Background: an optimization exercise with open tools, aiming at small area. Do not read the settings as production practice. Only simulation tests tie the RTL to the original design; equivalence was not proved. Some runs may be left out. An edit can pass the tests and still lose a function that they never use. Power and IR drop assume default switching activity.

$ cat flow/design.v
module  counter60(
        input         [ 3: 0]   l                       ,
        input         [ 2: 0]   h                       ,
        input                   is24                    ,
        input                   inc                     ,
        input                   dec                     ,
        output  reg   [ 3: 0]   nl                      ,
        output  reg   [ 2: 0]   nh
);
wire    top24   =   is24 && h == 3'd2 && l == 4'd3;
wire    l9      =   l == 4'd9;
wire    l0      =   l == 4'd0;
wire    h0      =   h == 3'd0;
always @(*) begin
    if(inc)
        nl = (l9 || top24) ? 4'd0 : l + 1'b1;
    else if(dec)
        nl = !l0 ? l - 1'b1 : (is24 && h0) ? 4'd3 : 4'd9;
    else
        nl = l;
    if(inc && top24)
        nh = 3'd0;
    else if(inc && l9)
        nh = (!is24 && h == 3'd5) ? 3'd0 : h + 1'b1;
    else if(dec && l0)
        nh = !h0 ? h - 1'b1 : is24 ? 3'd2 : 3'd5;
    else
        nh = h;
end
endmodule
module  debounce(
        input                   clk                     ,
        input                   rst_n                   ,
        input                   key_in                  ,
        output  wire            key_prev
);
reg     [ 1: 0]                 key_r                           ;
reg     [11: 0]                 cnt                             ;
always  @(posedge clk or negedge rst_n)begin
    if(!rst_n)
        key_r   <=  2'd0;
    else
        key_r   <=  {key_r[0],key_in};
end
wire    run     =   !key_r[1] && !((cnt & 12'h5ff) == 12'h05a);
always  @(posedge clk)begin
    if(run && rst_n)
        cnt     <=  {cnt[10:0], ~(cnt[0] ^ cnt[11])};
    else
        cnt     <=  12'd0;
end
assign  key_prev    =   (cnt & 12'h5ff) == 12'h1d6;   
endmodule
module  alarm(
        input                   clk                     ,
        input                   rst_n                   ,
        input                   k1                      , 
        input                   k2                      ,
        input                   k3                      ,
        input                   tick                    , 
        output  reg   [ 3: 0]   sec_l                   ,
        output  reg   [ 2: 0]   sec_h                   ,
        output  reg   [ 3: 0]   min_l                   ,
        output  reg   [ 2: 0]   min_h                   ,
        output  reg   [ 3: 0]   hour_l                  ,
        output  reg   [ 1: 0]   hour_h                  ,
        output  reg   [ 3: 0]   alarm_min_l             ,
        output  reg   [ 2: 0]   alarm_min_h             ,
        output  reg   [ 3: 0]   alarm_hour_l            ,
        output  reg   [ 1: 0]   alarm_hour_h            ,
        output  reg   [ 2: 0]   adjust                  ,
        output  wire  [ 3: 0]   n_min_l                 ,
        output  wire  [ 2: 0]   n_min_h                 ,
        output  wire  [ 3: 0]   n_hour_l                ,
        output  wire  [ 1: 0]   n_hour_h                ,
        output  wire  [ 3: 0]   n_alarm_min_l           ,
        output  wire  [ 2: 0]   n_alarm_min_h           ,
        output  wire  [ 3: 0]   n_alarm_hour_l          ,
        output  wire  [ 1: 0]   n_alarm_hour_h
);
wire    [ 3: 0]                 n_sec_l                         ;
wire    [ 2: 0]                 n_sec_h                         ;
wire    [ 2: 0]                 n_adjust                        ;
wire    mode0   =   adjust == 3'd0;
wire    sec59   =   sec_l == 4'd9 && sec_h == 3'd5;
wire    min59   =   min_l == 4'd9 && min_h == 3'd5;
wire    sel_s   =   adjust == 3'd1 || (mode0 && !sec59);
wire    sel_m   =   adjust == 3'd2 || (mode0 && sec59 && !min59);
wire    sel_h   =   adjust == 3'd3 || (mode0 && sec59 && min59);
wire    sel_am  =   adjust == 3'd4;
wire    sel_ah  =   adjust == 3'd5;
wire    clr_s   =   mode0 && tick && sec59;
wire    clr_m   =   mode0 && tick && sec59 && min59;
wire    [ 3: 0]                 f_l, nf_l                       ;
wire    [ 2: 0]                 f_h, nf_h                       ;
assign  f_l     =   {4{sel_s}} & sec_l | {4{sel_m}} & min_l | {4{sel_h}} & hour_l |
                    {4{sel_am}} & alarm_min_l | {4{sel_ah}} & alarm_hour_l;
assign  f_h     =   {3{sel_s}} & sec_h | {3{sel_m}} & min_h | {3{sel_h}} & {1'b0, hour_h} |
                    {3{sel_am}} & alarm_min_h | {3{sel_ah}} & {1'b0, alarm_hour_h};
counter60 cnt_inst (.l(f_l), .h(f_h), .is24(sel_h || sel_ah),
        .inc(mode0 ? tick : k2), .dec(!mode0 && k3),
        .nl(nf_l), .nh(nf_h));
assign  n_adjust        =   !k1 ? adjust : (adjust == 3'd5) ? 3'd0 : adjust + 1'b1;
assign  n_sec_l         =   sel_s ? nf_l : clr_s ? 4'd0 : sec_l;
assign  n_sec_h         =   sel_s ? nf_h : clr_s ? 3'd0 : sec_h;
assign  n_min_l         =   sel_m ? nf_l : clr_m ? 4'd0 : min_l;
assign  n_min_h         =   sel_m ? nf_h : clr_m ? 3'd0 : min_h;
assign  n_hour_l        =   sel_h ? nf_l : hour_l;
assign  n_hour_h        =   sel_h ? nf_h[1:0] : hour_h;
assign  n_alarm_min_l   =   sel_am ? nf_l : alarm_min_l;
assign  n_alarm_min_h   =   sel_am ? nf_h : alarm_min_h;
assign  n_alarm_hour_l  =   sel_ah ? nf_l : alarm_hour_l;
assign  n_alarm_hour_h  =   sel_ah ? nf_h[1:0] : alarm_hour_h;
always @(posedge clk or negedge rst_n)begin
    if(!rst_n)begin
        sec_l <= 0; sec_h <= 0; min_l <= 0; min_h <= 0; hour_l <= 0; hour_h <= 0;
        alarm_min_l <= 0; alarm_min_h <= 0; alarm_hour_l <= 0; alarm_hour_h <= 0;
        adjust <= 0;
    end
    else begin
        sec_l <= n_sec_l; sec_h <= n_sec_h;
        min_l <= n_min_l; min_h <= n_min_h;
        hour_l <= n_hour_l; hour_h <= n_hour_h;
        alarm_min_l <= n_alarm_min_l; alarm_min_h <= n_alarm_min_h;
        alarm_hour_l <= n_alarm_hour_l; alarm_hour_h <= n_alarm_hour_h;
        adjust <= n_adjust;
    end
end
endmodule
module  led(
        input                   clk                     ,
        input                   rst_n                   ,
        input                   alarm                   ,
        output  reg             led
);
reg     [ 8: 0]                 cnt                             ;
wire    end_cnt =   cnt == 9'h043;
always @(posedge clk)begin
    if(!rst_n || (alarm && end_cnt))
        cnt <= 9'd0;
    else if(alarm)
        cnt <= {cnt[7:0], ~(cnt[3] ^ cnt[8])};
end
always @(posedge clk or negedge rst_n)begin
    if(!rst_n)
        led <= 1'b0;
    else
        led <= alarm && (led ^ end_cnt);
end
endmodule
module  lcd(
        input                   clk                     ,
        input                   rst_n                   ,
        input         [ 3: 0]   sec_l                   ,
        input         [ 2: 0]   sec_h                   ,
        input         [ 3: 0]   min_l                   ,
        input         [ 2: 0]   min_h                   ,
        input         [ 3: 0]   hour_l                  ,
        input         [ 1: 0]   hour_h                  ,
        input         [ 3: 0]   alarm_min_l             ,
        input         [ 2: 0]   alarm_min_h             ,
        input         [ 3: 0]   alarm_hour_l            ,
        input         [ 1: 0]   alarm_hour_h            ,
        input         [ 2: 0]   adjust                  ,
        output  wire            tick                    , 
        output  wire            rs                      ,
        output  wire            rw                      ,
        output  wire            en                      ,
        output  wire            on                      ,
        output  reg   [ 7: 0]   data
);
reg     [ 4: 0]                 j                               ;
reg     [ 6: 0]                 c100                            ;
reg                             scan                            ;
reg     [ 2: 0]                 q5                              ;
reg                             row                             ;
reg                             chr                             ;
reg     [ 3: 0]                 pos                             ;
wire    t4      =   !j[4] &&  j[3];
wire    t9      =    j[4] && !j[3];
wire    t0      =   !j[4] && !j[0];
wire    adv     =   t0 && (c100 & 7'h3f) == 7'h00;     
assign  tick    =   adv && q5 == 3'd4;
assign  en      =   j[4];
assign  on      =   1'b1;
assign  rw      =   1'b0;
assign  rs      =   chr;
always @(posedge clk or negedge rst_n)begin
    if(!rst_n)begin
        j       <=  5'd0;
        scan    <=  1'b1;
        q5      <=  3'd7;
    end
    else begin
        j       <=  {j[3:0], ~j[4]};
        if(adv)begin
            scan    <=  ~scan;
            q5      <=  q5[2] ? 3'd0 : q5 + 1'b1;
        end
    end
end
always @(posedge clk)begin
    if(!rst_n || (t9 && (c100 & 7'h5f) == 7'h5b))    
        c100    <=  7'd0;
    else if(t9)
        c100    <=  {c100[5:0], ~(c100[2] ^ c100[6])};
end
always @(posedge clk or negedge rst_n)begin
    if(!rst_n)begin
        row     <=  1'b0;
        chr     <=  1'b0;
        pos     <=  4'd10;
    end
    else if(t4)begin
        if(chr)begin
            pos     <=  pos + 1'b1;
            if(pos == 4'd15)begin
                chr     <=  1'b0;
                row     <=  ~row;
            end
        end
        else if(pos == 4'd0)
            chr     <=  1'b1;
        else if(pos != 4'd10 || (c100 & 7'h5d) == 7'h40)
            pos     <=  pos + 1'b1;
    end
end
wire    blank1  =   scan && adjust == 3'd1;
wire    blank2  =   scan && adjust == 3'd2;
wire    blank3  =   scan && adjust == 3'd3;
wire    blank4  =   scan && adjust == 3'd4;
wire    blank5  =   scan && adjust == 3'd5;
always @(*)begin
    if(!chr)begin
        case(pos)
            4'd0:   data = row ? 8'hc0 : 8'h80;
            4'd12:  data = 8'h08;
            4'd13:  data = 8'h01;
            4'd14:  data = 8'h06;
            4'd15:  data = 8'h0c;
            default:data = 8'h38;
        endcase
    end
    else if(!row)begin
        case(pos)
            4'd0:   data = "A";
            4'd1:   data = "l";
            4'd2:   data = "a";
            4'd3:   data = "r";
            4'd4:   data = "m";
            4'd5:   data = ":";
            4'd6:   data = blank5 ? 8'h20 : {6'b001100, alarm_hour_h};
            4'd7:   data = blank5 ? 8'h20 : {4'b0011, alarm_hour_l};
            4'd8:   data = "-";
            4'd9:   data = blank4 ? 8'h20 : {5'b00110, alarm_min_h};
            4'd10:  data = blank4 ? 8'h20 : {4'b0011, alarm_min_l};
            default:data = " ";
        endcase
    end
    else begin
        case(pos)
            4'd0:   data = "C";
            4'd1:   data = "l";
            4'd2:   data = "o";
            4'd3:   data = "c";
            4'd4:   data = "k";
            4'd5:   data = ":";
            4'd6:   data = blank3 ? 8'h20 : {6'b001100, hour_h};
            4'd7:   data = blank3 ? 8'h20 : {4'b0011, hour_l};
            4'd8:   data = "-";
            4'd9:   data = blank2 ? 8'h20 : {5'b00110, min_h};
            4'd10:  data = blank2 ? 8'h20 : {4'b0011, min_l};
            4'd11:  data = "-";
            4'd12:  data = blank1 ? 8'h20 : {5'b00110, sec_h};
            4'd13:  data = blank1 ? 8'h20 : {4'b0011, sec_l};
            default:data = " ";
        endcase
    end
end
endmodule
module  top(
        input                   clk                     ,
        input                   s_rst_n                 ,
        input                   key1                    ,
        input                   key2                    ,
        input                   key3                    ,
        output  wire            led                     ,
        output  wire            rs                      ,
        output  wire            rw                      ,
        output  wire            en                      ,
        output  wire            on                      ,
        output  wire  [ 7: 0]   data
);
reg     [ 1: 0]                 rst_r                           ;
wire                            rst_n                           ;
wire                            k1, k2, k3, tick                ;
wire    [ 3: 0]                 sec_l, min_l, hour_l, alarm_min_l, alarm_hour_l;
wire    [ 2: 0]                 sec_h, min_h, alarm_min_h       ;
wire    [ 1: 0]                 hour_h, alarm_hour_h            ;
wire    [ 3: 0]                 n_min_l, n_hour_l, n_alarm_min_l, n_alarm_hour_l;
wire    [ 2: 0]                 n_min_h, n_alarm_min_h          ;
wire    [ 1: 0]                 n_hour_h, n_alarm_hour_h        ;
wire    [ 2: 0]                 adjust                          ;
always  @(posedge clk or negedge s_rst_n)begin
    if(s_rst_n==1'b0)
        rst_r   <=  'd0;
    else
        rst_r   <=  {rst_r[0],1'b1};
end
assign  rst_n   =       rst_r[1];
debounce debounce_inst1 (.clk(clk), .rst_n(rst_n), .key_in(key1), .key_prev(k1));
debounce debounce_inst2 (.clk(clk), .rst_n(rst_n), .key_in(key2), .key_prev(k2));
debounce debounce_inst3 (.clk(clk), .rst_n(rst_n), .key_in(key3), .key_prev(k3));
alarm alarm_inst (
        .clk(clk), .rst_n(rst_n), .k1(k1), .k2(k2), .k3(k3), .tick(tick),
        .sec_l(sec_l), .sec_h(sec_h), .min_l(min_l), .min_h(min_h),
        .hour_l(hour_l), .hour_h(hour_h),
        .alarm_min_l(alarm_min_l), .alarm_min_h(alarm_min_h),
        .alarm_hour_l(alarm_hour_l), .alarm_hour_h(alarm_hour_h),
        .adjust(adjust),
        .n_min_l(n_min_l), .n_min_h(n_min_h), .n_hour_l(n_hour_l), .n_hour_h(n_hour_h),
        .n_alarm_min_l(n_alarm_min_l), .n_alarm_min_h(n_alarm_min_h),
        .n_alarm_hour_l(n_alarm_hour_l), .n_alarm_hour_h(n_alarm_hour_h));
led led_inst (
        .clk(clk), .rst_n(rst_n),
        .alarm(n_alarm_min_l == n_min_l && n_alarm_min_h == n_min_h &&
               n_alarm_hour_l == n_hour_l && n_alarm_hour_h == n_hour_h),
        .led(led));
lcd lcd_inst (
        .clk(clk), .rst_n(rst_n),
        .sec_l(sec_l), .sec_h(sec_h), .min_l(min_l), .min_h(min_h),
        .hour_l(hour_l), .hour_h(hour_h),
        .alarm_min_l(alarm_min_l), .alarm_min_h(alarm_min_h),
        .alarm_hour_l(alarm_hour_l), .alarm_hour_h(alarm_hour_h),
        .adjust(adjust), .tick(tick),
        .rs(rs), .rw(rw), .en(en), .on(on), .data(data));
endmodule
$ cat flow/config.mk
export PLATFORM = sky130hd
export DESIGN_NAME = top
export DESIGN_NICKNAME = top
export VERILOG_FILES = /design/flow/design.v
export SDC_FILE = /design/flow/constraint.sdc
export NUM_CORES = 4
export LEC_CHECK = 0
export CAP_MARGIN = 20
export CORE_MARGIN = 2
export CORE_UTILIZATION = 40
export SLEW_MARGIN = 20
export SYNTH_HIERARCHICAL = 1
$ cat flow/constraint.sdc
create_clock -name core_clock -period 20.0 [get_ports {clk}]
set_input_delay 4.0000 -clock core_clock [delete_from_list [all_inputs] [get_ports {clk}]]
set_output_delay 4.0000 -clock core_clock [all_outputs]
set_load 0.01 [all_outputs]
$ cat flow/run.sh
#!/bin/bash
# synth_recipe.tcl (not shown) runs the flow's synth.tcl, then flattens the netlist and writes it again
# the make line also repeats each setting of config.mk as NAME=value (left out here)
make -C /OpenROAD-flow-scripts/flow DESIGN_CONFIG=/design/flow/config.mk WORK_HOME=/design/flow/orfs CLKGATE_MAP_FILE= SYNTH_SCRIPT=/design/flow/synth_recipe.tcl finish
==> run_1/registers.png <==
Scale: 4 px per um. Other sequential cells in the stronger gray, the rest of the logic in the fainter gray.
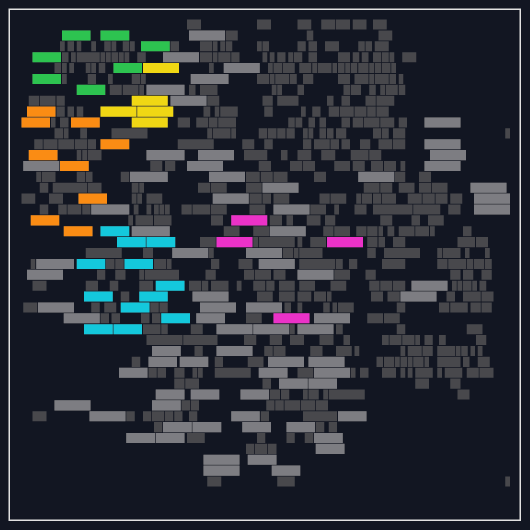
- green: lcd_inst.c100 (flops 7; where top left)
- orange: led_inst.cnt (flops 9)
- magenta: alarm_inst.alarm_hour_l (flops 4; where middle)
- yellow: lcd_inst.j (flops 5; where top left)
- cyan: debounce_inst1.cnt (flops 12; where left middle)

==> run_1/density.png <==
Scale: 3 px per um. The die is cut into 13 by 13 equal tiles; dark purple is low, yellow is high, 0 to 100% covered.
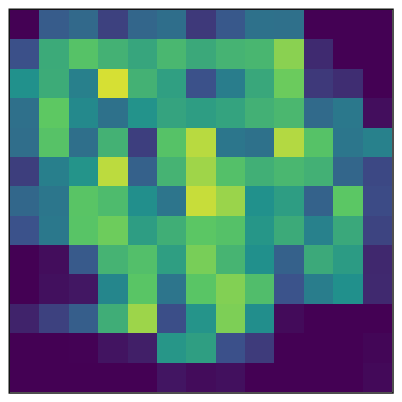
- nearly empty tiles: 17%
- tiles over 75% full: 8.3%
- densest ninth of the die: middle
- mean over tiles: 40%
- emptiest ninth of the die: bottom right
- fullest tile: 94%

==> run_1/final_congestion.png <==
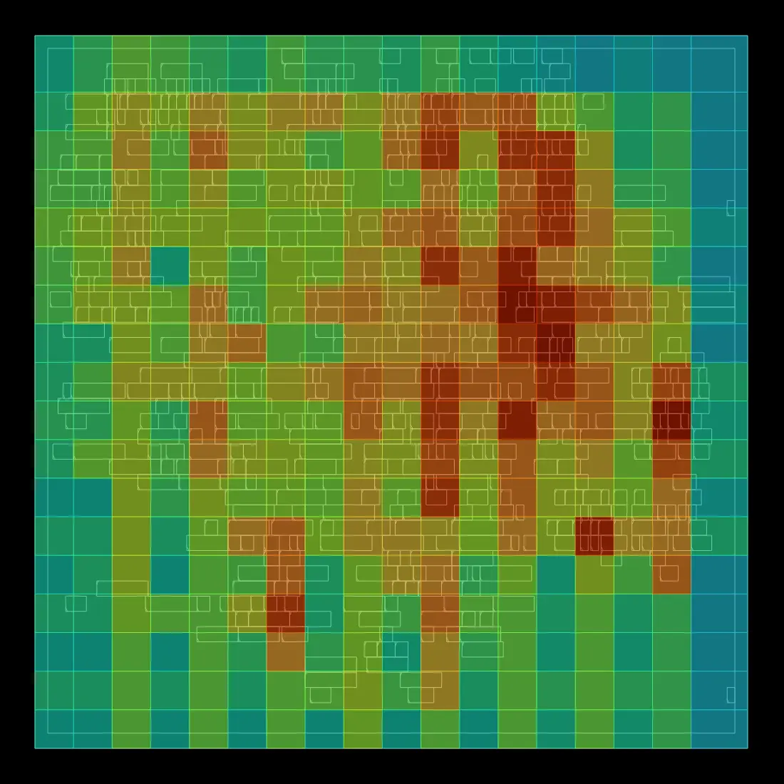
final design utilization: 44.2%
global-route met3 utilization: 5.15%
Tot GR Track Use: 17.9%
peak-usage layer in the global routing report: met2
global routing usage on met2: 27.5%

==> flow_summary.rst, run 1 <==
.. list-table::
   :header-rows: 1

   * - Metric
     - Value
   * - Run status
     - timing/DRC/antenna clean
   * - CTS clock-pin slew for the worst setup and hold paths
     - 0.07 ns
   * - Slack of the worst reg-to-reg path
     - 14.16 ns
   * - Antenna violations before repair
     - 0
   * - Number of setup violations in the final report
     - 0
   * - Area of the mapped netlist
     - 6090 um^2
   * - Summed negative setup slack over all endpoints
     - 0 ns
   * - Global-route wire length before repair
     - 23300 um
   * - Adder and majority cell fraction of the synthesized area
     - 3.08%
   * - Syn. warnings
     - 12
   * - Post-synth cell types
     - 92
   * - Worst min path class
     - reg2reg
   * - Post-synth EDFFs
     - 0
   * - Commonest non-fill, non-tap cells in the layout
     - sky130_fd_sc_hd__dfrtp_1, sky130_fd_sc_hd__dfxtp_1, sky130_fd_sc_hd__nand2_1, sky130_fd_sc_hd__a21oi_1, sky130_fd_sc_hd__nor2_1
   * - Family with the most delay on the worst path
     - compound AO/OA/AOI/OAI gates
   * - Final Wtd Congestion
     - 0.933
   * - Unrepaired setup endpoints after global routing
     - no
   * - Ant diodes
     - 0
   * - Std-Cell Core Area
     - 15000 um^2
   * - Height of the die
     - 127 um
   * - Area growth, synth to finish
     - 9.06%
   * - Sum of internal, switching and leakage power
     - 0.419 mW
   * - Cell repeated most along the worst path
     - sky130_fd_sc_hd__inv_1
   * - Origin of the critical flop-to-flop path
     - alarm_inst.adjust[1]
   * - Number of pins exceeding their max-slew limit in the final report
     - 0
   * - Post-synthesis share of cell area spent on xor and xnor gates
     - 3.74%
   * - Min-delay src
     - debounce_inst3.key_r[0]
   * - Post-synthesis mux area share
     - 7.07%
   * - Length of routed met3 wiring
     - 794 um
   * - Via count
     - 4610
   * - Mapped Avg Cell Area
     - 10.1 um^2
   * - Post-Syn Nets
     - 624
   * - Maximum count of clock buffers along a single path
     - 2
   * - Placed wire-length estimate after detailed placement
     - 10000 um
   * - Instance count on the critical path
     - 8
   * - Number of hold buffers added after cts
     - 0
   * - Actual slew at the worst max-slew pin
     - 1.10 ns
   * - Number of cells produced by synthesis
     - 604
   * - Worst setup EP type
     - primary output
   * - Register area share after synthesis
     - 41.9%
   * - Initial Util
     - 40.5%
   * - FF-to-FF path depth
     - 19
   * - Number of remaining DRC errors
     - 0
-- run 1: power by group --
part	switching [mW]	internal (mW)
clock	0.0878	0.0887
combinational	0.00499	0.00448
sequential	0.00412	0.229
-- run 1: worst min-delay path by stage --
stage,end,slack [ns],depth (start not counted)
after floorplan,debounce_inst1.key_r[1],0.33,0
after global placement,debounce_inst3.key_r[1],0.33,0
after detailed placement,lcd_inst.j[3],0.34,0
after CTS,debounce_inst1.key_r[1],0.35,0
after global routing,lcd_inst.j[2],0.36,0
final,debounce_inst3.key_r[1],0.35,0
-- run 1: per-stage QoR --
| step | setup WS, ns | instance area, um^2 | std cells | hold WS, ns | utilization [%] |
|---|---|---|---|---|---|
| 2_1_floorplan | 14.15 | 6090 | 604 | 0.331 | - |
| 3_3_place_gp | 13.35 | 6340 | 781 | 0.334 | 42.2 |
| 3_5_place_dp | 13.26 | 6340 | 781 | 0.336 | 42.2 |
| 4_1_cts | 12.86 | 6640 | 797 | 0.355 | 44.2 |
| 5_1_grt | 12.61 | 6640 | 797 | 0.359 | 44.2 |
| 6_report | 12.82 | 6640 | 797 | 0.353 | 44.2 |
-- run 1: final cells by class --
class                   count  area, um^2  share of cell area (%)
inverters                  23        86.3                    1.30
well taps                 188         235                    3.54
clock buffers               9         225                    3.39
repair buffers             18         173                    2.60
multi-input cells         440        3300                    49.7
clock inverters             7        72.6                    1.09
flip-flops and latches    112        2550                    38.4
-- run 1: worst reg2reg max path, stage by stage (launching register included) --
cell and delay, ns:
sky130_fd_sc_hd__dfrtp_1 0.75, sky130_fd_sc_hd__nor4b_1 0.21, sky130_fd_sc_hd__a2111oi_4 1.04, sky130_fd_sc_hd__a221o_2 0.37
sky130_fd_sc_hd__inv_1 0.11, sky130_fd_sc_hd__ha_1 0.25, sky130_fd_sc_hd__nor2b_1 0.18, sky130_fd_sc_hd__nand3_1 0.09
sky130_fd_sc_hd__a31oi_1 0.09, sky130_fd_sc_hd__o32ai_1 0.67, sky130_fd_sc_hd__inv_1 0.14, sky130_fd_sc_hd__o21ai_0 0.31
sky130_fd_sc_hd__xor2_1 0.11, sky130_fd_sc_hd__nor4_1 0.27, sky130_fd_sc_hd__nand4_1 0.20, sky130_fd_sc_hd__nor4_2 0.29
sky130_fd_sc_hd__buf_4 0.25, sky130_fd_sc_hd__inv_1 0.10, sky130_fd_sc_hd__a31oi_1 0.16, sky130_fd_sc_hd__o221a_2 0.20
==> run_1/hierarchy.png <==
Scale: 4 px per um. Other sequential cells in the stronger gray, the rest of the logic in the fainter gray.
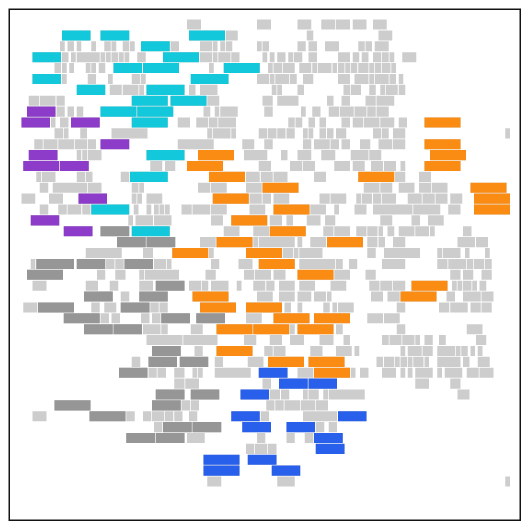

==> run 1 -> run 2 <==
--- a/flow/config.mk
+++ b/flow/config.mk
@@ -8,5 +8,6 @@
 export CAP_MARGIN = 20
 export CORE_MARGIN = 2
-export CORE_UTILIZATION = 40
+export CORE_UTILIZATION = 70
+export CTS_BUF_LIST = sky130_fd_sc_hd__clkbuf_8
 export SLEW_MARGIN = 20
 export SYNTH_HIERARCHICAL = 1
==> run_2/hierarchy.png <==
Scale: 4 px per um. Other sequential cells in the stronger gray, the rest of the logic in the fainter gray.
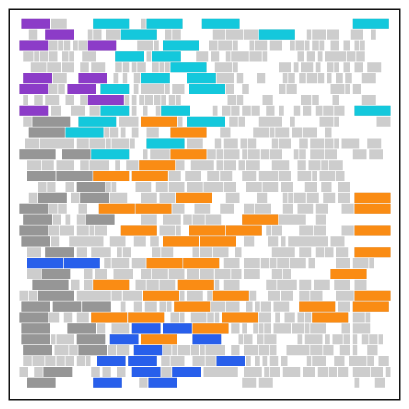
- blue: debounce_inst2 (flops 14)
- purple: led_inst (flops 10; where top left)
- orange: alarm_inst (flops 36)
- cyan: lcd_inst (flops 22)
non-filler cells in the finished layout: 718
final design utilization: 75.1%
die area: 9460 um^2

==> run_2/final_worst_path.png <==
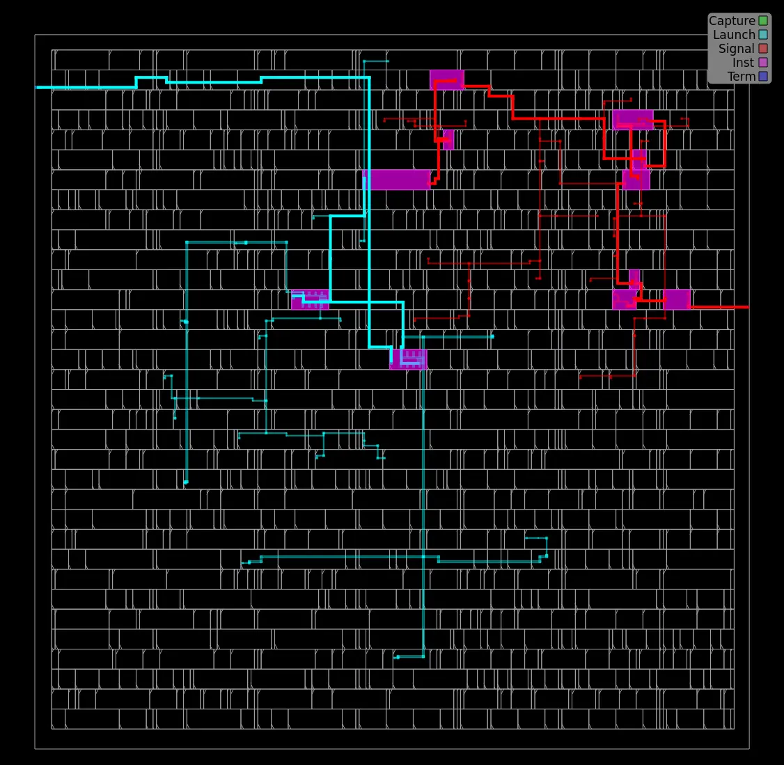
summed negative setup slack over all endpoints: 0 ns
time the final worst path needs with I/O delays and setup: 7.24 ns
Worst Slack Setup Final: 12.76 ns

==> run_2/registers.png <==
Scale: 4 px per um. Other sequential cells in the stronger gray, the rest of the logic in the fainter gray.
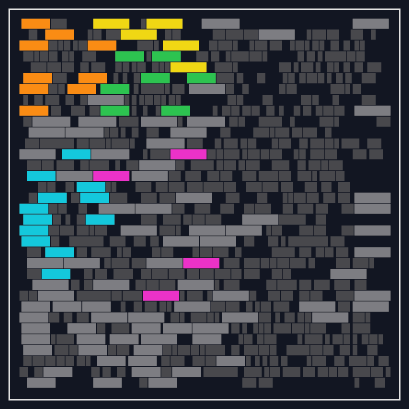
- cyan: debounce_inst1.cnt (flops 12; where left middle)
- green: lcd_inst.c100 (flops 7)
- yellow: lcd_inst.j (flops 5; where top middle)
- magenta: alarm_inst.alarm_hour_l (flops 4; where middle)
- orange: led_inst.cnt (flops 9; where top left)
- not colored: 75
power dissipated in sequential cells: 0.232 mW
sequential share of cell area: 39.5%

==> run 2 against run 1 <==
Compared with the run above:
- worst setup slack lost 0.059 ns
- synthesized cell count stayed put
- cell area fell by 2.8%
- clock power is 21% lower
- power is 8.8% lower
- register-to-register slack better by 0.05 ns
- cell count is 9.9% lower
- area after synthesis is the same
- combinational power increased by 13%
- utilization increased by 31 points
- highest routed layer unchanged
==> flow_summary.rst, run 2 <==
.. list-table::
   :header-rows: 1

   * - Metric
     - Value
   * - Number of pins exceeding their max-slew limit in the final report
     - 0 (unchanged)
   * - Post-Syn Nets
     - 624 (unchanged)
   * - Post-synth EDFFs
     - 0 (unchanged)
   * - Number of hold buffers added after cts
     - 0 (unchanged)
   * - Cell-internal power
     - 0.286 mW (was 0.322 mW)
   * - Family with the most delay on the worst path
     - compound AO/OA/AOI/OAI gates (unchanged)
   * - Worst min path class
     - reg2async (was reg2reg)
   * - Clock group share of total power
     - 36.4% (was 42.1%)
   * - Number of setup violations in the final report
     - 0 (unchanged)
   * - Reg power frac
     - 60.8% (was 55.6%)
   * - FF-to-FF path depth
     - 19 (unchanged)
   * - Area of combinational cells with multiple inputs
     - 3300 um^2 (unchanged)
   * - Worst hold margin
     - 0.0869 ns (was 0.353 ns)
   * - Switching part of the total power
     - 25.1% (was 23.1%)
   * - Comb power frac
     - 2.8% (was 2.3%)
   * - Area taken by flip-flops and latches
     - 2550 um^2 (unchanged)
   * - Register area share after synthesis
     - 41.9% (unchanged)
   * - Maximum count of clock buffers along a single path
     - 2 (unchanged)
   * - Worst setup EP type
     - primary output (unchanged)
   * - Actual slew at the worst max-slew pin
     - 1.01 ns (was 1.10 ns)
   * - Via count
     - 4746 (was 4610)
   * - Commonest non-fill, non-tap cells in the layout
     - sky130_fd_sc_hd__dfrtp_1, sky130_fd_sc_hd__dfxtp_1, sky130_fd_sc_hd__nand2_1, sky130_fd_sc_hd__a21oi_1, sky130_fd_sc_hd__nor2_1 (unchanged)
   * - CTS clock-pin slew for the worst setup and hold paths
     - 0.11 ns (was 0.07 ns)
   * - Unrepaired setup endpoints after global routing
     - no (unchanged)
   * - Instance count on the critical path
     - 8 (unchanged)
   * - Number of remaining DRC errors
     - 0 (unchanged)
   * - Post-place instance area
     - 6250 um^2 (was 6340 um^2)
   * - Number of cells produced by synthesis
     - 604 (unchanged)
   * - Std-Cell Core Area
     - 8590 um^2 (was 15000 um^2)
   * - Tot GR Track Use
     - 29.7% (was 17.9%)
   * - Final Wtd Congestion
     - 0.955 (was 0.933)
   * - Post-synth cell types
     - 92 (unchanged)
   * - Area of the mapped netlist
     - 6090 um^2 (unchanged)
   * - Placed wire-length estimate after detailed placement
     - 9630 um (was 10000 um)
   * - Switch Pwr
     - 0.0957 mW (was 0.0969 mW)
   * - Syn. warnings
     - 12 (unchanged)
   * - Run status
     - timing/DRC/antenna clean (unchanged)
   * - Final design instance area without fill
     - 6460 um^2 (was 6640 um^2)
   * - Height of the die
     - 97.3 um (was 127 um)
## run 2: cell counts after synthesis
No cell type changed its count.
## run 2: stage by stage
step | worst slack, ns | util, %
2_1_floorplan | 14.15 | -
3_3_place_gp | 13.33 | 72.8
3_5_place_dp | 13.23 | 72.8
4_1_cts | 12.80 | 75.1
5_1_grt | 12.55 | 75.1
6_report | 12.76 | 75.1
## run 2: power groups by stage
stage	sequential, mW	clock (mW)	combinational [mW]
5_1_grt	0.233	0.149	0.0122
2_1_floorplan	0.237	0	0.00665
3_5_place_dp	0.237	0	0.0108
4_1_cts	0.232	0.142	0.0110
3_3_place_gp	0.236	0	0.0102
6_report	0.232	0.139	0.0107
## run 2: area by class of cell
type / instances / share of cell area (%)
well taps: 108 / 2.09
flip-flops and latches: 112 / 39.5
repair buffers: 19 / 2.79
multi-input cells: 440 / 51.1
clock inverters: 6 / 1.05
inverters: 23 / 1.34
clock buffers: 10 / 2.13
## run 2: per-layer routing
layer  global-route usage (%)  part of all wire [%]
met3                     6.33                   7.2
met5                        0                     0
met1                     41.3                    43
met4                     9.51                   2.7
met2                     46.7                    47
## run 2: final timing paths
path,from,end
worst min-delay path,rst_r[1],debounce_inst3.key_r[0]
worst max register to register,alarm_inst.adjust[0],led_inst.cnt[2]
worst max-delay path,lcd_inst.pos[0],data[0]
worst min register to register,rst_r[1],debounce_inst3.key_r[0]
min in group core_clock,debounce_inst2.key_r[0],debounce_inst2.key_r[1]
max in group asynchronous,s_rst_n,rst_r[1]
## run 2: cells by family (layout without fill, tap and decap cells)
family	count (synthesis)	count (layout)	synth area share, %
and+or+nand+nor	217	217	22.9
muxes	40	40	7.07
adders and majority gates	15	15	3.08
AOI/OAI and AO/OA	139	139	17.2
xor gates and xnor gates	26	26	3.74
DFF	112	112	41.9
other	3	3	0.185
buffers and inverters	52	58	3.96
## run 2: per-module statistics from Yosys (local to each module, per instance)
module	cells inside	copies in the design	cell area, um^2
alarm	144	1	1800
counter60	68	1	490
debounce	36	3	455
lcd	221	1	1790
led	43	1	444
top	20	1	199
==> run_2/density.png <==
Scale: 4 px per um. The die is cut into 10 by 10 equal tiles; dark purple is low, yellow is high, 0 to 100% covered.
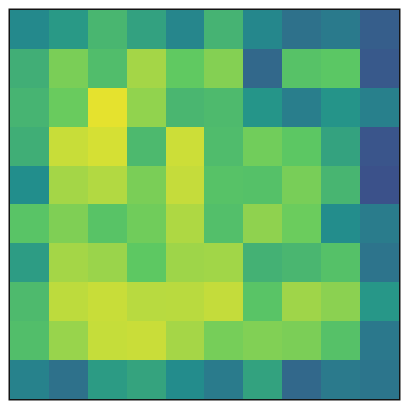

==> run 2 -> run 3 <==
--- a/flow/design.v
+++ b/flow/design.v
@@ -175,6 +175,6 @@
 reg     [ 2: 0]                 q5                              ;
 reg                             row                             ;
-reg                             chr                             ;
-reg     [ 3: 0]                 pos                             ;
+reg     [ 2: 0]                 grp                             ;
+reg     [ 1: 0]                 sub                             ;
 wire    t4      =   !j[4] &&  j[3];
 wire    t9      =    j[4] && !j[3];
@@ -185,5 +185,4 @@
 assign  on      =   1'b1;
 assign  rw      =   1'b0;
-assign  rs      =   chr;
 always @(posedge clk or negedge rst_n)begin
     if(!rst_n)begin
@@ -206,24 +205,28 @@
         c100    <=  {c100[5:0], ~(c100[2] ^ c100[6])};
 end
+wire    idle    =   grp == 3'd6 && sub == 2'd0;
+wire    last    =   grp == 3'd5 && sub == 2'd1;
 always @(posedge clk or negedge rst_n)begin
     if(!rst_n)begin
         row     <=  1'b0;
-        chr     <=  1'b0;
-        pos     <=  4'd10;
+        grp     <=  3'd6;
+        sub     <=  2'd0;
     end
-    else if(t4)begin
-        if(chr)begin
-            pos     <=  pos + 1'b1;
-            if(pos == 4'd15)begin
-                chr     <=  1'b0;
-                row     <=  ~row;
-            end
+    else if(t4 && (!idle || (c100 & 7'h5d) == 7'h40))begin    
+        if(last)begin
+            row     <=  ~row;
+            grp     <=  3'd0;
+            sub     <=  2'd0;
         end
-        else if(pos == 4'd0)
-            chr     <=  1'b1;
-        else if(pos != 4'd10 || (c100 & 7'h5d) == 7'h40)
-            pos     <=  pos + 1'b1;
+        else if(sub == 2'd2)begin
+            grp     <=  grp + 1'b1;
+            sub     <=  2'd0;
+        end
+        else
+            sub     <=  sub + 1'b1;
     end
 end
+wire    cmd     =   (grp == 3'd0 && sub == 2'd0) || grp[2:1] == 2'b11;
+assign  rs      =   !cmd;
 wire    blank1  =   scan && adjust == 3'd1;
 wire    blank2  =   scan && adjust == 3'd2;
@@ -231,51 +234,49 @@
 wire    blank4  =   scan && adjust == 3'd4;
 wire    blank5  =   scan && adjust == 3'd5;
+reg     [ 3: 0]                 f_l                             ;
+reg     [ 2: 0]                 f_h                             ;
+reg                             f_on                            ;
 always @(*)begin
-    if(!chr)begin
-        case(pos)
-            4'd0:   data = row ? 8'hc0 : 8'h80;
-            4'd12:  data = 8'h08;
-            4'd13:  data = 8'h01;
-            4'd14:  data = 8'h06;
-            4'd15:  data = 8'h0c;
-            default:data = 8'h38;
-        endcase
-    end
-    else if(!row)begin
-        case(pos)
-            4'd0:   data = "A";
-            4'd1:   data = "l";
-            4'd2:   data = "a";
-            4'd3:   data = "r";
-            4'd4:   data = "m";
-            4'd5:   data = ":";
-            4'd6:   data = blank5 ? 8'h20 : {6'b001100, alarm_hour_h};
-            4'd7:   data = blank5 ? 8'h20 : {4'b0011, alarm_hour_l};
-            4'd8:   data = "-";
-            4'd9:   data = blank4 ? 8'h20 : {5'b00110, alarm_min_h};
-            4'd10:  data = blank4 ? 8'h20 : {4'b0011, alarm_min_l};
-            default:data = " ";
-        endcase
-    end
-    else begin
-        case(pos)
-            4'd0:   data = "C";
-            4'd1:   data = "l";
-            4'd2:   data = "o";
-            4'd3:   data = "c";
-            4'd4:   data = "k";
-            4'd5:   data = ":";
-            4'd6:   data = blank3 ? 8'h20 : {6'b001100, hour_h};
-            4'd7:   data = blank3 ? 8'h20 : {4'b0011, hour_l};
-            4'd8:   data = "-";
-            4'd9:   data = blank2 ? 8'h20 : {5'b00110, min_h};
-            4'd10:  data = blank2 ? 8'h20 : {4'b0011, min_l};
-            4'd11:  data = "-";
-            4'd12:  data = blank1 ? 8'h20 : {5'b00110, sec_h};
-            4'd13:  data = blank1 ? 8'h20 : {4'b0011, sec_l};
-            default:data = " ";
-        endcase
-    end
+    case({row, grp})
+        4'b0_010:   begin f_l = alarm_hour_l; f_h = {1'b0, alarm_hour_h}; f_on = !blank5; end
+        4'b0_011:   begin f_l = alarm_min_l;  f_h = alarm_min_h;          f_on = !blank4; end
+        4'b1_010:   begin f_l = hour_l;       f_h = {1'b0, hour_h};       f_on = !blank3; end
+        4'b1_011:   begin f_l = min_l;        f_h = min_h;                f_on = !blank2; end
+        4'b1_100:   begin f_l = sec_l;        f_h = sec_h;                f_on = !blank1; end
+        default:    begin f_l = 4'd0;         f_h = 3'd0;                 f_on = 1'b0;    end
+    endcase
+end
+wire    dig     =   f_on && sub != 2'd0;
+wire    [ 3: 0] v   =   !dig ? 4'd0 : (sub == 2'd1) ? {1'b0, f_h} : f_l;
+reg     [ 7: 0]                 cdata                           ;
+always @(*)begin
+    case({row, grp, sub})
+        6'b0_000_00:    cdata = 8'h80;
+        6'b0_000_01:    cdata = "A";
+        6'b0_000_10:    cdata = "l";
+        6'b0_001_00:    cdata = "a";
+        6'b0_001_01:    cdata = "r";
+        6'b0_001_10:    cdata = "m";
+        6'b0_010_00:    cdata = ":";
+        6'b0_011_00:    cdata = "-";
+        6'b0_110_00:    cdata = 8'h38;
+        6'b0_110_01:    cdata = 8'h38;
+        6'b0_110_10:    cdata = 8'h08;
+        6'b0_111_00:    cdata = 8'h01;
+        6'b0_111_01:    cdata = 8'h06;
+        6'b0_111_10:    cdata = 8'h0c;
+        6'b1_000_00:    cdata = 8'hc0;
+        6'b1_000_01:    cdata = "C";
+        6'b1_000_10:    cdata = "l";
+        6'b1_001_00:    cdata = "o";
+        6'b1_001_01:    cdata = "c";
+        6'b1_001_10:    cdata = "k";
+        6'b1_010_00:    cdata = ":";
+        6'b1_011_00:    cdata = "-";
+        6'b1_100_00:    cdata = "-";
+        default:        cdata = " ";
+    endcase
 end
+always @(*) data = cdata | {3'b000, dig, v};
 endmodule
 module  top(
==> flow/flow/run.sh (new file) <==
#!/bin/bash
# Layout flow: the standard synthesis, then the combinational logic
# between the registers is mapped again with an area-oriented ABC script
# (registers, their names and cell types are kept as synthesis made them),
# then the standard layout from floorplan to finish.
set -euo pipefail
R=orfs/results/sky130hd/top/base

# 1. standard synthesis
bash standard.sh synth > log_1_standard_synth.log 2>&1

# 2. re-map the combinational logic
cp $R/1_2_yosys.v netlist_standard.v
sed -e "s#@LIB@#$FLOW_HOME/platforms/sky130hd/lib/sky130_fd_sc_hd__tt_025C_1v80.lib#g" \
    -e "s#@ABC@#$PWD/flow/area.abc#g" \
    -e "s#@DONTUSE@#$(cat flow/dont_use.txt | sed 's/^/-dont_use /' | tr '\n' ' ')#g" \
    flow/remap.ys > remap.ys
yosys -l log_2_remap.log -q remap.ys > log_2_remap.stdout 2>&1
# keep the standard netlist if the new one is not smaller or lost a register
std_ff=$(grep -c "sky130_fd_sc_hd__d[f]" netlist_standard.v || true)
new_ff=$(grep -c "sky130_fd_sc_hd__d[f]" netlist_remapped.v || true)
if [[ "$std_ff" == "$new_ff" ]] && [[ -s netlist_remapped.v ]]; then
  sleep 1
  cp netlist_remapped.v $R/1_2_yosys.v
  touch $R/1_2_yosys.v
else
  echo "remap not used: registers $std_ff vs $new_ff" > log_2_remap_skipped.log
fi

# 3. standard layout on the new netlist; ports are buffered with the
# smallest buffer (every port still gets its buffer)
bash standard.sh "BUFFER_PORTS_ARGS=-buffer_cell sky130_fd_sc_hd__buf_1" finish > log_3_standard_finish.log 2>&1
==> flow/flow/area.abc (new file) <==
strash
&get -n
&st
&dch -f
&nf -a -R 1000
&put
==> flow/flow/dont_use.txt (new file) <==
sky130_fd_sc_hd__probe_p_8
sky130_fd_sc_hd__probec_p_8
sky130_fd_sc_hd__lpflow_bleeder_1
sky130_fd_sc_hd__lpflow_clkbufkapwr_1
sky130_fd_sc_hd__lpflow_clkbufkapwr_16
sky130_fd_sc_hd__lpflow_clkbufkapwr_2
sky130_fd_sc_hd__lpflow_clkbufkapwr_4
sky130_fd_sc_hd__lpflow_clkbufkapwr_8
sky130_fd_sc_hd__lpflow_clkinvkapwr_1
sky130_fd_sc_hd__lpflow_clkinvkapwr_16
sky130_fd_sc_hd__lpflow_clkinvkapwr_2
sky130_fd_sc_hd__lpflow_clkinvkapwr_4
sky130_fd_sc_hd__lpflow_clkinvkapwr_8
sky130_fd_sc_hd__lpflow_decapkapwr_12
sky130_fd_sc_hd__lpflow_decapkapwr_3
sky130_fd_sc_hd__lpflow_decapkapwr_4
sky130_fd_sc_hd__lpflow_decapkapwr_6
sky130_fd_sc_hd__lpflow_decapkapwr_8
sky130_fd_sc_hd__lpflow_inputiso0n_1
sky130_fd_sc_hd__lpflow_inputiso0p_1
sky130_fd_sc_hd__lpflow_inputiso1n_1
sky130_fd_sc_hd__lpflow_inputiso1p_1
sky130_fd_sc_hd__lpflow_inputisolatch_1
sky130_fd_sc_hd__lpflow_isobufsrc_1
sky130_fd_sc_hd__lpflow_isobufsrc_16
sky130_fd_sc_hd__lpflow_isobufsrc_2
sky130_fd_sc_hd__lpflow_isobufsrc_4
sky130_fd_sc_hd__lpflow_isobufsrc_8
sky130_fd_sc_hd__lpflow_isobufsrckapwr_16
sky130_fd_sc_hd__lpflow_lsbuf_lh_hl_isowell_tap_1
sky130_fd_sc_hd__lpflow_lsbuf_lh_hl_isowell_tap_2
sky130_fd_sc_hd__lpflow_lsbuf_lh_hl_isowell_tap_4
sky130_fd_sc_hd__lpflow_lsbuf_lh_isowell_4
sky130_fd_sc_hd__lpflow_lsbuf_lh_isowell_tap_1
sky130_fd_sc_hd__lpflow_lsbuf_lh_isowell_tap_2
sky130_fd_sc_hd__lpflow_lsbuf_lh_isowell_tap_4
sky130_fd_sc_hd__fill_1
sky130_fd_sc_hd__fill_2
sky130_fd_sc_hd__fill_4
sky130_fd_sc_hd__fill_8
==> flow/flow/remap.ys (new file) <==
# cell functions from the library; registers and tie cells stay black boxes
read_liberty -ignore_miss_func @LIB@
blackbox sky130_fd_sc_hd__df* sky130_fd_sc_hd__sdf* sky130_fd_sc_hd__edf* sky130_fd_sc_hd__sedf* sky130_fd_sc_hd__dl* sky130_fd_sc_hd__conb_1
read_verilog netlist_standard.v
hierarchy -top top
tee -o stat_standard.txt stat -liberty @LIB@ top
flatten top
opt -purge top
abc -liberty @LIB@ -script @ABC@ @DONTUSE@
opt_clean -purge
hilomap -singleton -hicell sky130_fd_sc_hd__conb_1 HI -locell sky130_fd_sc_hd__conb_1 LO
splitnets
opt_clean -purge
tee -o stat_remapped.txt stat -liberty @LIB@ top
select top
write_verilog -noattr -nohex -nodec -selected netlist_remapped.v
==> flow/standard.sh (new file) <==
#!/bin/bash
# synth_recipe.tcl (not shown) runs the flow's synth.tcl, then flattens the netlist and writes it again
# the make line also repeats each setting of config.mk as NAME=value (left out here)
make -C /OpenROAD-flow-scripts/flow DESIGN_CONFIG=/design/flow/config.mk WORK_HOME=/design/flow/orfs CLKGATE_MAP_FILE= SYNTH_SCRIPT=/design/flow/synth_recipe.tcl "${@:-finish}"
--- a/flow/config.mk
+++ b/flow/config.mk
@@ -9,5 +9,4 @@
 export CORE_MARGIN = 2
 export CORE_UTILIZATION = 70
-export CTS_BUF_LIST = sky130_fd_sc_hd__clkbuf_8
 export SLEW_MARGIN = 20
 export SYNTH_HIERARCHICAL = 1
removed: flow/run.sh
==> run_3/density.png <==
Scale: 4 px per um. The die is cut into 9 by 9 equal tiles; dark purple is low, yellow is high, 0 to 100% covered.
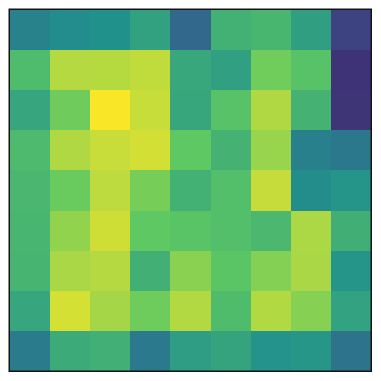
- emptiest ninth of the die: top right
- fullest tile: 99%
- tiles over 75% full: 38%
- densest ninth of the die: left middle
- mean over tiles: 68%

==> run_3/hierarchy.png <==
Scale: 4 px per um. Other sequential cells in the stronger gray, the rest of the logic in the fainter gray.
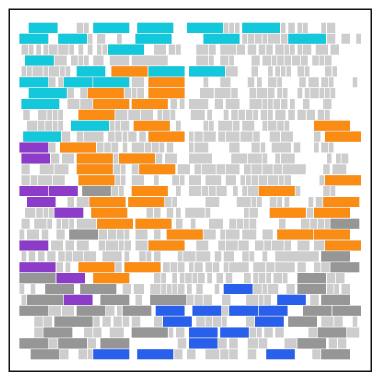
- purple: led_inst (flops 10; where left middle)
- orange: alarm_inst (flops 36)
- cyan: lcd_inst (flops 22)
- blue: debounce_inst2 (flops 14)
die area: 8130 um^2
non-filler cells in the finished layout: 714
final design utilization: 78.1%

==> run 3 against run 2 <==
Compared with the run above:
- sequential power barely moved
- utilization grew 2.9 points
- largest cell class unchanged
- critical path depth increased by 4
- routed wire length down 7.7%
- synthesized cell count down 3.8%
- highest routed layer unchanged
- largest power group unchanged
- cell count fell by 0.56%
==> flow_summary.rst, run 3 <==
.. list-table::
   :header-rows: 1

   * - Metric
     - Value
   * - Syn. warnings
     - 12 (unchanged)
   * - Std-Cell Core Area
     - 7210 um^2 (was 8590 um^2)
   * - Initial Util
     - 72.0% (was 70.9%)
   * - Switching part of the total power
     - 23.5% (was 25.1%)
   * - Height of the die
     - 90.1 um (was 97.3 um)
   * - Unrepaired setup endpoints after global routing
     - no (unchanged)
   * - Ant diodes
     - 0 (unchanged)
   * - Number of hold buffers added after cts
     - 0 (unchanged)
   * - Reg power frac
     - 59.2% (was 60.8%)
   * - Clock group share of total power
     - 38.5% (was 36.4%)
   * - Sum of internal, switching and leakage power
     - 0.392 mW (was 0.382 mW)
   * - Number of remaining DRC errors
     - 0 (unchanged)
   * - CTS clock-pin slew for the worst setup and hold paths
     - 0.11 ns (about the same)
   * - Global-route met3 utilization
     - 6.96% (was 6.33%)
   * - Mapped Avg Cell Area
     - 8.94 um^2 (was 10.1 um^2)
   * - Run status
     - timing/DRC/antenna clean (unchanged)
   * - Summed negative setup slack over all endpoints
     - 0 ns (unchanged)
   * - Area of combinational cells with multiple inputs
     - 2580 um^2 (was 3300 um^2)
   * - Comb power frac
     - 2.3% (was 2.8%)
   * - Post-Syn Nets
     - 586 (was 624)
   * - Area of the mapped netlist
     - 5190 um^2 (was 6090 um^2)
   * - Cell-internal power
     - 0.300 mW (was 0.286 mW)
   * - Number of setup violations in the final report
     - 0 (unchanged)
   * - Peak-usage layer in the global routing report
     - met2 (unchanged)
   * - Switch Pwr
     - 0.0921 mW (was 0.0957 mW)
   * - Max frequency
     - 0.138 GHz (about the same)
   * - Global routing usage on met2
     - 49.9% (was 46.7%)
   * - Cell repeated most along the worst path
     - sky130_fd_sc_hd__nand2_1 (was sky130_fd_sc_hd__inv_1)
   * - Actual slew at the worst max-slew pin
     - 0.945 ns (was 1.01 ns)
   * - Number of cells produced by synthesis
     - 581 (was 604)
   * - Global-route wire length before repair
     - 21400 um (was 22800 um)
   * - Time the final worst path needs with I/O delays and setup
     - 7.27 ns (was 7.24 ns)
   * - Via count
     - 4616 (was 4746)
   * - Placed wire-length estimate after detailed placement
     - 8830 um (was 9630 um)
   * - Grt ovf
     - 0 (unchanged)
   * - Worst min path class
     - reg2async (unchanged)
==> run_3/registers.png <==
Scale: 4 px per um. Other sequential cells in the stronger gray, the rest of the logic in the fainter gray.
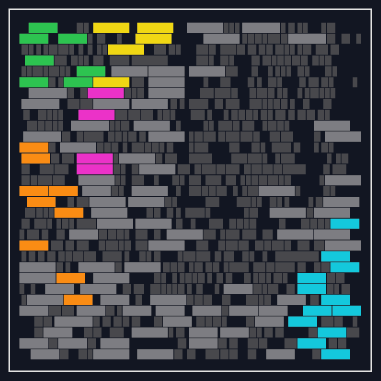
- cyan: debounce_inst1.cnt (flops 12; where bottom right)
- yellow: lcd_inst.j (flops 5)
- green: lcd_inst.c100 (flops 7; where top left)
- magenta: alarm_inst.alarm_hour_l (flops 4)
- orange: led_inst.cnt (flops 9; where left middle)
area taken by flip-flops and latches: 2550 um^2
sequential share of cell area: 45.3%

## run 3: area by class of cell
type	instances	share of cell area, %
multi-input combinational	452	45.8
inverter	17	1.13
tap	99	2.20
clock inverter	6	1.51
timing repair buffer	18	1.40
sequential	112	45.3
clock buffer	10	2.64
## run 3: worst max-delay path, delay by kind of cell, from the launching register on
kind / cells / cell delay [ns]
DFF: 1 / 0.50
AOI/OAI and AO/OA: 3 / 0.65
buffers and inverters: 2 / 0.29
and+or+nand+nor: 7 / 1.43
## run 3: metrics by stage
stage	cell area, um^2	cells	setup WS (ns)	hold slack, ns
2_1_floorplan	5190	581	13.85	0.331
4_1_cts	5630	714	12.79	0.0980
3_5_place_dp	5400	698	13.21	0.0866
6_report	5630	714	12.73	0.0911
5_1_grt	5630	714	12.38	0.109
3_3_place_gp	5400	698	13.28	0.0761
## run 3: metal layers
metal  wire [um]  up-vias
li1            -     2143
met4         477        0
met5           0        -
met2        5650      254
met3        1140       45
met1        5330     2174
## run 3: path summary, 6_finish.rpt
kind	cells after the start	slack, ns	from	to
min in group core_clock	0	0.36	lcd_inst.j[1]	lcd_inst.j[2]
worst min register to register	0	0.09	rst_r[1]	debounce_inst2.key_r[0]
worst max register to register	18	13.58	alarm_inst.adjust[0]	led_inst.cnt[7]
max in group asynchronous	1	16.48	s_rst_n	rst_r[1]
worst max-delay path	12	12.73	alarm_inst.adjust[1]	data[3]
worst min-delay path	0	0.09	rst_r[1]	debounce_inst2.key_r[0]
## run 3: power by group through the flow
stage                     logic (mW)  clock network (mW)  registers [mW]
after global placement       0.00872                   0           0.237
after CTS                    0.00929               0.151           0.232
after detailed placement     0.00917                   0           0.237
after global routing          0.0108               0.159           0.233
final                        0.00913               0.151           0.232
after floorplan              0.00509                   0           0.237
==> run_3/wire_density.png <==
Scale: 4 px per um. The die is cut into 18 by 18 equal tiles; dark purple is low, yellow is high, scaled to the fullest tile. Values are wire area over tile area, all layers added.
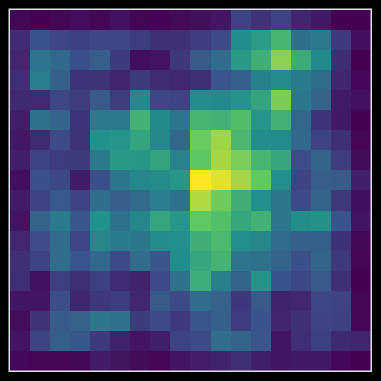

==> run 3 -> run 4 <==
--- a/flow/flow/run.sh
+++ b/flow/flow/run.sh
@@ -28,5 +28,4 @@
 fi
 
-# 3. standard layout on the new netlist; ports are buffered with the
-# smallest buffer (every port still gets its buffer)
-bash standard.sh "BUFFER_PORTS_ARGS=-buffer_cell sky130_fd_sc_hd__buf_1" finish > log_3_standard_finish.log 2>&1
+# 3. standard layout on the new netlist
+bash standard.sh > log_3_standard_finish.log 2>&1
==> run_4/wire_density.png <==
Scale: 4 px per um. The die is cut into 18 by 18 equal tiles; dark purple is low, yellow is high, scaled to the fullest tile. Values are wire area over tile area, all layers added.
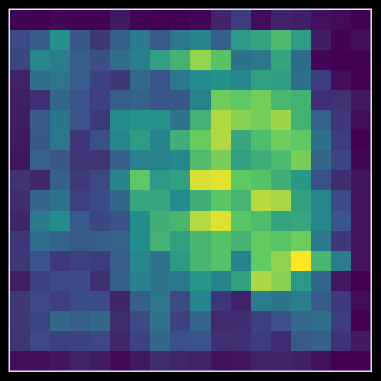
- fullest tile: 0.80
- nearly empty tiles: 6.5%
- mean over tiles: 0.27
- tiles over half the peak: 26%
- densest ninth of the die: middle
final WL: 13100 um
Tot GR Track Use: 32.7%
via count: 4679
average routed wire per standard cell: 18.3 um

==> run_4/final_congestion.png <==
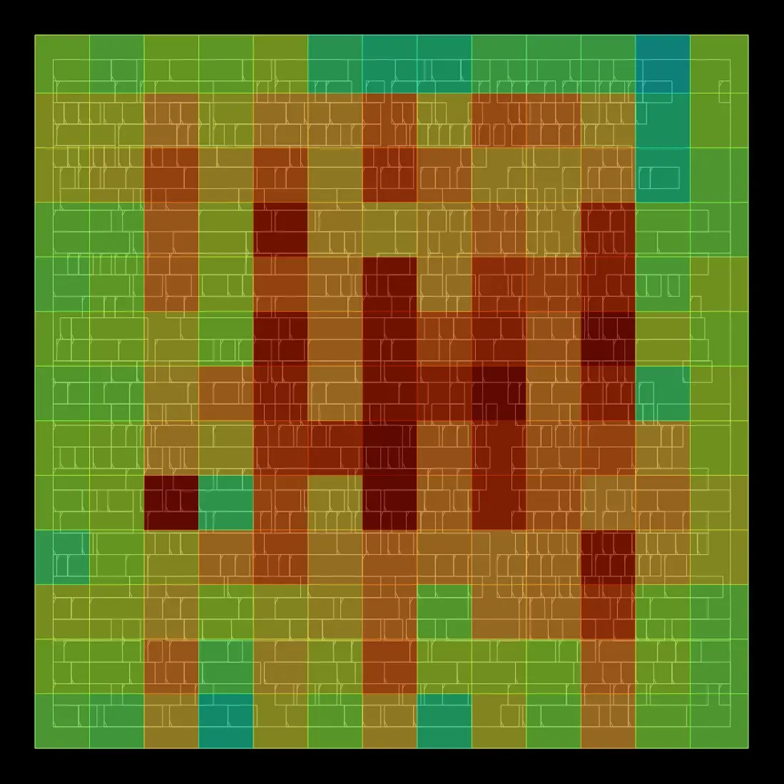
global routing usage on met2: 49.3%
grt met1 use: 45.6%
global-route met3 utilization: 8.72%
final design utilization: 79.0%

==> run_4/final_worst_path.png <==
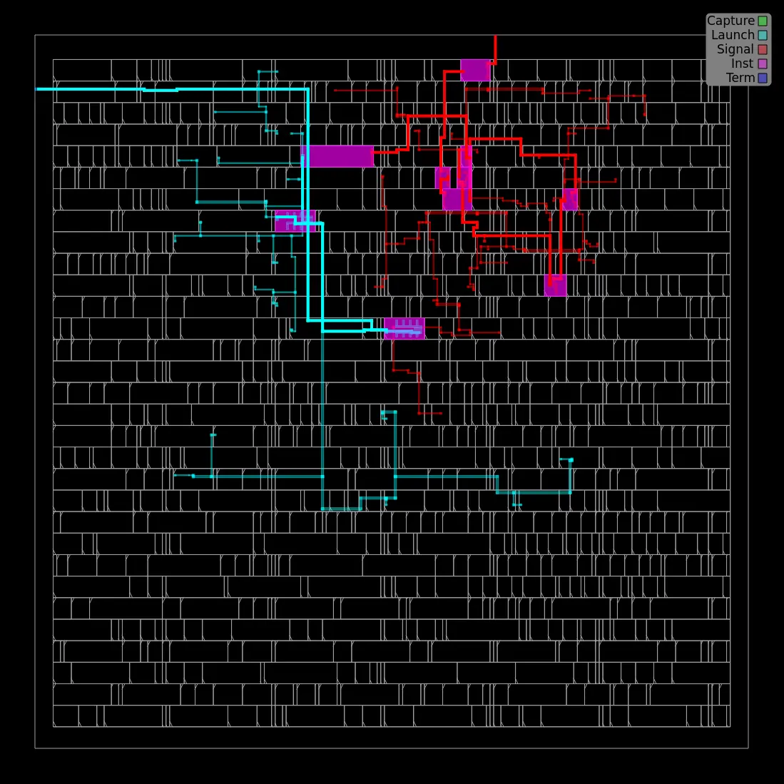
Worst Slack Setup Final: 12.29 ns
time the final worst path needs with I/O delays and setup: 7.71 ns

==> run 4 against run 3 <==
Compared with the run above:
- still clean on timing, DRC and antenna
- cell area grew 1.2%
- clock power down 9%
- area after synthesis unchanged
- sequential cell count did not move
- combinational power up 7.4%
- power shrank 3.2%
- hold slack worse by 0.042 ns
- utilization grew 0.92 points
- largest cell class unchanged
==> flow_summary.rst, run 4 <==
.. list-table::
   :header-rows: 1

   * - Metric
     - Value
   * - Placed wire-length estimate after detailed placement
     - 9220 um (was 8830 um)
   * - Commonest non-fill, non-tap cells in the layout
     - sky130_fd_sc_hd__nand2_1, sky130_fd_sc_hd__nor2_1, sky130_fd_sc_hd__dfrtp_1, sky130_fd_sc_hd__dfxtp_1, sky130_fd_sc_hd__o21ai_0 (unchanged)
   * - Total clock sinks
     - 112 (unchanged)
   * - CTS clock-pin slew for the worst setup and hold paths
     - 0.12 ns (was 0.11 ns)
   * - Boundary Pins
     - 18 (unchanged)
   * - Buffers inserted by post-CTS timing repair
     - 0 (unchanged)
   * - Grt ovf
     - 0 (unchanged)
   * - Most common cell after layout, fill and taps aside
     - sky130_fd_sc_hd__nand2_1 (unchanged)
   * - Run status
     - timing/DRC/antenna clean (unchanged)
   * - Slew HR
     - 28.0% (was 36.2%)
   * - Worst-path maximum fanout
     - 29 (was 16)
   * - Max frequency
     - 0.130 GHz (was 0.138 GHz)
   * - Power density relative to cell area
     - 66.6 nW/um^2 (was 69.6 nW/um^2)
   * - Number of remaining DRC errors
     - 0 (unchanged)
   * - Peak supply drop
     - 0.0000591 V (was 0.0000560 V)
   * - Unrepaired setup endpoints after global routing
     - no (unchanged)
   * - Actual slew at the worst max-slew pin
     - 1.07 ns (was 0.945 ns)
   * - Area growth, synth to finish
     - 9.71% (was 8.43%)
   * - Worst setup EP type
     - primary output (unchanged)
   * - Post-Syn Nets
     - 586 (unchanged)
   * - Initial Util
     - 72.0% (unchanged)
   * - Ant diodes
     - 0 (unchanged)
   * - Syn. warnings
     - 12 (unchanged)
   * - Die area
     - 8130 um^2 (unchanged)
   * - Antenna violations before repair
     - 0 (unchanged)
   * - Worst slack, placed
     - 12.84 ns (was 13.21 ns)
   * - Leakage
     - 2.20 nW (was 2.17 nW)
   * - Global-route wire length before repair
     - 21400 um (about the same)
   * - Number of pins exceeding their max-slew limit in the final report
     - 0 (unchanged)
   * - Number of setup violations in the final report
     - 0 (unchanged)
   * - Area of the mapped netlist
     - 5190 um^2 (unchanged)
   * - Number of cells produced by synthesis
     - 581 (unchanged)
   * - Mapped Avg Cell Area
     - 8.94 um^2 (unchanged)
   * - Inserted Clock Buffers
     - 9 (unchanged)
   * - Final Wtd Congestion
     - 0.957 (was 1.00)
   * - Maximum count of clock buffers along a single path
     - 2 (unchanged)
   * - Summed negative setup slack over all endpoints
     - 0 ns (unchanged)
   * - Post-route clock period utilization
     - 38.5% (was 36.3%)
   * - Std-Cell Core Area
     - 7210 um^2 (unchanged)
   * - Height of the die
     - 90.1 um (unchanged)
   * - Die X-Extent
     - 90.1 um (unchanged)
   * - Setup crit start kind
     - flop (unchanged)
   * - Number of hold buffers added after cts
     - 0 (unchanged)
   * - CTS tree
     - yes (unchanged)
   * - Worst min path class
     - reg2async (unchanged)
   * - Type of the worst setup path
     - reg2out (unchanged)
## run 4: metrics by stage
stage	hold slack, ns	power (mW)	instance area [um^2]	util (%)	std cells
2_1_floorplan	0.331	0.243	5190	-	581
3_3_place_gp	0.0382	0.246	5490	76.1	698
3_5_place_dp	0.0445	0.247	5490	76.1	698
4_1_cts	0.0519	0.379	5700	79.0	714
5_1_grt	0.0563	0.390	5700	79.0	714
6_report	0.0490	0.380	5700	79.0	714
## run 4: area by class of cell
cell class | count | area [um^2]
clock buffers | 10 | 138
multi-input cells | 452 | 2580
fillers | 486 | 1520
well taps | 99 | 124
clock inverters | 6 | 68.8
flip-flops and latches | 112 | 2550
inverters | 17 | 63.8
repair buffers | 18 | 173
## run 4: routing by layer
layer	up-vias	global-route usage, %	part of all wire (%)
met1	2220	45.6	42
met2	269	49.3	45
li1	2137	-	-
met4	0	12.4	3.4
met3	53	8.72	10
met5	-	0	0
## run 4: path summary, 6_finish.rpt
check,cells past startpoint,slack (ns),from,to
worst max-delay path,7,12.29,lcd_inst.row,data[1]
worst min-delay path,0,0.05,rst_r[1],debounce_inst3.key_r[0]
worst max register to register,18,13.54,alarm_inst.adjust[0],led_inst.cnt[7]
worst min register to register,0,0.05,rst_r[1],debounce_inst3.key_r[0]
max in group asynchronous,1,16.09,s_rst_n,rst_r[1]
min in group core_clock,0,0.36,debounce_inst1.key_r[0],debounce_inst1.key_r[1]
## run 4: power breakdown
group	switching (mW)	internal, mW
clock	0.0843	0.0533
combinational	0.00630	0.00351
sequential	0.00304	0.229
total	0.0936	0.286
## run 4: critical path, stage by stage (launching register included)
cell and delay [ns]:
sky130_fd_sc_hd__dfrtp_1 1.01, sky130_fd_sc_hd__nand2_1 0.23, sky130_fd_sc_hd__nor3_1 0.62, sky130_fd_sc_hd__a21boi_0 0.27, sky130_fd_sc_hd__o21ai_0 0.26, sky130_fd_sc_hd__a311o_1 0.34
sky130_fd_sc_hd__nand3_1 0.08, sky130_fd_sc_hd__clkdlybuf4s50_1 0.53
==> run_4/hierarchy.png <==
Scale: 4 px per um. Other sequential cells in the stronger gray, the rest of the logic in the fainter gray.
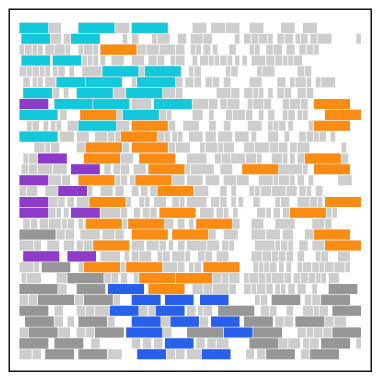

==> run 4 -> run 5 <==
--- a/flow/flow/run.sh
+++ b/flow/flow/run.sh
@@ -29,3 +29,8 @@
 
 # 3. standard layout on the new netlist
-bash standard.sh > log_3_standard_finish.log 2>&1
+# flow/make_args.txt: one more make variable per line for these steps
+args=()
+if [[ -f flow/make_args.txt ]]; then
+  while IFS= read -r line; do [[ -n "$line" ]] && args+=("$line"); done < flow/make_args.txt
+fi
+bash standard.sh "${args[@]}" finish > log_3_standard_finish.log 2>&1
==> flow/flow/make_args.txt (new file) <==
BUFFER_PORTS_ARGS=-buffer_cell sky130_fd_sc_hd__buf_1
CTS_ARGS=-sink_clustering_enable -repair_clock_nets -dont_use_dummy_load
==> run_5/hierarchy.png <==
Scale: 4 px per um. Other sequential cells in the stronger gray, the rest of the logic in the fainter gray.
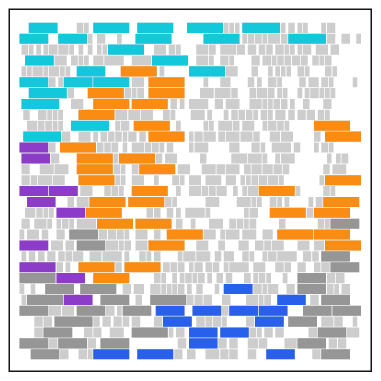
- cyan: lcd_inst (flops 22)
- orange: alarm_inst (flops 36)
- blue: debounce_inst2 (flops 14)
- purple: led_inst (flops 10; where left middle)
- not colored: 30
non-filler cells in the finished layout: 707
final design utilization: 76.6%

==> run_5/final_worst_path.png <==
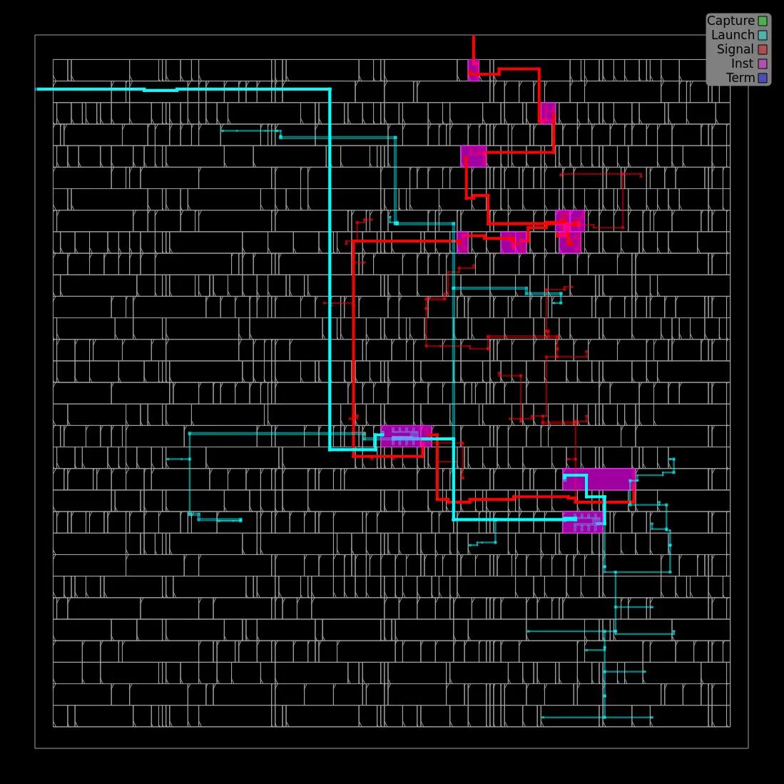
Worst Slack Setup Final: 12.73 ns
time the final worst path needs with I/O delays and setup: 7.27 ns

==> run 5 against run 4 <==
Compared with the run above:
- still clean on timing, DRC and antenna
- sequential power hardly changed
- hold slack improved by 0.040 ns
- die area unchanged
- routed wire length fell by 5.8%
- via count decreased by 3.1%
- global-route usage shrank 0.65 points
- utilization is 2.4 points lower
- critical path type unchanged
- critical endpoint is now data[3]
- highest routed layer unchanged
==> flow_summary.rst, run 5 <==
.. list-table::
   :header-rows: 1

   * - Metric
     - Value
   * - Number of setup violations in the final report
     - 0 (unchanged)
   * - Area growth, synth to finish
     - 6.31% (was 9.71%)
   * - Std-Cell Core Area
     - 7210 um^2 (unchanged)
   * - Worst-path maximum fanout
     - 19 (was 29)
   * - Final WL
     - 12300 um (was 13100 um)
   * - CTS clock-pin slew for the worst setup and hold paths
     - 0.12 ns (about the same)
   * - Placed wire-length estimate after detailed placement
     - 8830 um (was 9220 um)
   * - Sum of internal, switching and leakage power
     - 0.349 mW (was 0.380 mW)
   * - Boundary Pins
     - 18 (unchanged)
   * - Number of pins exceeding their max-slew limit in the final report
     - 0 (unchanged)
   * - Most common cell after layout, fill and taps aside
     - sky130_fd_sc_hd__nand2_1 (unchanged)
   * - Worst min path class
     - reg2async (unchanged)
   * - Initial Util
     - 72.0% (unchanged)
   * - Maximum count of clock buffers along a single path
     - 2 (unchanged)
   * - Run status
     - timing/DRC/antenna clean (unchanged)
   * - Grt ovf
     - 0 (unchanged)
   * - Unrepaired setup endpoints after global routing
     - no (unchanged)
   * - Ant diodes
     - 0 (unchanged)
   * - Power density relative to cell area
     - 63.2 nW/um^2 (was 66.6 nW/um^2)
   * - Die area
     - 8130 um^2 (unchanged)
   * - Startpoint of the worst setup timing path
     - alarm_inst.adjust[0] (was lcd_inst.row)
   * - Inserted Clock Buffers
     - 9 (unchanged)
   * - Slew HR
     - 34.3% (was 28.0%)
   * - Switching part of the total power
     - 21.9% (was 24.7%)
   * - Number of hold buffers added after cts
     - 0 (unchanged)
   * - Type of the worst setup path
     - reg2out (unchanged)
   * - Via count
     - 4535 (was 4679)
   * - CTS tree
     - yes (unchanged)
   * - Syn. warnings
     - 12 (unchanged)
   * - Antenna violations before repair
     - 0 (unchanged)
   * - Leakage
     - 2.12 nW (was 2.20 nW)
   * - FF-to-FF path depth
     - 18 (unchanged)
   * - Switch Pwr
     - 0.0763 mW (was 0.0936 mW)
==> run_5/final_congestion.png <==
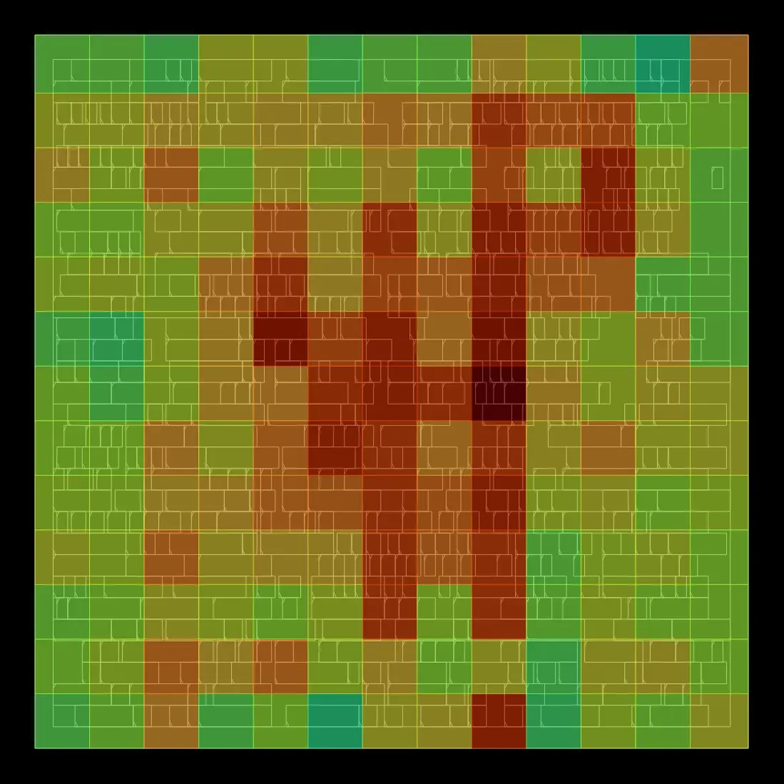
average routed wire per standard cell: 17.4 um
global routing usage on met2: 48.2%
Tot GR Track Use: 32.0%
global-route met3 utilization: 7.21%
grt met1 use: 46.1%

[run 5: critical path, stage by stage, from the launching register on]
cell	delay, ns
sky130_fd_sc_hd__dfrtp_1	0.66
sky130_fd_sc_hd__nor2_1	0.83
sky130_fd_sc_hd__nand2_1	0.12
sky130_fd_sc_hd__o21ai_0	0.10
sky130_fd_sc_hd__nand2_1	0.08
sky130_fd_sc_hd__nand3_1	0.08
sky130_fd_sc_hd__o211ai_1	0.09
sky130_fd_sc_hd__o21ai_0	0.50
sky130_fd_sc_hd__nand4b_1	0.20
sky130_fd_sc_hd__nand3_1	0.10
sky130_fd_sc_hd__buf_1	0.14
[run 5: cell type report]
cell class / instances / area, um^2 / share of cell area (%)
Multi-Input combinational cell: 452 / 2580 / 46.7
Sequential cell: 112 / 2550 / 46.2
Clock buffer: 9 / 124 / 2.24
Tap cell: 99 / 124 / 2.24
Timing Repair Buffer: 18 / 78.8 / 1.43
Inverter: 17 / 63.8 / 1.16
[run 5: power by group through the flow]
stage	Sequential (mW)	Combinational (mW)	Clock, mW
floorplan	0.237	0.00509	0
global placement	0.237	0.00872	0
detailed placement	0.237	0.00917	0
CTS	0.232	0.00926	0.109
global route	0.233	0.0107	0.117
finish	0.232	0.00908	0.108
[run 5: how the worst min path moves through the flow]
stage	slack (ns)	to	cells after the start	start
2_1_floorplan	0.33	debounce_inst1.key_r[1]	0	debounce_inst1.key_r[0]
3_3_place_gp	0.08	debounce_inst2.key_r[0]	0	rst_r[1]
3_5_place_dp	0.09	debounce_inst2.key_r[0]	0	rst_r[1]
4_1_cts	0.1	debounce_inst2.key_r[0]	0	rst_r[1]
5_1_grt	0.11	debounce_inst2.key_r[0]	0	rst_r[1]
6_report	0.09	debounce_inst2.key_r[0]	0	rst_r[1]
[run 5: routing by layer]
layer | wire [um] | share of wire (%) | track usage (%)
met3 | 1130 | 9.2 | 7.21
met1 | 5360 | 43 | 46.1
met2 | 5450 | 44 | 48.2
met4 | 379 | 3.1 | 11.3
met5 | 0 | 0 | 0
[run 5: metrics by stage]
stage               hold WS (ns)  cells  area (um^2)  utilization [%]  setup WS (ns)
floorplan                  0.331    581         5190                -          13.85
global placement          0.0761    698         5400             74.8          13.28
detailed placement        0.0866    698         5400             74.8          13.21
CTS                       0.0980    707         5520             76.6          12.84
global route               0.109    707         5520             76.6          12.42
finish                    0.0894    707         5520             76.6          12.73
==> run_5/density.png <==
Scale: 4 px per um. The die is cut into 9 by 9 equal tiles; dark purple is low, yellow is high, 0 to 100% covered.
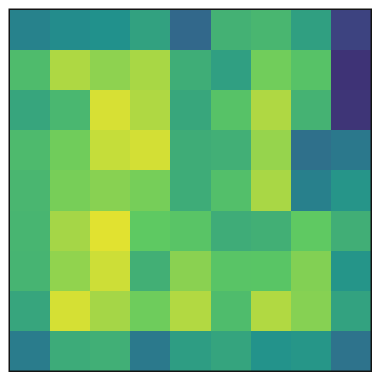

==> run 5 -> run 6 <==
==> flow/flow/make_args.txt (replaced) <==
BUFFER_PORTS_ARGS=-buffer_cell sky130_fd_sc_hd__buf_1
CTS_ARGS=-sink_clustering_enable -repair_clock_nets -dont_use_dummy_load -buf_list sky130_fd_sc_hd__clkbuf_16 -sink_clustering_size 40
==> run_6/density.png <==
Scale: 4 px per um. The die is cut into 9 by 9 equal tiles; dark purple is low, yellow is high, 0 to 100% covered.
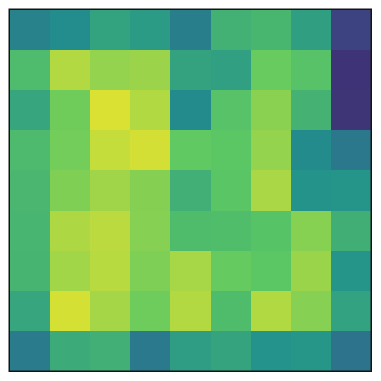
- emptiest ninth of the die: top right
- tiles over 75% full: 41%
- fullest tile: 95%
- mean over tiles: 68%
Std-Cell Core Area: 7210 um^2
final design utilization: 78.0%
Initial Util: 72.0%

==> run_6/final_congestion.png <==
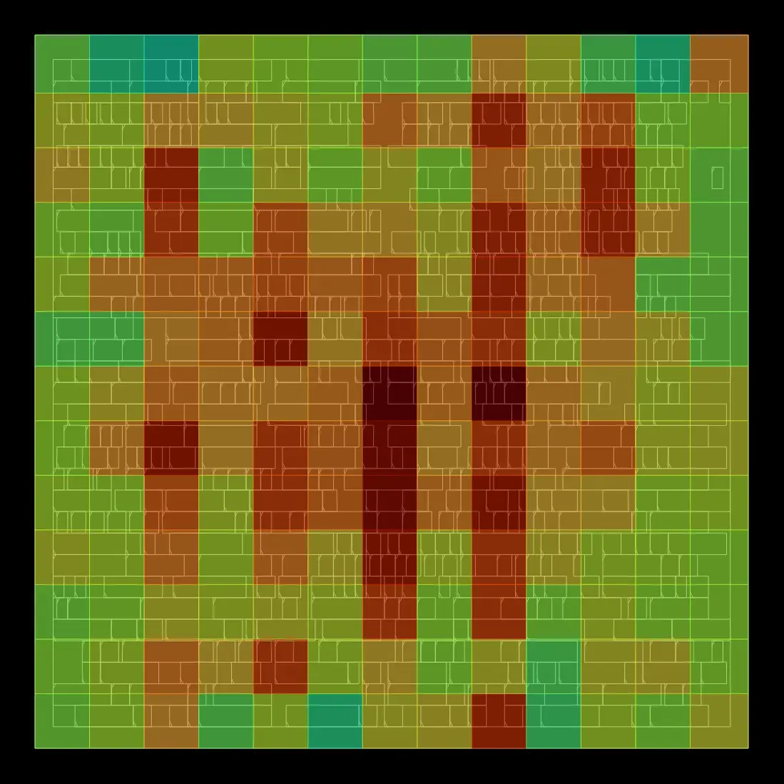
average routed wire per standard cell: 17.8 um
Tot GR Track Use: 32.9%
grt met1 use: 46.5%

==> run 6 against run 5 <==
Compared with the run above:
- power increased by 13%
- non-clock buffer count stayed put
- clock power is 42% higher
- cell count is the same
==> flow_summary.rst, run 6 <==
.. list-table::
   :header-rows: 1

   * - Metric
     - Value
   * - FF-to-FF path depth
     - 18 (unchanged)
   * - Slew HR
     - 35.7% (was 34.3%)
   * - Area of combinational cells with multiple inputs
     - 2580 um^2 (unchanged)
   * - Boundary Pins
     - 18 (unchanged)
   * - Buffers plus inverters on the worst setup path
     - 1 (unchanged)
   * - Power density relative to cell area
     - 70.1 nW/um^2 (was 63.2 nW/um^2)
   * - Family with the most delay on the worst path
     - flip-flops (was simple AND/OR/NAND/NOR gates)
   * - Final design instance area without fill
     - 5620 um^2 (was 5520 um^2)
   * - Syn. warnings
     - 12 (unchanged)
   * - Grt ovf
     - 0 (unchanged)
   * - Placed wire-length estimate after detailed placement
     - 8830 um (unchanged)
   * - Maximum count of clock buffers along a single path
     - 2 (unchanged)
   * - Worst slack, placed
     - 13.21 ns (unchanged)
   * - Worst setup EP type
     - primary output (unchanged)
   * - Max frequency
     - 0.139 GHz (was 0.138 GHz)
   * - Most common cell after layout, fill and taps aside
     - sky130_fd_sc_hd__nand2_1 (unchanged)
   * - CP cell instances
     - nand2_1 > nor3_1 > a21boi_0 > o21ai_0 > a311o_1 > nand3_1 > buf_1 (was nor2_1 > nand2_1 > o21ai_0 > nand2_1 > nand3_1 > o211ai_1 > o21ai_0 > nand4b_1 > nand3_1 > buf_1)
   * - Type of the worst setup path
     - reg2out (unchanged)
   * - Global-route wire length before repair
     - 21400 um (was 20900 um)
   * - Non-filler cells in the finished layout
     - 707 (unchanged)
   * - Ant diodes
     - 0 (unchanged)
   * - Worst-path maximum fanout
     - 29 (was 19)
   * - Summed negative setup slack over all endpoints
     - 0 ns (unchanged)
   * - Antenna violations before repair
     - 0 (unchanged)
   * - Run status
     - timing/DRC/antenna clean (unchanged)
   * - FF-to-FF End
     - led_inst.cnt[2] (was led_inst.cnt[7])
   * - Via count
     - 4520 (was 4535)
   * - Die area
     - 8130 um^2 (unchanged)
   * - Area growth, synth to finish
     - 8.26% (was 6.31%)
   * - Height of the die
     - 90.1 um (unchanged)
   * - CTS clock-pin slew for the worst setup and hold paths
     - 0.08 ns (was 0.12 ns)
   * - Area taken by flip-flops and latches
     - 2550 um^2 (unchanged)
   * - Post-route clock period utilization
     - 36.0% (was 36.4%)
   * - Commonest non-fill, non-tap cells in the layout
     - sky130_fd_sc_hd__nand2_1, sky130_fd_sc_hd__nor2_1, sky130_fd_sc_hd__dfrtp_1, sky130_fd_sc_hd__dfxtp_1, sky130_fd_sc_hd__o21ai_0 (unchanged)
   * - Leakage
     - 2.17 nW (was 2.12 nW)
   * - Worst hold margin
     - 0.0863 ns (was 0.0894 ns)
   * - Final WL
     - 12600 um (was 12300 um)
   * - Buffers inserted by post-CTS timing repair
     - 0 (unchanged)
==> run_6/hierarchy.png <==
Scale: 4 px per um. Other sequential cells in the stronger gray, the rest of the logic in the fainter gray.
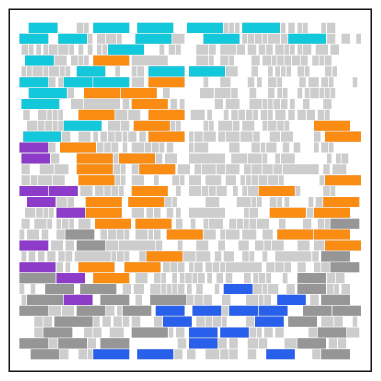
- orange: alarm_inst (flops 36)
- cyan: lcd_inst (flops 22)
- blue: debounce_inst2 (flops 14)
- purple: led_inst (flops 10; where left middle)
- not colored: 30

==> run 6: where the power goes <==
| group | internal [mW] | total [mW] | switching (mW) | leakage [nW] |
|---|---|---|---|---|
| combinational | 0.00291 | 0.00912 | 0.00622 | 0.857 |
| clock | 0.0796 | 0.153 | 0.0733 | 0.111 |
| sequential | 0.229 | 0.232 | 0.00313 | 1.20 |
| total | 0.312 | 0.394 | 0.0826 | 2.17 |
==> run 6: final cells by class <==
| cell class | count | share of cell area (%) |
|---|---|---|
| Multi-Input combinational cell | 452 | 45.9 |
| Sequential cell | 112 | 45.4 |
| Clock buffer | 9 | 4.00 |
| Tap cell | 99 | 2.20 |
| Timing Repair Buffer | 18 | 1.40 |
| Inverter | 17 | 1.13 |
==> run 6: metal layers <==
metal,routed length (um),GRT usage (%)
met1,5370,46.5
met2,5660,50.4
met3,1160,6.29
met4,359,13.1
met5,0,0
==> run 6: worst max path at each step <==
| stage | startpoint | to | cells past startpoint |
|---|---|---|---|
| global route | alarm_inst.adjust[1] | data[3] | 12 |
| global placement | alarm_inst.adjust[1] | data[3] | 12 |
| CTS | lcd_inst.row | data[1] | 7 |
| finish | lcd_inst.row | data[1] | 7 |
| detailed placement | lcd_inst.row | data[1] | 7 |
| floorplan | alarm_inst.adjust[1] | data[3] | 11 |
==> run_6/registers.png <==
Scale: 4 px per um. Other sequential cells in the stronger gray, the rest of the logic in the fainter gray.
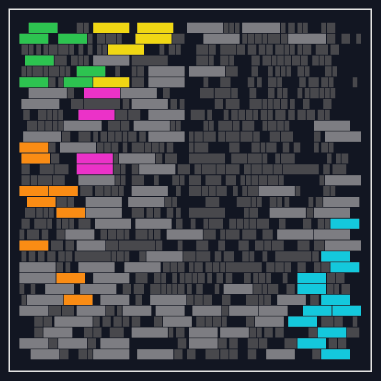

==> run 6 -> run 7 <==
==> flow/flow/make_args.txt (replaced) <==
BUFFER_PORTS_ARGS=-buffer_cell sky130_fd_sc_hd__buf_1
CTS_ARGS=-sink_clustering_enable -repair_clock_nets -dont_use_dummy_load -buf_list sky130_fd_sc_hd__clkbuf_8 -sink_clustering_size 12
==> run_7/registers.png <==
Scale: 4 px per um. Other sequential cells in the stronger gray, the rest of the logic in the fainter gray.
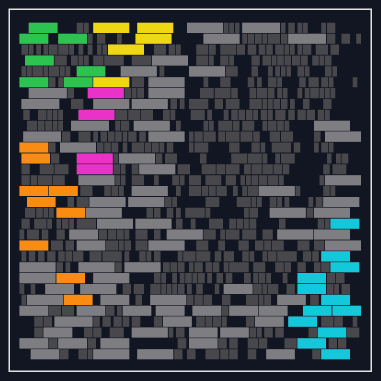
- magenta: alarm_inst.alarm_hour_l (flops 4)
- yellow: lcd_inst.j (flops 5)
- green: lcd_inst.c100 (flops 7; where top left)
- cyan: debounce_inst1.cnt (flops 12; where bottom right)
- orange: led_inst.cnt (flops 9; where left middle)
- not colored: 75

==> run 7 against run 6 <==
Compared with the run above:
- still clean
- global-route usage is 0.83 points lower
- register-to-register slack better by 0.02 ns
- first-iteration DRC count is 6.7% lower
- maximum frequency is 1.1% lower
- cell area is 1.8% lower
- hold slack better by 0.0031 ns
- power is 12% lower
- utilization is 1.4 points lower
- critical path type unchanged
==> flow_summary.rst, run 7 <==
.. list-table::
   :header-rows: 1

   * - Metric
     - Value
   * - Run status
     - timing/DRC/antenna clean (unchanged)
   * - Via count
     - 4535 (was 4520)
   * - Switch Pwr
     - 0.0763 mW (was 0.0826 mW)
   * - Slack of the worst reg-to-reg path
     - 13.62 ns (was 13.60 ns)
   * - Grt ovf
     - 0 (unchanged)
   * - Boundary Pins
     - 18 (unchanged)
   * - Global-route wire length before repair
     - 20900 um (was 21400 um)
   * - Worst-path maximum fanout
     - 19 (was 29)
   * - FF-to-FF End
     - led_inst.cnt[7] (was led_inst.cnt[2])
   * - Number of setup violations in the final report
     - 0 (unchanged)
   * - Power density relative to cell area
     - 63.2 nW/um^2 (was 70.1 nW/um^2)
   * - Leakage
     - 2.12 nW (was 2.17 nW)
   * - Mapped Avg Cell Area
     - 8.94 um^2 (unchanged)
   * - Actual slew at the worst max-slew pin
     - 0.973 ns (was 0.953 ns)
   * - Worst min path class
     - reg2async (unchanged)
   * - Post-place instance area
     - 5400 um^2 (unchanged)
   * - FF-to-FF path depth
     - 18 (unchanged)
   * - Die area
     - 8130 um^2 (unchanged)
   * - Final WL
     - 12300 um (was 12600 um)
   * - Ant diodes
     - 0 (unchanged)
   * - Cell-internal power
     - 0.273 mW (was 0.312 mW)
   * - Max frequency
     - 0.138 GHz (was 0.139 GHz)
   * - Final design instance area without fill
     - 5520 um^2 (was 5620 um^2)
   * - Reg power frac
     - 66.5% (was 58.9%)
   * - Summed negative setup slack over all endpoints
     - 0 ns (unchanged)
   * - Origin of the critical flop-to-flop path
     - alarm_inst.adjust[0] (unchanged)
   * - Time the final worst path needs with I/O delays and setup
     - 7.27 ns (was 7.19 ns)
   * - Number of hold buffers added after cts
     - 0 (unchanged)
   * - Family with the most delay on the worst path
     - simple AND/OR/NAND/NOR gates (was flip-flops)
   * - Buffers plus inverters on the worst setup path
     - 1 (unchanged)
   * - Number of remaining DRC errors
     - 0 (unchanged)
   * - Type of the worst setup path
     - reg2out (unchanged)
   * - Area of the mapped netlist
     - 5190 um^2 (unchanged)
   * - Inserted Clock Buffers
     - 9 (unchanged)
   * - Initial Util
     - 72.0% (unchanged)
   * - Worst setup EP type
     - primary output (unchanged)
   * - Slowest Stage Delay on Critical Path
     - 0.83 ns (was 0.96 ns)
   * - Tot GR Track Use
     - 32.0% (was 32.9%)
   * - Number of filler instances in the final layout
     - 528 (was 507)
   * - Slew HR
     - 34.3% (was 35.7%)
   * - Peak supply drop
     - 0.0000496 V (was 0.0000524 V)
   * - Switching part of the total power
     - 21.9% (was 21.0%)
   * - Buffers inserted by post-CTS timing repair
     - 0 (unchanged)
==> run_7/wire_density.png <==
Scale: 4 px per um. The die is cut into 18 by 18 equal tiles; dark purple is low, yellow is high, scaled to the fullest tile. Values are wire area over tile area, all layers added.
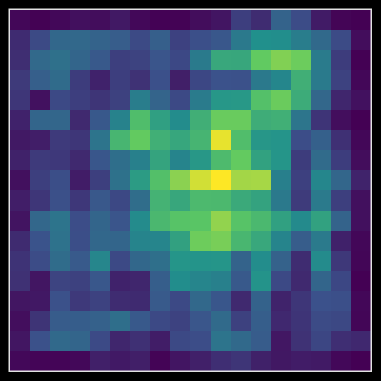
- fullest tile: 0.84
- nearly empty tiles: 5.9%
- densest ninth of the die: middle
- mean over tiles: 0.26
- tiles over half the peak: 19%

## run 7: worst max path at each step
stage / startpoint / to / slack, ns / cells after the start
finish: alarm_inst.adjust[0] / data[3] / 12.73 / 10
global route: alarm_inst.adjust[1] / data[3] / 12.42 / 12
CTS: lcd_inst.row / data[1] / 12.84 / 7
detailed placement: lcd_inst.row / data[1] / 13.21 / 7
global placement: alarm_inst.adjust[1] / data[3] / 13.28 / 12
floorplan: alarm_inst.adjust[1] / data[3] / 13.85 / 11
## run 7: final cells by class
type                    count  area [um^2]  share of cell area [%]
well taps                  99          124                    2.24
inverters                  17         63.8                    1.16
repair buffers             18         78.8                    1.43
multi-input cells         452         2580                    46.7
clock buffers               9          124                    2.24
flip-flops and latches    112         2550                    46.2
## run 7: metal layers
metal  vias up  routed length, um  GRT usage (%)
met4         0                379           11.3
met1      2133               5360           46.1
met3        41               1130           7.21
met5         -                  0              0
li1       2135                  -              -
met2       226               5450           48.2
## run 7: metrics by stage
step	utilization, %	power, mW	worst slack [ns]	cells
5_1_grt	76.6	0.360	12.42	707
2_1_floorplan	-	0.243	13.85	581
3_3_place_gp	74.8	0.245	13.28	698
6_report	76.6	0.349	12.73	707
4_1_cts	76.6	0.350	12.84	707
3_5_place_dp	74.8	0.246	13.21	698
## run 7: power by group through the flow
stage	Clock, mW	Sequential (mW)	Combinational, mW
CTS	0.109	0.232	0.00926
finish	0.108	0.232	0.00908
detailed placement	0	0.237	0.00917
floorplan	0	0.237	0.00509
global placement	0	0.237	0.00872
global route	0.117	0.233	0.0107
==> run 7 -> run 8 <==
--- a/flow/design.v
+++ b/flow/design.v
@@ -112,5 +112,5 @@
 assign  n_alarm_hour_l  =   sel_ah ? nf_l : alarm_hour_l;
 assign  n_alarm_hour_h  =   sel_ah ? nf_h[1:0] : alarm_hour_h;
-always @(posedge clk or negedge rst_n)begin
+always @(posedge clk)begin
     if(!rst_n)begin
         sec_l <= 0; sec_h <= 0; min_l <= 0; min_h <= 0; hour_l <= 0; hour_h <= 0;
==> flow/flow/run.sh (replaced) <==
#!/bin/bash
# Layout flow: the standard synthesis, then the combinational logic
# between the registers is mapped again with area-oriented ABC scripts
# (registers, their names and cell types are kept as synthesis made them;
# each new netlist must be fully mapped and is proved equivalent to the
# standard one, register pins taken as cut points; the smallest is used),
# then the standard layout from floorplan to finish.
set -euo pipefail
R=orfs/results/sky130hd/top/base
LIB=$FLOW_HOME/platforms/sky130hd/lib/sky130_fd_sc_hd__tt_025C_1v80.lib
DONTUSE=$(sed 's/^/-dont_use /' flow/dont_use.txt | tr '\n' ' ')

# 1. standard synthesis
bash standard.sh synth > log_1_standard_synth.log 2>&1

# 2. re-map the combinational logic
cp $R/1_2_yosys.v netlist_standard.v
best=""; best_area=""
for abc in flow/abc_s*.abc; do
  s=$(basename $abc .abc)
  sed -e "s#@LIB@#$LIB#g" -e "s#@ABC@#$PWD/$abc#g" -e "s#@DONTUSE@#$DONTUSE#g" \
      -e "s#@OUT@#netlist_$s.v#g" -e "s#@STAT@#stat_$s.txt#g" flow/remap.ys > remap_$s.ys
  if ! timeout 600 yosys -l log_2_remap_$s.log -q remap_$s.ys > /dev/null 2>&1; then continue; fi
  [[ -s netlist_$s.v ]] || continue
  # fully mapped: no generic cells left
  if grep -q '\$_' stat_$s.txt; then echo "$s: not mapped" >> log_2_choice.log; continue; fi
  std_ff=$(grep -c "sky130_fd_sc_hd__d[f]" netlist_standard.v || true)
  new_ff=$(grep -c "sky130_fd_sc_hd__d[f]" netlist_$s.v || true)
  if [[ "$std_ff" != "$new_ff" ]]; then echo "$s: registers $new_ff vs $std_ff" >> log_2_choice.log; continue; fi
  sed -e "s#@LIB@#$LIB#g" -e "s#@GOLD@#netlist_standard.v#g" -e "s#@GATE@#netlist_$s.v#g" flow/check.ys > check_$s.ys
  if ! timeout 600 yosys -l log_2_check_$s.log -q check_$s.ys > /dev/null 2>&1; then echo "$s: not proved equivalent" >> log_2_choice.log; continue; fi
  grep -q "SUCCESS" log_2_check_$s.log || { echo "$s: no proof" >> log_2_choice.log; continue; }
  a=$(grep "Chip area" stat_$s.txt | awk '{print $NF}')
  echo "$s: area $a, equivalent" >> log_2_choice.log
  if [[ -z "$best" ]] || awk -v a="$a" -v b="$best_area" 'BEGIN{exit !(a<b)}'; then best=$s; best_area=$a; fi
done
if [[ -n "$best" ]]; then
  echo "using $best ($best_area)" >> log_2_choice.log
  sleep 1
  cp netlist_$best.v $R/1_2_yosys.v
  touch $R/1_2_yosys.v
else
  echo "using the standard netlist" >> log_2_choice.log
fi

# 3. standard layout on the new netlist
# flow/make_args.txt: one more make variable per line for these steps
args=()
if [[ -f flow/make_args.txt ]]; then
  while IFS= read -r line; do [[ -n "$line" ]] && args+=("$line"); done < flow/make_args.txt
fi
bash standard.sh "${args[@]}" finish > log_3_standard_finish.log 2>&1
==> flow/flow/abc_s1.abc (new file) <==
strash
&get -n
&st
&dch -f
&nf -a -R 1000
&put
==> flow/flow/abc_s2.abc (new file) <==
strash
&get -n
&st
&dch -f
&nf -a -R 1000
&put
strash
&get -n
&st
&dch -f
&nf -a -R 1000
&put
==> flow/flow/abc_s3.abc (new file) <==
strash
&get -n
&st
&dch -f
&nf -a -R 1000
&put
strash
&get -n
&st
&dch -f
&nf -a -R 1000
&put
strash
&get -n
&st
&dch -f
&nf -a -R 1000
&put
strash
&get -n
&st
&dch -f
&nf -a -R 1000
&put
strash
&get -n
&st
&dch -f
&nf -a -R 1000
&put
==> flow/flow/abc_s4.abc (new file) <==
strash
dc2
strash
&get -n
&st
&dch -f
&nf -a -R 1000
&put
strash
&get -n
&st
&dch -f
&nf -a -R 1000
&put
==> flow/flow/abc_s5.abc (new file) <==
strash
dc2
&get -n
&st
&dch -f
&nf -a -R 1000
&put
==> flow/flow/check.ys (new file) <==
read_liberty -ignore_miss_func @LIB@
blackbox sky130_fd_sc_hd__df* sky130_fd_sc_hd__sdf* sky130_fd_sc_hd__edf* sky130_fd_sc_hd__sedf* sky130_fd_sc_hd__dl*
read_verilog @GOLD@
hierarchy -top top
flatten
delete t:$scopeinfo
opt_clean -purge
expose -evert t:sky130_fd_sc_hd__df*
rename top gold
design -stash gold_d
read_liberty -ignore_miss_func @LIB@
blackbox sky130_fd_sc_hd__df* sky130_fd_sc_hd__sdf* sky130_fd_sc_hd__edf* sky130_fd_sc_hd__sedf* sky130_fd_sc_hd__dl*
read_verilog @GATE@
hierarchy -top top
flatten
delete t:$scopeinfo
opt_clean -purge
expose -evert t:sky130_fd_sc_hd__df*
rename top gate
design -stash gate_d
design -copy-from gold_d -as gold gold
design -copy-from gate_d -as gate gate
miter -equiv -flatten -make_assert gold gate miter
hierarchy -top miter
sat -verify -prove-asserts -show-ports miter
==> flow/flow/make_args.txt (replaced) <==
BUFFER_PORTS_ARGS=-buffer_cell sky130_fd_sc_hd__buf_1
CTS_ARGS=-repair_clock_nets -dont_use_dummy_load -buf_list sky130_fd_sc_hd__clkbuf_16 -sink_buffer_max_cap_derate 1.0
--- a/flow/flow/remap.ys
+++ b/flow/flow/remap.ys
@@ -12,5 +12,5 @@
 splitnets
 opt_clean -purge
-tee -o stat_remapped.txt stat -liberty @LIB@ top
+tee -o @STAT@ stat -liberty @LIB@ top
 select top
-write_verilog -noattr -nohex -nodec -selected netlist_remapped.v
+write_verilog -noattr -nohex -nodec -selected @OUT@
removed: flow/flow/area.abc
==> run_8/final_congestion.png <==
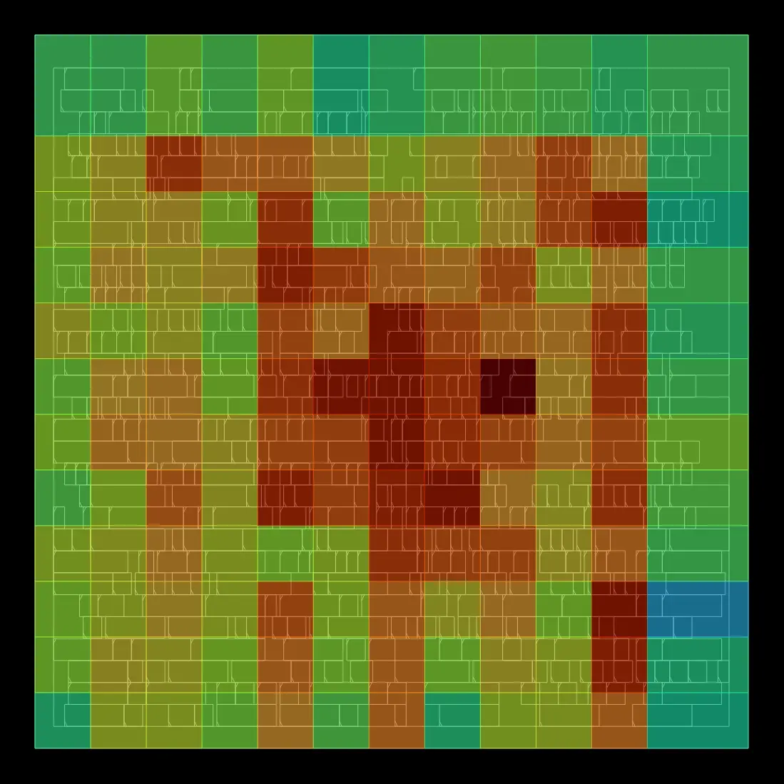
Tot GR Track Use: 33.4%
average routed wire per standard cell: 17.5 um
final design utilization: 79.5%
global-route met3 utilization: 9.24%

==> run_8/final_worst_path.png <==
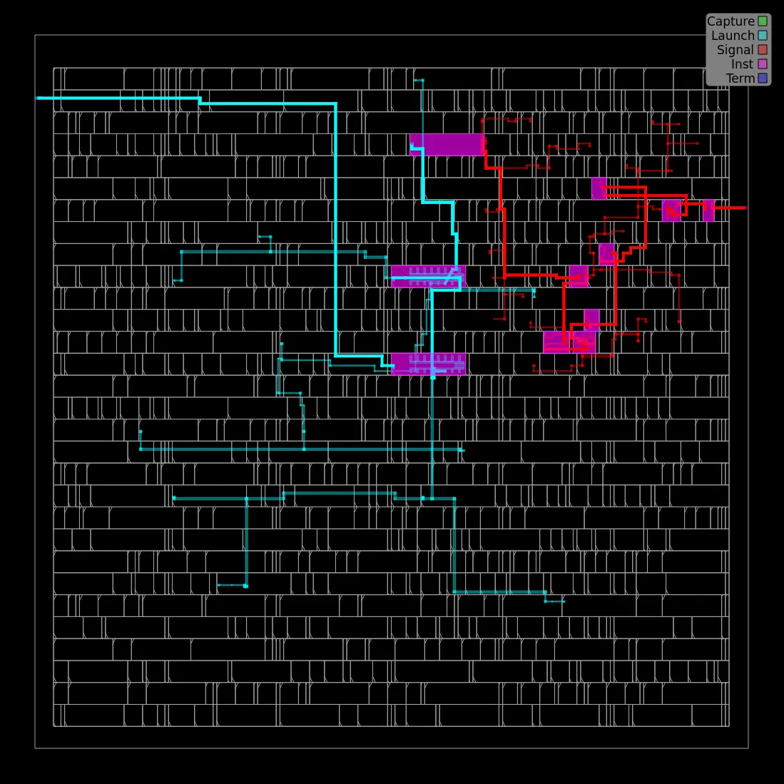
Worst Slack Setup Final: 13.28 ns
non-filler cells in the finished layout: 705

==> run_8/registers.png <==
Scale: 6 px per um. Other sequential cells in the stronger gray, the rest of the logic in the fainter gray.
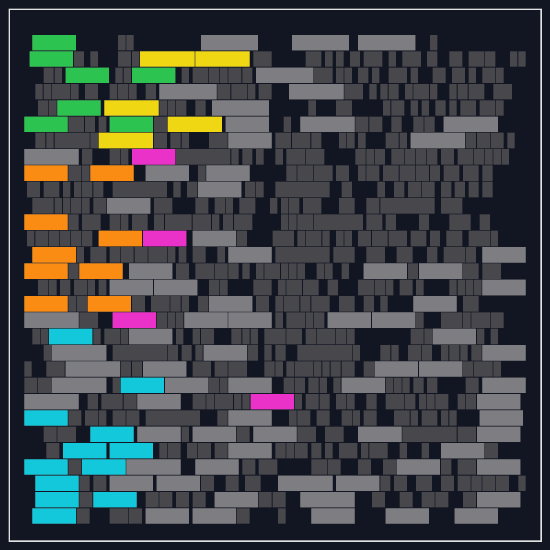
- yellow: lcd_inst.j (flops 5)
- orange: led_inst.cnt (flops 9; where left middle)
- magenta: alarm_inst.alarm_hour_l (flops 4; where left middle)
- green: lcd_inst.c100 (flops 7; where top left)
- cyan: debounce_inst1.cnt (flops 12; where bottom left)
- not colored: 75
area taken by flip-flops and latches: 2370 um^2
sequential share of cell area: 43.6%
power dissipated in sequential cells: 0.230 mW

==> run 8 against run 7 <==
Compared with the run above:
- still clean
- clock skew fell by 0.023 ns
- maximum frequency grew 8.2%
- register-to-register slack gained 0.75 ns
- cell area decreased by 1.6%
- hold slack improved by 0.24 ns
- combinational power decreased by 8.3%
- largest power group unchanged
- worst setup slack gained 0.55 ns
- global-route usage is 1.3 points higher
- non-clock buffer count rose by 1
- area after synthesis shrank 4.0%
==> flow_summary.rst, run 8 <==
.. list-table::
   :header-rows: 1

   * - Metric
     - Value
   * - Critical-path cell with the highest stage delay
     - sky130_fd_sc_hd__dfrtp_1 (was sky130_fd_sc_hd__nor2_1)
   * - Setup crit start kind
     - flop (unchanged)
   * - Ant diodes
     - 0 (unchanged)
   * - CTS clock-pin slew for the worst setup and hold paths
     - 0.07 ns (was 0.12 ns)
   * - Number of cells produced by synthesis
     - 581 (unchanged)
   * - Leakage
     - 1.96 nW (was 2.12 nW)
   * - Area of the mapped netlist
     - 4990 um^2 (was 5190 um^2)
   * - Max frequency
     - 0.149 GHz (was 0.138 GHz)
   * - Mapped Avg Cell Area
     - 8.58 um^2 (was 8.94 um^2)
   * - Grt ovf
     - 0 (unchanged)
   * - Initial Util
     - 73.0% (was 72.0%)
   * - Worst-path maximum fanout
     - 27 (was 19)
   * - Peak supply drop
     - 0.0000650 V (was 0.0000496 V)
   * - Final design instance area without fill
     - 5430 um^2 (was 5520 um^2)
   * - Std-Cell Core Area
     - 6830 um^2 (was 7210 um^2)
   * - Total clock sinks
     - 112 (unchanged)
   * - Antenna violations before repair
     - 0 (unchanged)
   * - Unrepaired setup endpoints after global routing
     - no (unchanged)
   * - Worst setup EP type
     - primary output (unchanged)
   * - Family with the most delay on the worst path
     - flip-flops (was simple AND/OR/NAND/NOR gates)
   * - Origin of the critical flop-to-flop path
     - alarm_inst.sec_l[0] (was alarm_inst.adjust[0])
   * - Placed instance count
     - 696 (was 698)
   * - Summed negative setup slack over all endpoints
     - 0 ns (unchanged)
   * - CP cell instances
     - and2_0 > a221oi_1 > a211oi_1 > a21oi_1 > a21oi_1 > o21ai_0 > nand4_1 > buf_1 (was nor2_1 > nand2_1 > o21ai_0 > nand2_1 > nand3_1 > o211ai_1 > o21ai_0 > nand4b_1 > nand3_1 > buf_1)
   * - Via count
     - 4595 (was 4535)
   * - Buffers plus inverters on the worst setup path
     - 1 (unchanged)
   * - Final Wtd Congestion
     - 0.987 (was 1.00)
   * - Slowest Stage Delay on Critical Path
     - 0.85 ns (was 0.83 ns)
   * - Power density relative to cell area
     - 72.2 nW/um^2 (was 63.2 nW/um^2)
   * - Final WL
     - 12300 um (about the same)
   * - Post-route clock period utilization
     - 33.6% (was 36.4%)
   * - Number of filler instances in the final layout
     - 494 (was 528)
   * - Run status
     - timing/DRC/antenna clean (unchanged)
   * - Height of the die
     - 88.4 um (was 90.1 um)
   * - Area of combinational cells with multiple inputs
     - 2580 um^2 (about the same)
run 8: cell types whose count changed in the layout (fill, tap and decap cells not counted), sizes merged, moves of 9 or more:
cell   change
a22oi     +10
a21oi      +9
and2       +9
dfrtp     -36
dfxtp     +36
nor2      +11
o21ai     -14
run 8: worst reg2reg max path, delay by kind of cell, from the launching register on:
family | cells | cell delay [ns]
flops | 1 | 0.43
compound gates | 9 | 2.64
buf+inv | 1 | 0.24
xor+xnor | 1 | 0.23
simple gates | 9 | 1.97
run 8: cell type report:
| cell class | count | share of cell area, % |
|---|---|---|
| clock buffer | 9 | 4.15 |
| inverter | 14 | 0.967 |
| timing repair buffer | 19 | 1.59 |
| sequential | 112 | 43.6 |
| tap | 96 | 2.21 |
| multi-input combinational | 455 | 47.5 |
run 8: worst max path at each step:
stage | depth (start not counted) | slack, ns | endpoint | start
after global routing | 6 | 13.12 | data[2] | lcd_inst.row
after detailed placement | 5 | 13.67 | data[2] | lcd_inst.grp[0]
final | 8 | 13.28 | data[1] | lcd_inst.grp[0]
after CTS | 5 | 13.33 | data[2] | lcd_inst.grp[0]
after floorplan | 4 | 13.94 | data[2] | lcd_inst.grp[0]
after global placement | 5 | 13.72 | data[2] | lcd_inst.grp[0]
run 8: per-layer routing:
layer,vias up,GRT usage (%),wire length (um)
met5,-,0,0
met4,0,11.7,373
met3,52,9.24,1210
met2,272,53.9,5650
met1,2129,43.4,5080
li1,2142,-,-
run 8: per-stage QoR:
stage               power (mW)  setup WS (ns)  hold WS, ns
floorplan                0.240          13.94        0.331
global placement         0.243          13.72        0.331
detailed placement       0.244          13.67        0.340
CTS                      0.392          13.33        0.340
global route             0.401          13.12        0.364
finish                   0.392          13.28        0.327
run 8: power by group:
group	internal (mW)	total, mW	leakage, nW	switching (mW)
Clock	0.0797	0.153	0.111	0.0736
Sequential	0.228	0.230	0.985	0.00251
Combinational	0.00274	0.00833	0.864	0.00559
==> run_8/hierarchy.png <==
Scale: 6 px per um. Other sequential cells in the stronger gray, the rest of the logic in the fainter gray.
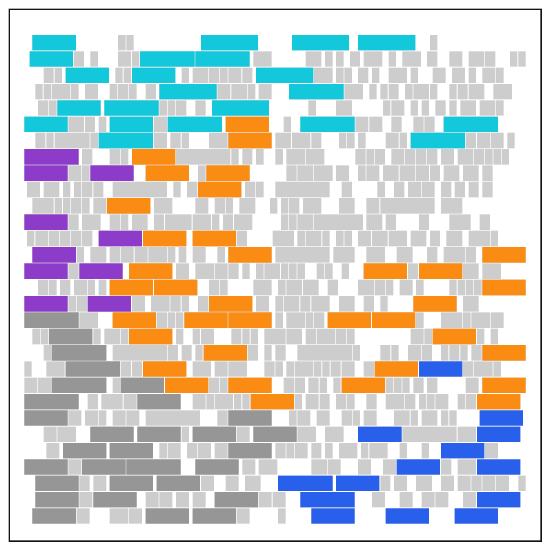

==> run 8 -> run 9 <==
--- a/flow/design.v
+++ b/flow/design.v
@@ -112,5 +112,5 @@
 assign  n_alarm_hour_l  =   sel_ah ? nf_l : alarm_hour_l;
 assign  n_alarm_hour_h  =   sel_ah ? nf_h[1:0] : alarm_hour_h;
-always @(posedge clk)begin
+always @(posedge clk or negedge rst_n)begin
     if(!rst_n)begin
         sec_l <= 0; sec_h <= 0; min_l <= 0; min_h <= 0; hour_l <= 0; hour_h <= 0;
==> flow/flow/make_args.txt (replaced) <==
BUFFER_PORTS_ARGS=-buffer_cell sky130_fd_sc_hd__buf_1
CTS_ARGS=-sink_clustering_enable -repair_clock_nets -dont_use_dummy_load
==> run_9/hierarchy.png <==
Scale: 6 px per um. Other sequential cells in the stronger gray, the rest of the logic in the fainter gray.
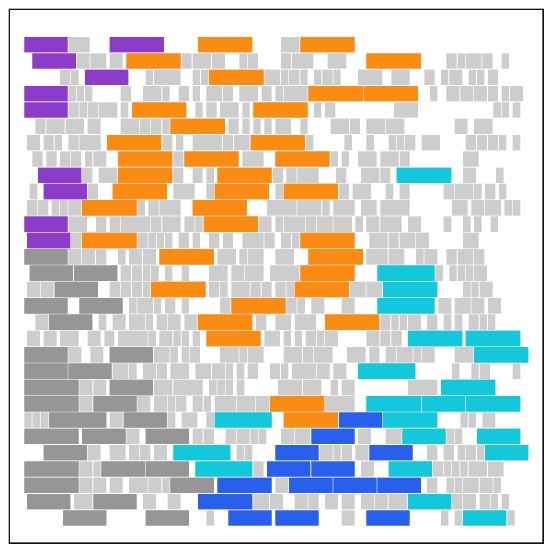
- blue: debounce_inst2 (flops 14; where bottom middle)
- cyan: lcd_inst (flops 22)
- purple: led_inst (flops 10; where top left)
- orange: alarm_inst (flops 36)

==> run_9/registers.png <==
Scale: 6 px per um. Other sequential cells in the stronger gray, the rest of the logic in the fainter gray.
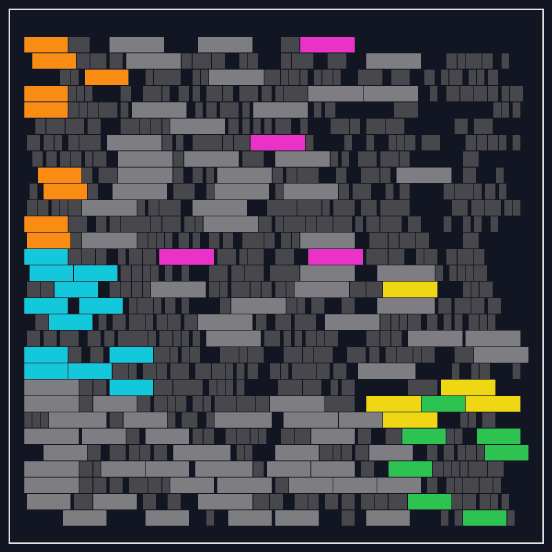
- orange: led_inst.cnt (flops 9; where top left)
- yellow: lcd_inst.j (flops 5; where bottom right)
- magenta: alarm_inst.alarm_hour_l (flops 4)
- cyan: debounce_inst1.cnt (flops 12; where left middle)
- green: lcd_inst.c100 (flops 7; where bottom right)
- not colored: 75

==> run 9 against run 8 <==
Compared with the run above:
- utilization shrank 1.2 points
- non-clock buffer count grew 1
- sequential cell count is the same
- combinational power grew 4.3%
- routed wire length shrank 2.3%
- still clean
- highest routed layer unchanged
- hold slack lost 0.060 ns
- first-iteration DRC count shrank 6.8%
==> flow_summary.rst, run 9 <==
.. list-table::
   :header-rows: 1

   * - Metric
     - Value
   * - Most common cell after layout, fill and taps aside
     - sky130_fd_sc_hd__nand2_1 (was sky130_fd_sc_hd__dfxtp_1)
   * - Final Wtd Congestion
     - 0.950 (was 0.987)
   * - CP cell instances
     - nor2b_1 > nor2b_1 > a222oi_1 > a21oi_1 > a211oi_1 > a21oi_1 > a211oi_1 > nand3_1 > buf_1 (was and2_0 > a221oi_1 > a211oi_1 > a21oi_1 > a21oi_1 > o21ai_0 > nand4_1 > buf_1)
   * - Non-filler cells in the finished layout
     - 676 (was 705)
   * - Placed wire-length estimate after detailed placement
     - 8580 um (was 8510 um)
   * - Actual slew at the worst max-slew pin
     - 0.955 ns (was 0.845 ns)
   * - Ant diodes
     - 0 (unchanged)
   * - Peak-usage layer in the global routing report
     - met2 (unchanged)
   * - Switch Pwr
     - 0.0748 mW (was 0.0817 mW)
   * - Number of setup violations in the final report
     - 0 (unchanged)
   * - Post-route clock period utilization
     - 33.7% (was 33.6%)
   * - Global-route met3 utilization
     - 7.93% (was 9.24%)
   * - Power density relative to cell area
     - 64.6 nW/um^2 (was 72.2 nW/um^2)
   * - Area of the mapped netlist
     - 5030 um^2 (was 4990 um^2)
   * - Height of the die
     - 88.7 um (was 88.4 um)
   * - Post-Syn Nets
     - 556 (was 586)
   * - Boundary Pins
     - 18 (unchanged)
   * - Run status
     - timing/DRC/antenna clean (unchanged)
   * - Number of filler instances in the final layout
     - 479 (was 494)
   * - Number of pins exceeding their max-slew limit in the final report
     - 0 (unchanged)
   * - Comb power frac
     - 2.5% (was 2.1%)
   * - Sum of internal, switching and leakage power
     - 0.347 mW (was 0.392 mW)
   * - Setup crit start kind
     - flop (unchanged)
   * - Summed negative setup slack over all endpoints
     - 0 ns (unchanged)
   * - Slowest Stage Delay on Critical Path
     - 0.61 ns (was 0.85 ns)
   * - Post-place instance area
     - 5250 um^2 (was 5200 um^2)
   * - Std-Cell Core Area
     - 6870 um^2 (was 6830 um^2)
   * - Maximum count of clock buffers along a single path
     - 2 (unchanged)
   * - Clock group share of total power
     - 30.5% (was 39.1%)
   * - Worst min path class
     - reg2async (unchanged)
   * - Leakage
     - 2.13 nW (was 1.96 nW)
==> run_9/final_congestion.png <==
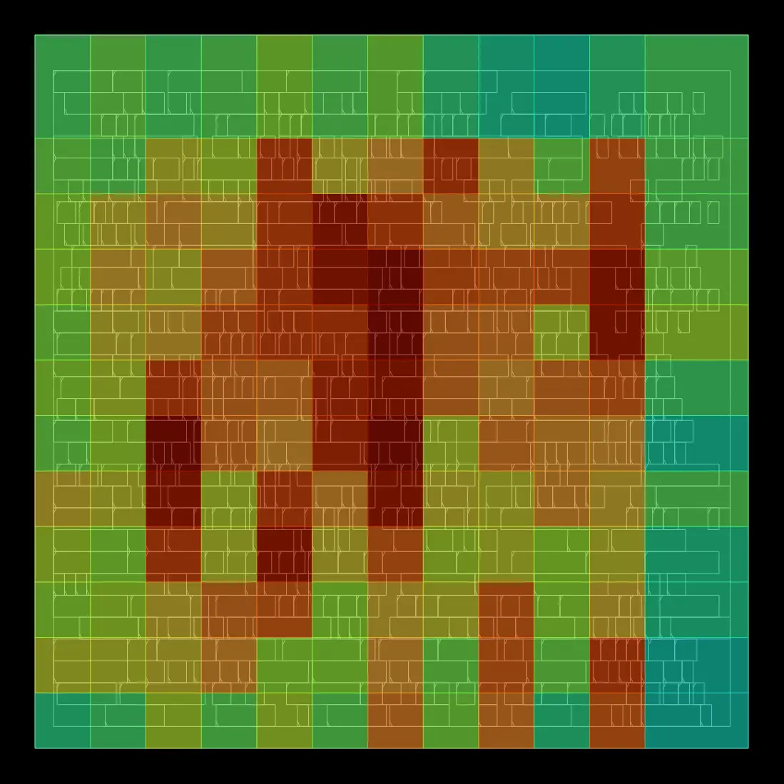
final design utilization: 78.3%
average routed wire per standard cell: 17.8 um
grt met1 use: 39.5%
Tot GR Track Use: 32.5%

run 9: final timing paths:
check                                             to  slack, ns  depth (start not counted)
max                                          data[2]      13.26                          9
min                        alarm_inst.alarm_min_h[0]       0.27                          0
max reg2reg                          led_inst.cnt[2]      14.51                         19
min reg2reg                alarm_inst.alarm_min_h[0]       0.27                          0
max in group asynchronous                   rst_r[1]      16.47                          1
min in group core_clock                     rst_r[1]       0.36                          0
run 9: final cells by class:
cell class | instances | area (um^2) | area share [%]
Timing Repair Buffer | 20 | 93.8 | 1.74
Inverter | 10 | 37.5 | 0.698
Sequential cell | 112 | 2550 | 47.4
Multi-Input combinational cell | 429 | 2450 | 45.6
Clock buffer | 9 | 124 | 2.30
Tap cell | 96 | 120 | 2.23
run 9: power by group through the flow:
stage,Sequential (mW),Combinational [mW],Clock [mW]
after floorplan,0.238,0.00536,0
final,0.233,0.00869,0.106
after CTS,0.233,0.00883,0.106
after detailed placement,0.237,0.00878,0
after global placement,0.237,0.00834,0
after global routing,0.233,0.0101,0.114
run 9: through the flow:
stage,worst slack [ns],util (%),hold slack (ns)
global route,13.03,78.3,0.314
finish,13.26,78.3,0.267
global placement,13.79,76.5,0.255
CTS,13.33,78.3,0.277
detailed placement,13.73,76.5,0.283
floorplan,14.09,-,0.331
run 9: worst max-delay path: cells and delay by family, from the launching register on:
kind / cells / cell delay, ns
AND/OR/NAND/NOR: 3 / 0.94
flip-flops: 1 / 0.61
AO/OA/AOI/OAI: 5 / 0.69
buffers and inverters: 1 / 0.15
run 9: layer usage:
layer / vias to the layer above / part of all wire, %
met1: 2028 / 41
li1: 2043 / -
met3: 46 / 7.1
met4: 0 / 3.3
met2: 209 / 49
met5: - / 0
==> run_9/final_worst_path.png <==
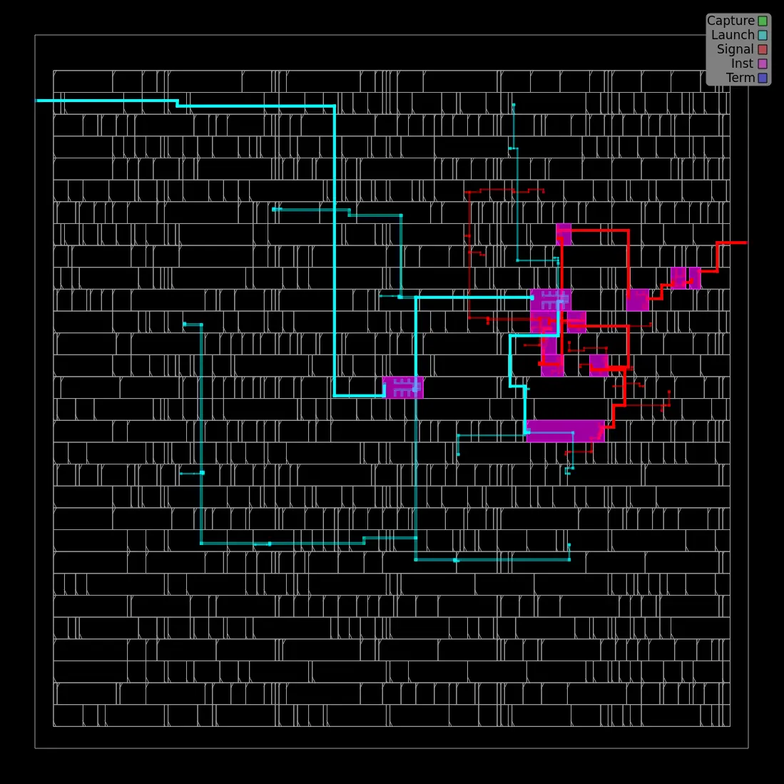

==> run 9 -> run 10 <==
--- a/flow/design.v
+++ b/flow/design.v
@@ -112,5 +112,5 @@
 assign  n_alarm_hour_l  =   sel_ah ? nf_l : alarm_hour_l;
 assign  n_alarm_hour_h  =   sel_ah ? nf_h[1:0] : alarm_hour_h;
-always @(posedge clk or negedge rst_n)begin
+always @(posedge clk)begin
     if(!rst_n)begin
         sec_l <= 0; sec_h <= 0; min_l <= 0; min_h <= 0; hour_l <= 0; hour_h <= 0;
==> run_10/final_worst_path.png <==
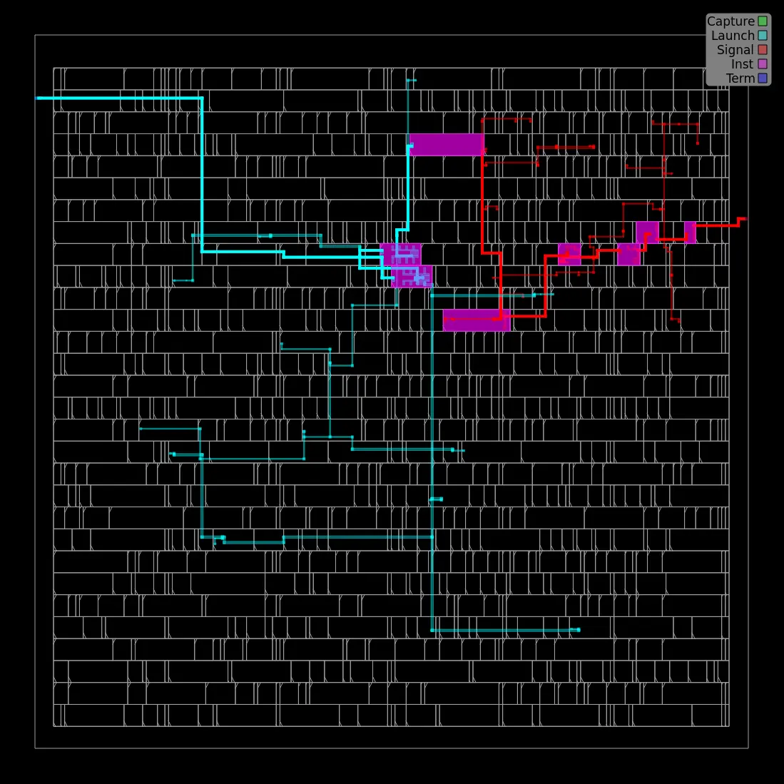
Worst Slack Setup Final: 13.28 ns
time the final worst path needs with I/O delays and setup: 6.72 ns
final design utilization: 78.0%

==> run_10/wire_density.png <==
Scale: 4 px per um. The die is cut into 18 by 18 equal tiles; dark purple is low, yellow is high, scaled to the fullest tile. Values are wire area over tile area, all layers added.
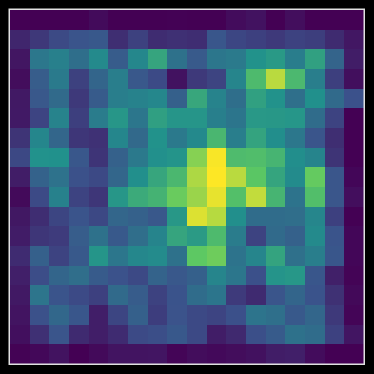
- emptiest ninth of the die: bottom left
- tiles over half the peak: 18%
- densest ninth of the die: middle
via count: 4495
final WL: 12200 um
Tot GR Track Use: 32.8%
average routed wire per standard cell: 17.2 um

==> run_10/hierarchy.png <==
Scale: 6 px per um. Other sequential cells in the stronger gray, the rest of the logic in the fainter gray.
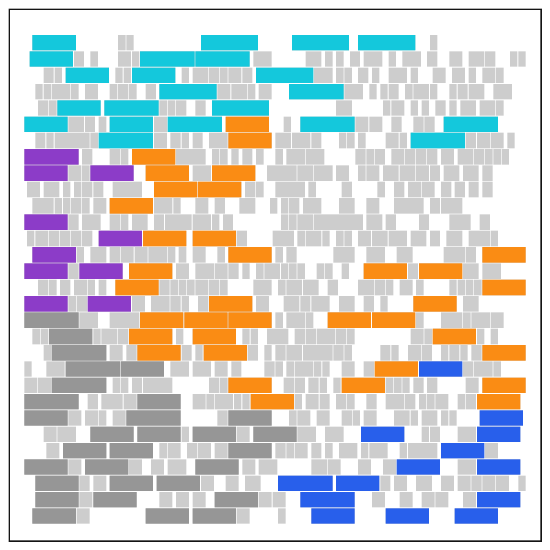
- orange: alarm_inst (flops 36)
- blue: debounce_inst2 (flops 14; where bottom right)
- purple: led_inst (flops 10; where left middle)
- cyan: lcd_inst (flops 22)
die area: 7820 um^2

==> run 10 against run 9 <==
Compared with the run above:
- power is essentially flat
- non-clock buffer count shrank 1
- first-iteration DRC count grew 16%
- synthesized cell count grew 5.4%
- clock-buffer cell count is the same
- worst setup slack gained 0.023 ns
- sequential share of layout area shrank 3.0 points
- critical endpoint unchanged
==> flow_summary.rst, run 10 <==
.. list-table::
   :header-rows: 1

   * - Metric
     - Value
   * - Run status
     - timing/DRC/antenna clean (unchanged)
   * - Grt ovf
     - 0 (unchanged)
   * - Worst hold margin
     - 0.314 ns (was 0.267 ns)
   * - Area growth, synth to finish
     - 6.90% (was 6.97%)
   * - Inserted Clock Buffers
     - 9 (unchanged)
   * - CP cell instances
     - mux4_2 > a22oi_1 > a211oi_1 > or4_1 > buf_1 (was nor2b_1 > nor2b_1 > a222oi_1 > a21oi_1 > a211oi_1 > a21oi_1 > a211oi_1 > nand3_1 > buf_1)
   * - Syn. warnings
     - 12 (unchanged)
   * - Ant diodes
     - 0 (unchanged)
   * - Total clock sinks
     - 112 (unchanged)
   * - Power density relative to cell area
     - 65.1 nW/um^2 (was 64.6 nW/um^2)
   * - Max frequency
     - 0.149 GHz (was 0.148 GHz)
   * - Actual slew at the worst max-slew pin
     - 0.787 ns (was 0.955 ns)
   * - Global-route wire length before repair
     - 20000 um (was 19300 um)
   * - Worst slack, placed
     - 13.67 ns (was 13.73 ns)
   * - Leakage
     - 1.91 nW (was 2.13 nW)
   * - Critical-path cell with the highest stage delay
     - sky130_fd_sc_hd__dfrtp_1 (was sky130_fd_sc_hd__dfstp_2)
   * - Commonest non-fill, non-tap cells in the layout
     - sky130_fd_sc_hd__dfxtp_1, sky130_fd_sc_hd__nand2_1, sky130_fd_sc_hd__nor2_1, sky130_fd_sc_hd__a21oi_1, sky130_fd_sc_hd__and2_0 (was sky130_fd_sc_hd__nand2_1, sky130_fd_sc_hd__a21oi_1, sky130_fd_sc_hd__dfrtp_1, sky130_fd_sc_hd__dfxtp_1, sky130_fd_sc_hd__nor2_1)
   * - Sum of internal, switching and leakage power
     - 0.347 mW (about the same)
   * - Height of the die
     - 88.4 um (was 88.7 um)
   * - Area taken by flip-flops and latches
     - 2370 um^2 (was 2550 um^2)
   * - Unrepaired setup endpoints after global routing
     - no (unchanged)
   * - FF-to-FF End
     - led_inst.cnt[2] (unchanged)
   * - Switch Pwr
     - 0.0759 mW (was 0.0748 mW)
   * - Clock group share of total power
     - 31.3% (was 30.5%)
   * - Non-filler cells in the finished layout
     - 705 (was 676)
   * - Area of the mapped netlist
     - 4990 um^2 (was 5030 um^2)
   * - Number of filler instances in the final layout
     - 504 (was 479)
   * - Reg power frac
     - 66.3% (was 67.0%)
   * - Global routing usage on met2
     - 53.9% (was 55.6%)
   * - Placed instance count
     - 696 (was 667)
   * - Worst-path maximum fanout
     - 27 (was 11)
   * - Die X-Extent
     - 88.4 um (was 88.7 um)
   * - Final design instance area without fill
     - 5330 um^2 (was 5380 um^2)
   * - Boundary Pins
     - 18 (unchanged)
   * - Area of combinational cells with multiple inputs
     - 2580 um^2 (was 2450 um^2)
   * - Number of cells produced by synthesis
     - 581 (was 551)
   * - Setup crit start kind
     - flop (unchanged)
   * - Slew HR
     - 47.1% (was 36.3%)
   * - Number of pins exceeding their max-slew limit in the final report
     - 0 (unchanged)
   * - Post-Syn Nets
     - 586 (was 556)
   * - Switching part of the total power
     - 21.9% (was 21.5%)
   * - CTS tree
     - yes (unchanged)
   * - Number of hold buffers added after cts
     - 0 (unchanged)
   * - Worst setup EP type
     - primary output (unchanged)
   * - Global-route met3 utilization
     - 9.42% (was 7.93%)
   * - Grt met1 use
     - 43.4% (was 39.5%)
   * - Buffers inserted by post-CTS timing repair
     - 0 (unchanged)
-- run 10: layout make-up --
class | instances | area share, %
flip-flops and latches | 112 | 44.4
inverters | 14 | 0.986
repair buffers | 19 | 1.62
clock buffers | 9 | 2.32
well taps | 96 | 2.25
multi-input cells | 455 | 48.4
-- run 10: metal layers --
| layer | up-vias | share of wire (%) |
|---|---|---|
| li1 | 2125 | - |
| met1 | 2114 | 42 |
| met2 | 234 | 47 |
| met3 | 22 | 9.5 |
| met4 | 0 | 1.4 |
| met5 | - | 0 |
-- run 10: worst min path at each step --
| stage | end | slack [ns] | depth (start not counted) | from |
|---|---|---|---|---|
| 2_1_floorplan | debounce_inst1.key_r[1] | 0.33 | 0 | debounce_inst1.key_r[0] |
| 3_3_place_gp | debounce_inst1.key_r[1] | 0.33 | 0 | debounce_inst1.key_r[0] |
| 3_5_place_dp | debounce_inst1.key_r[1] | 0.34 | 0 | debounce_inst1.key_r[0] |
| 4_1_cts | debounce_inst1.key_r[0] | 0.33 | 1 | rst_r[1] |
| 5_1_grt | debounce_inst1.key_r[0] | 0.37 | 1 | rst_r[1] |
| 6_report | debounce_inst1.key_r[0] | 0.31 | 1 | rst_r[1] |
-- run 10: power by group through the flow --
stage                     Clock [mW]  Sequential [mW]  Combinational (mW)
final                          0.109            0.230             0.00833
after global routing           0.117            0.231             0.00950
after CTS                      0.109            0.230             0.00829
after detailed placement           0            0.235             0.00826
after global placement             0            0.235             0.00780
after floorplan                    0            0.236             0.00489
-- run 10: critical path: cells and delay by family, from the launching register on --
kind | cells | cell delay [ns]
AO/OA/AOI/OAI | 2 | 0.26
buffers and inverters | 1 | 0.14
flip-flops | 1 | 0.84
multiplexers | 1 | 0.60
AND/OR/NAND/NOR | 1 | 0.52

[re-timing with driven ports]
Ports are ideal in the flow. The routed layouts listed here were re-timed in OpenROAD.
Step 1: set_driving_cell puts a clkbuf_16 on clk and a buf_2 on each other input, an assumption about the parent block.
Step 2 moves the port delays by t, midway between the first and last clock arrival at a register: inputs arrive t later, outputs are due t later. That takes back most of the time a late clock gives input paths.
Slacks: no drivers / after step 1 / after step 2; pairs: no drivers / after step 1.
| run | shift t [ns] | slack for setup (ns) | worst setup path after step 2 |
|---|---|---|---|
| run 1 | 0.392 | 12.822 / 12.779 / 13.171 | register to output |
| run 2 | 0.414 | 12.764 / 12.731 / 13.145 | register to output |
| run 3 | 0.415 | 12.732 / 12.698 / 13.113 | register to output |
| run 4 | 0.398 | 12.291 / 12.260 / 12.658 | register to output |
| run 5 | 0.396 | 12.729 / 12.694 / 13.091 | register to output |
| run 6 | 0.385 | 12.809 / 12.770 / 13.155 | register to output |
| run 7 | 0.396 | 12.729 / 12.694 / 13.091 | register to output |
| run 8 | 0.371 | 13.279 / 13.243 / 13.615 | register to output |
| run 9 | 0.389 | 13.257 / 13.225 / 13.614 | register to output |
| run 10 | 0.390 | 13.280 / 13.251 / 13.640 | register to output |
After both steps every run listed still meets setup and hold.
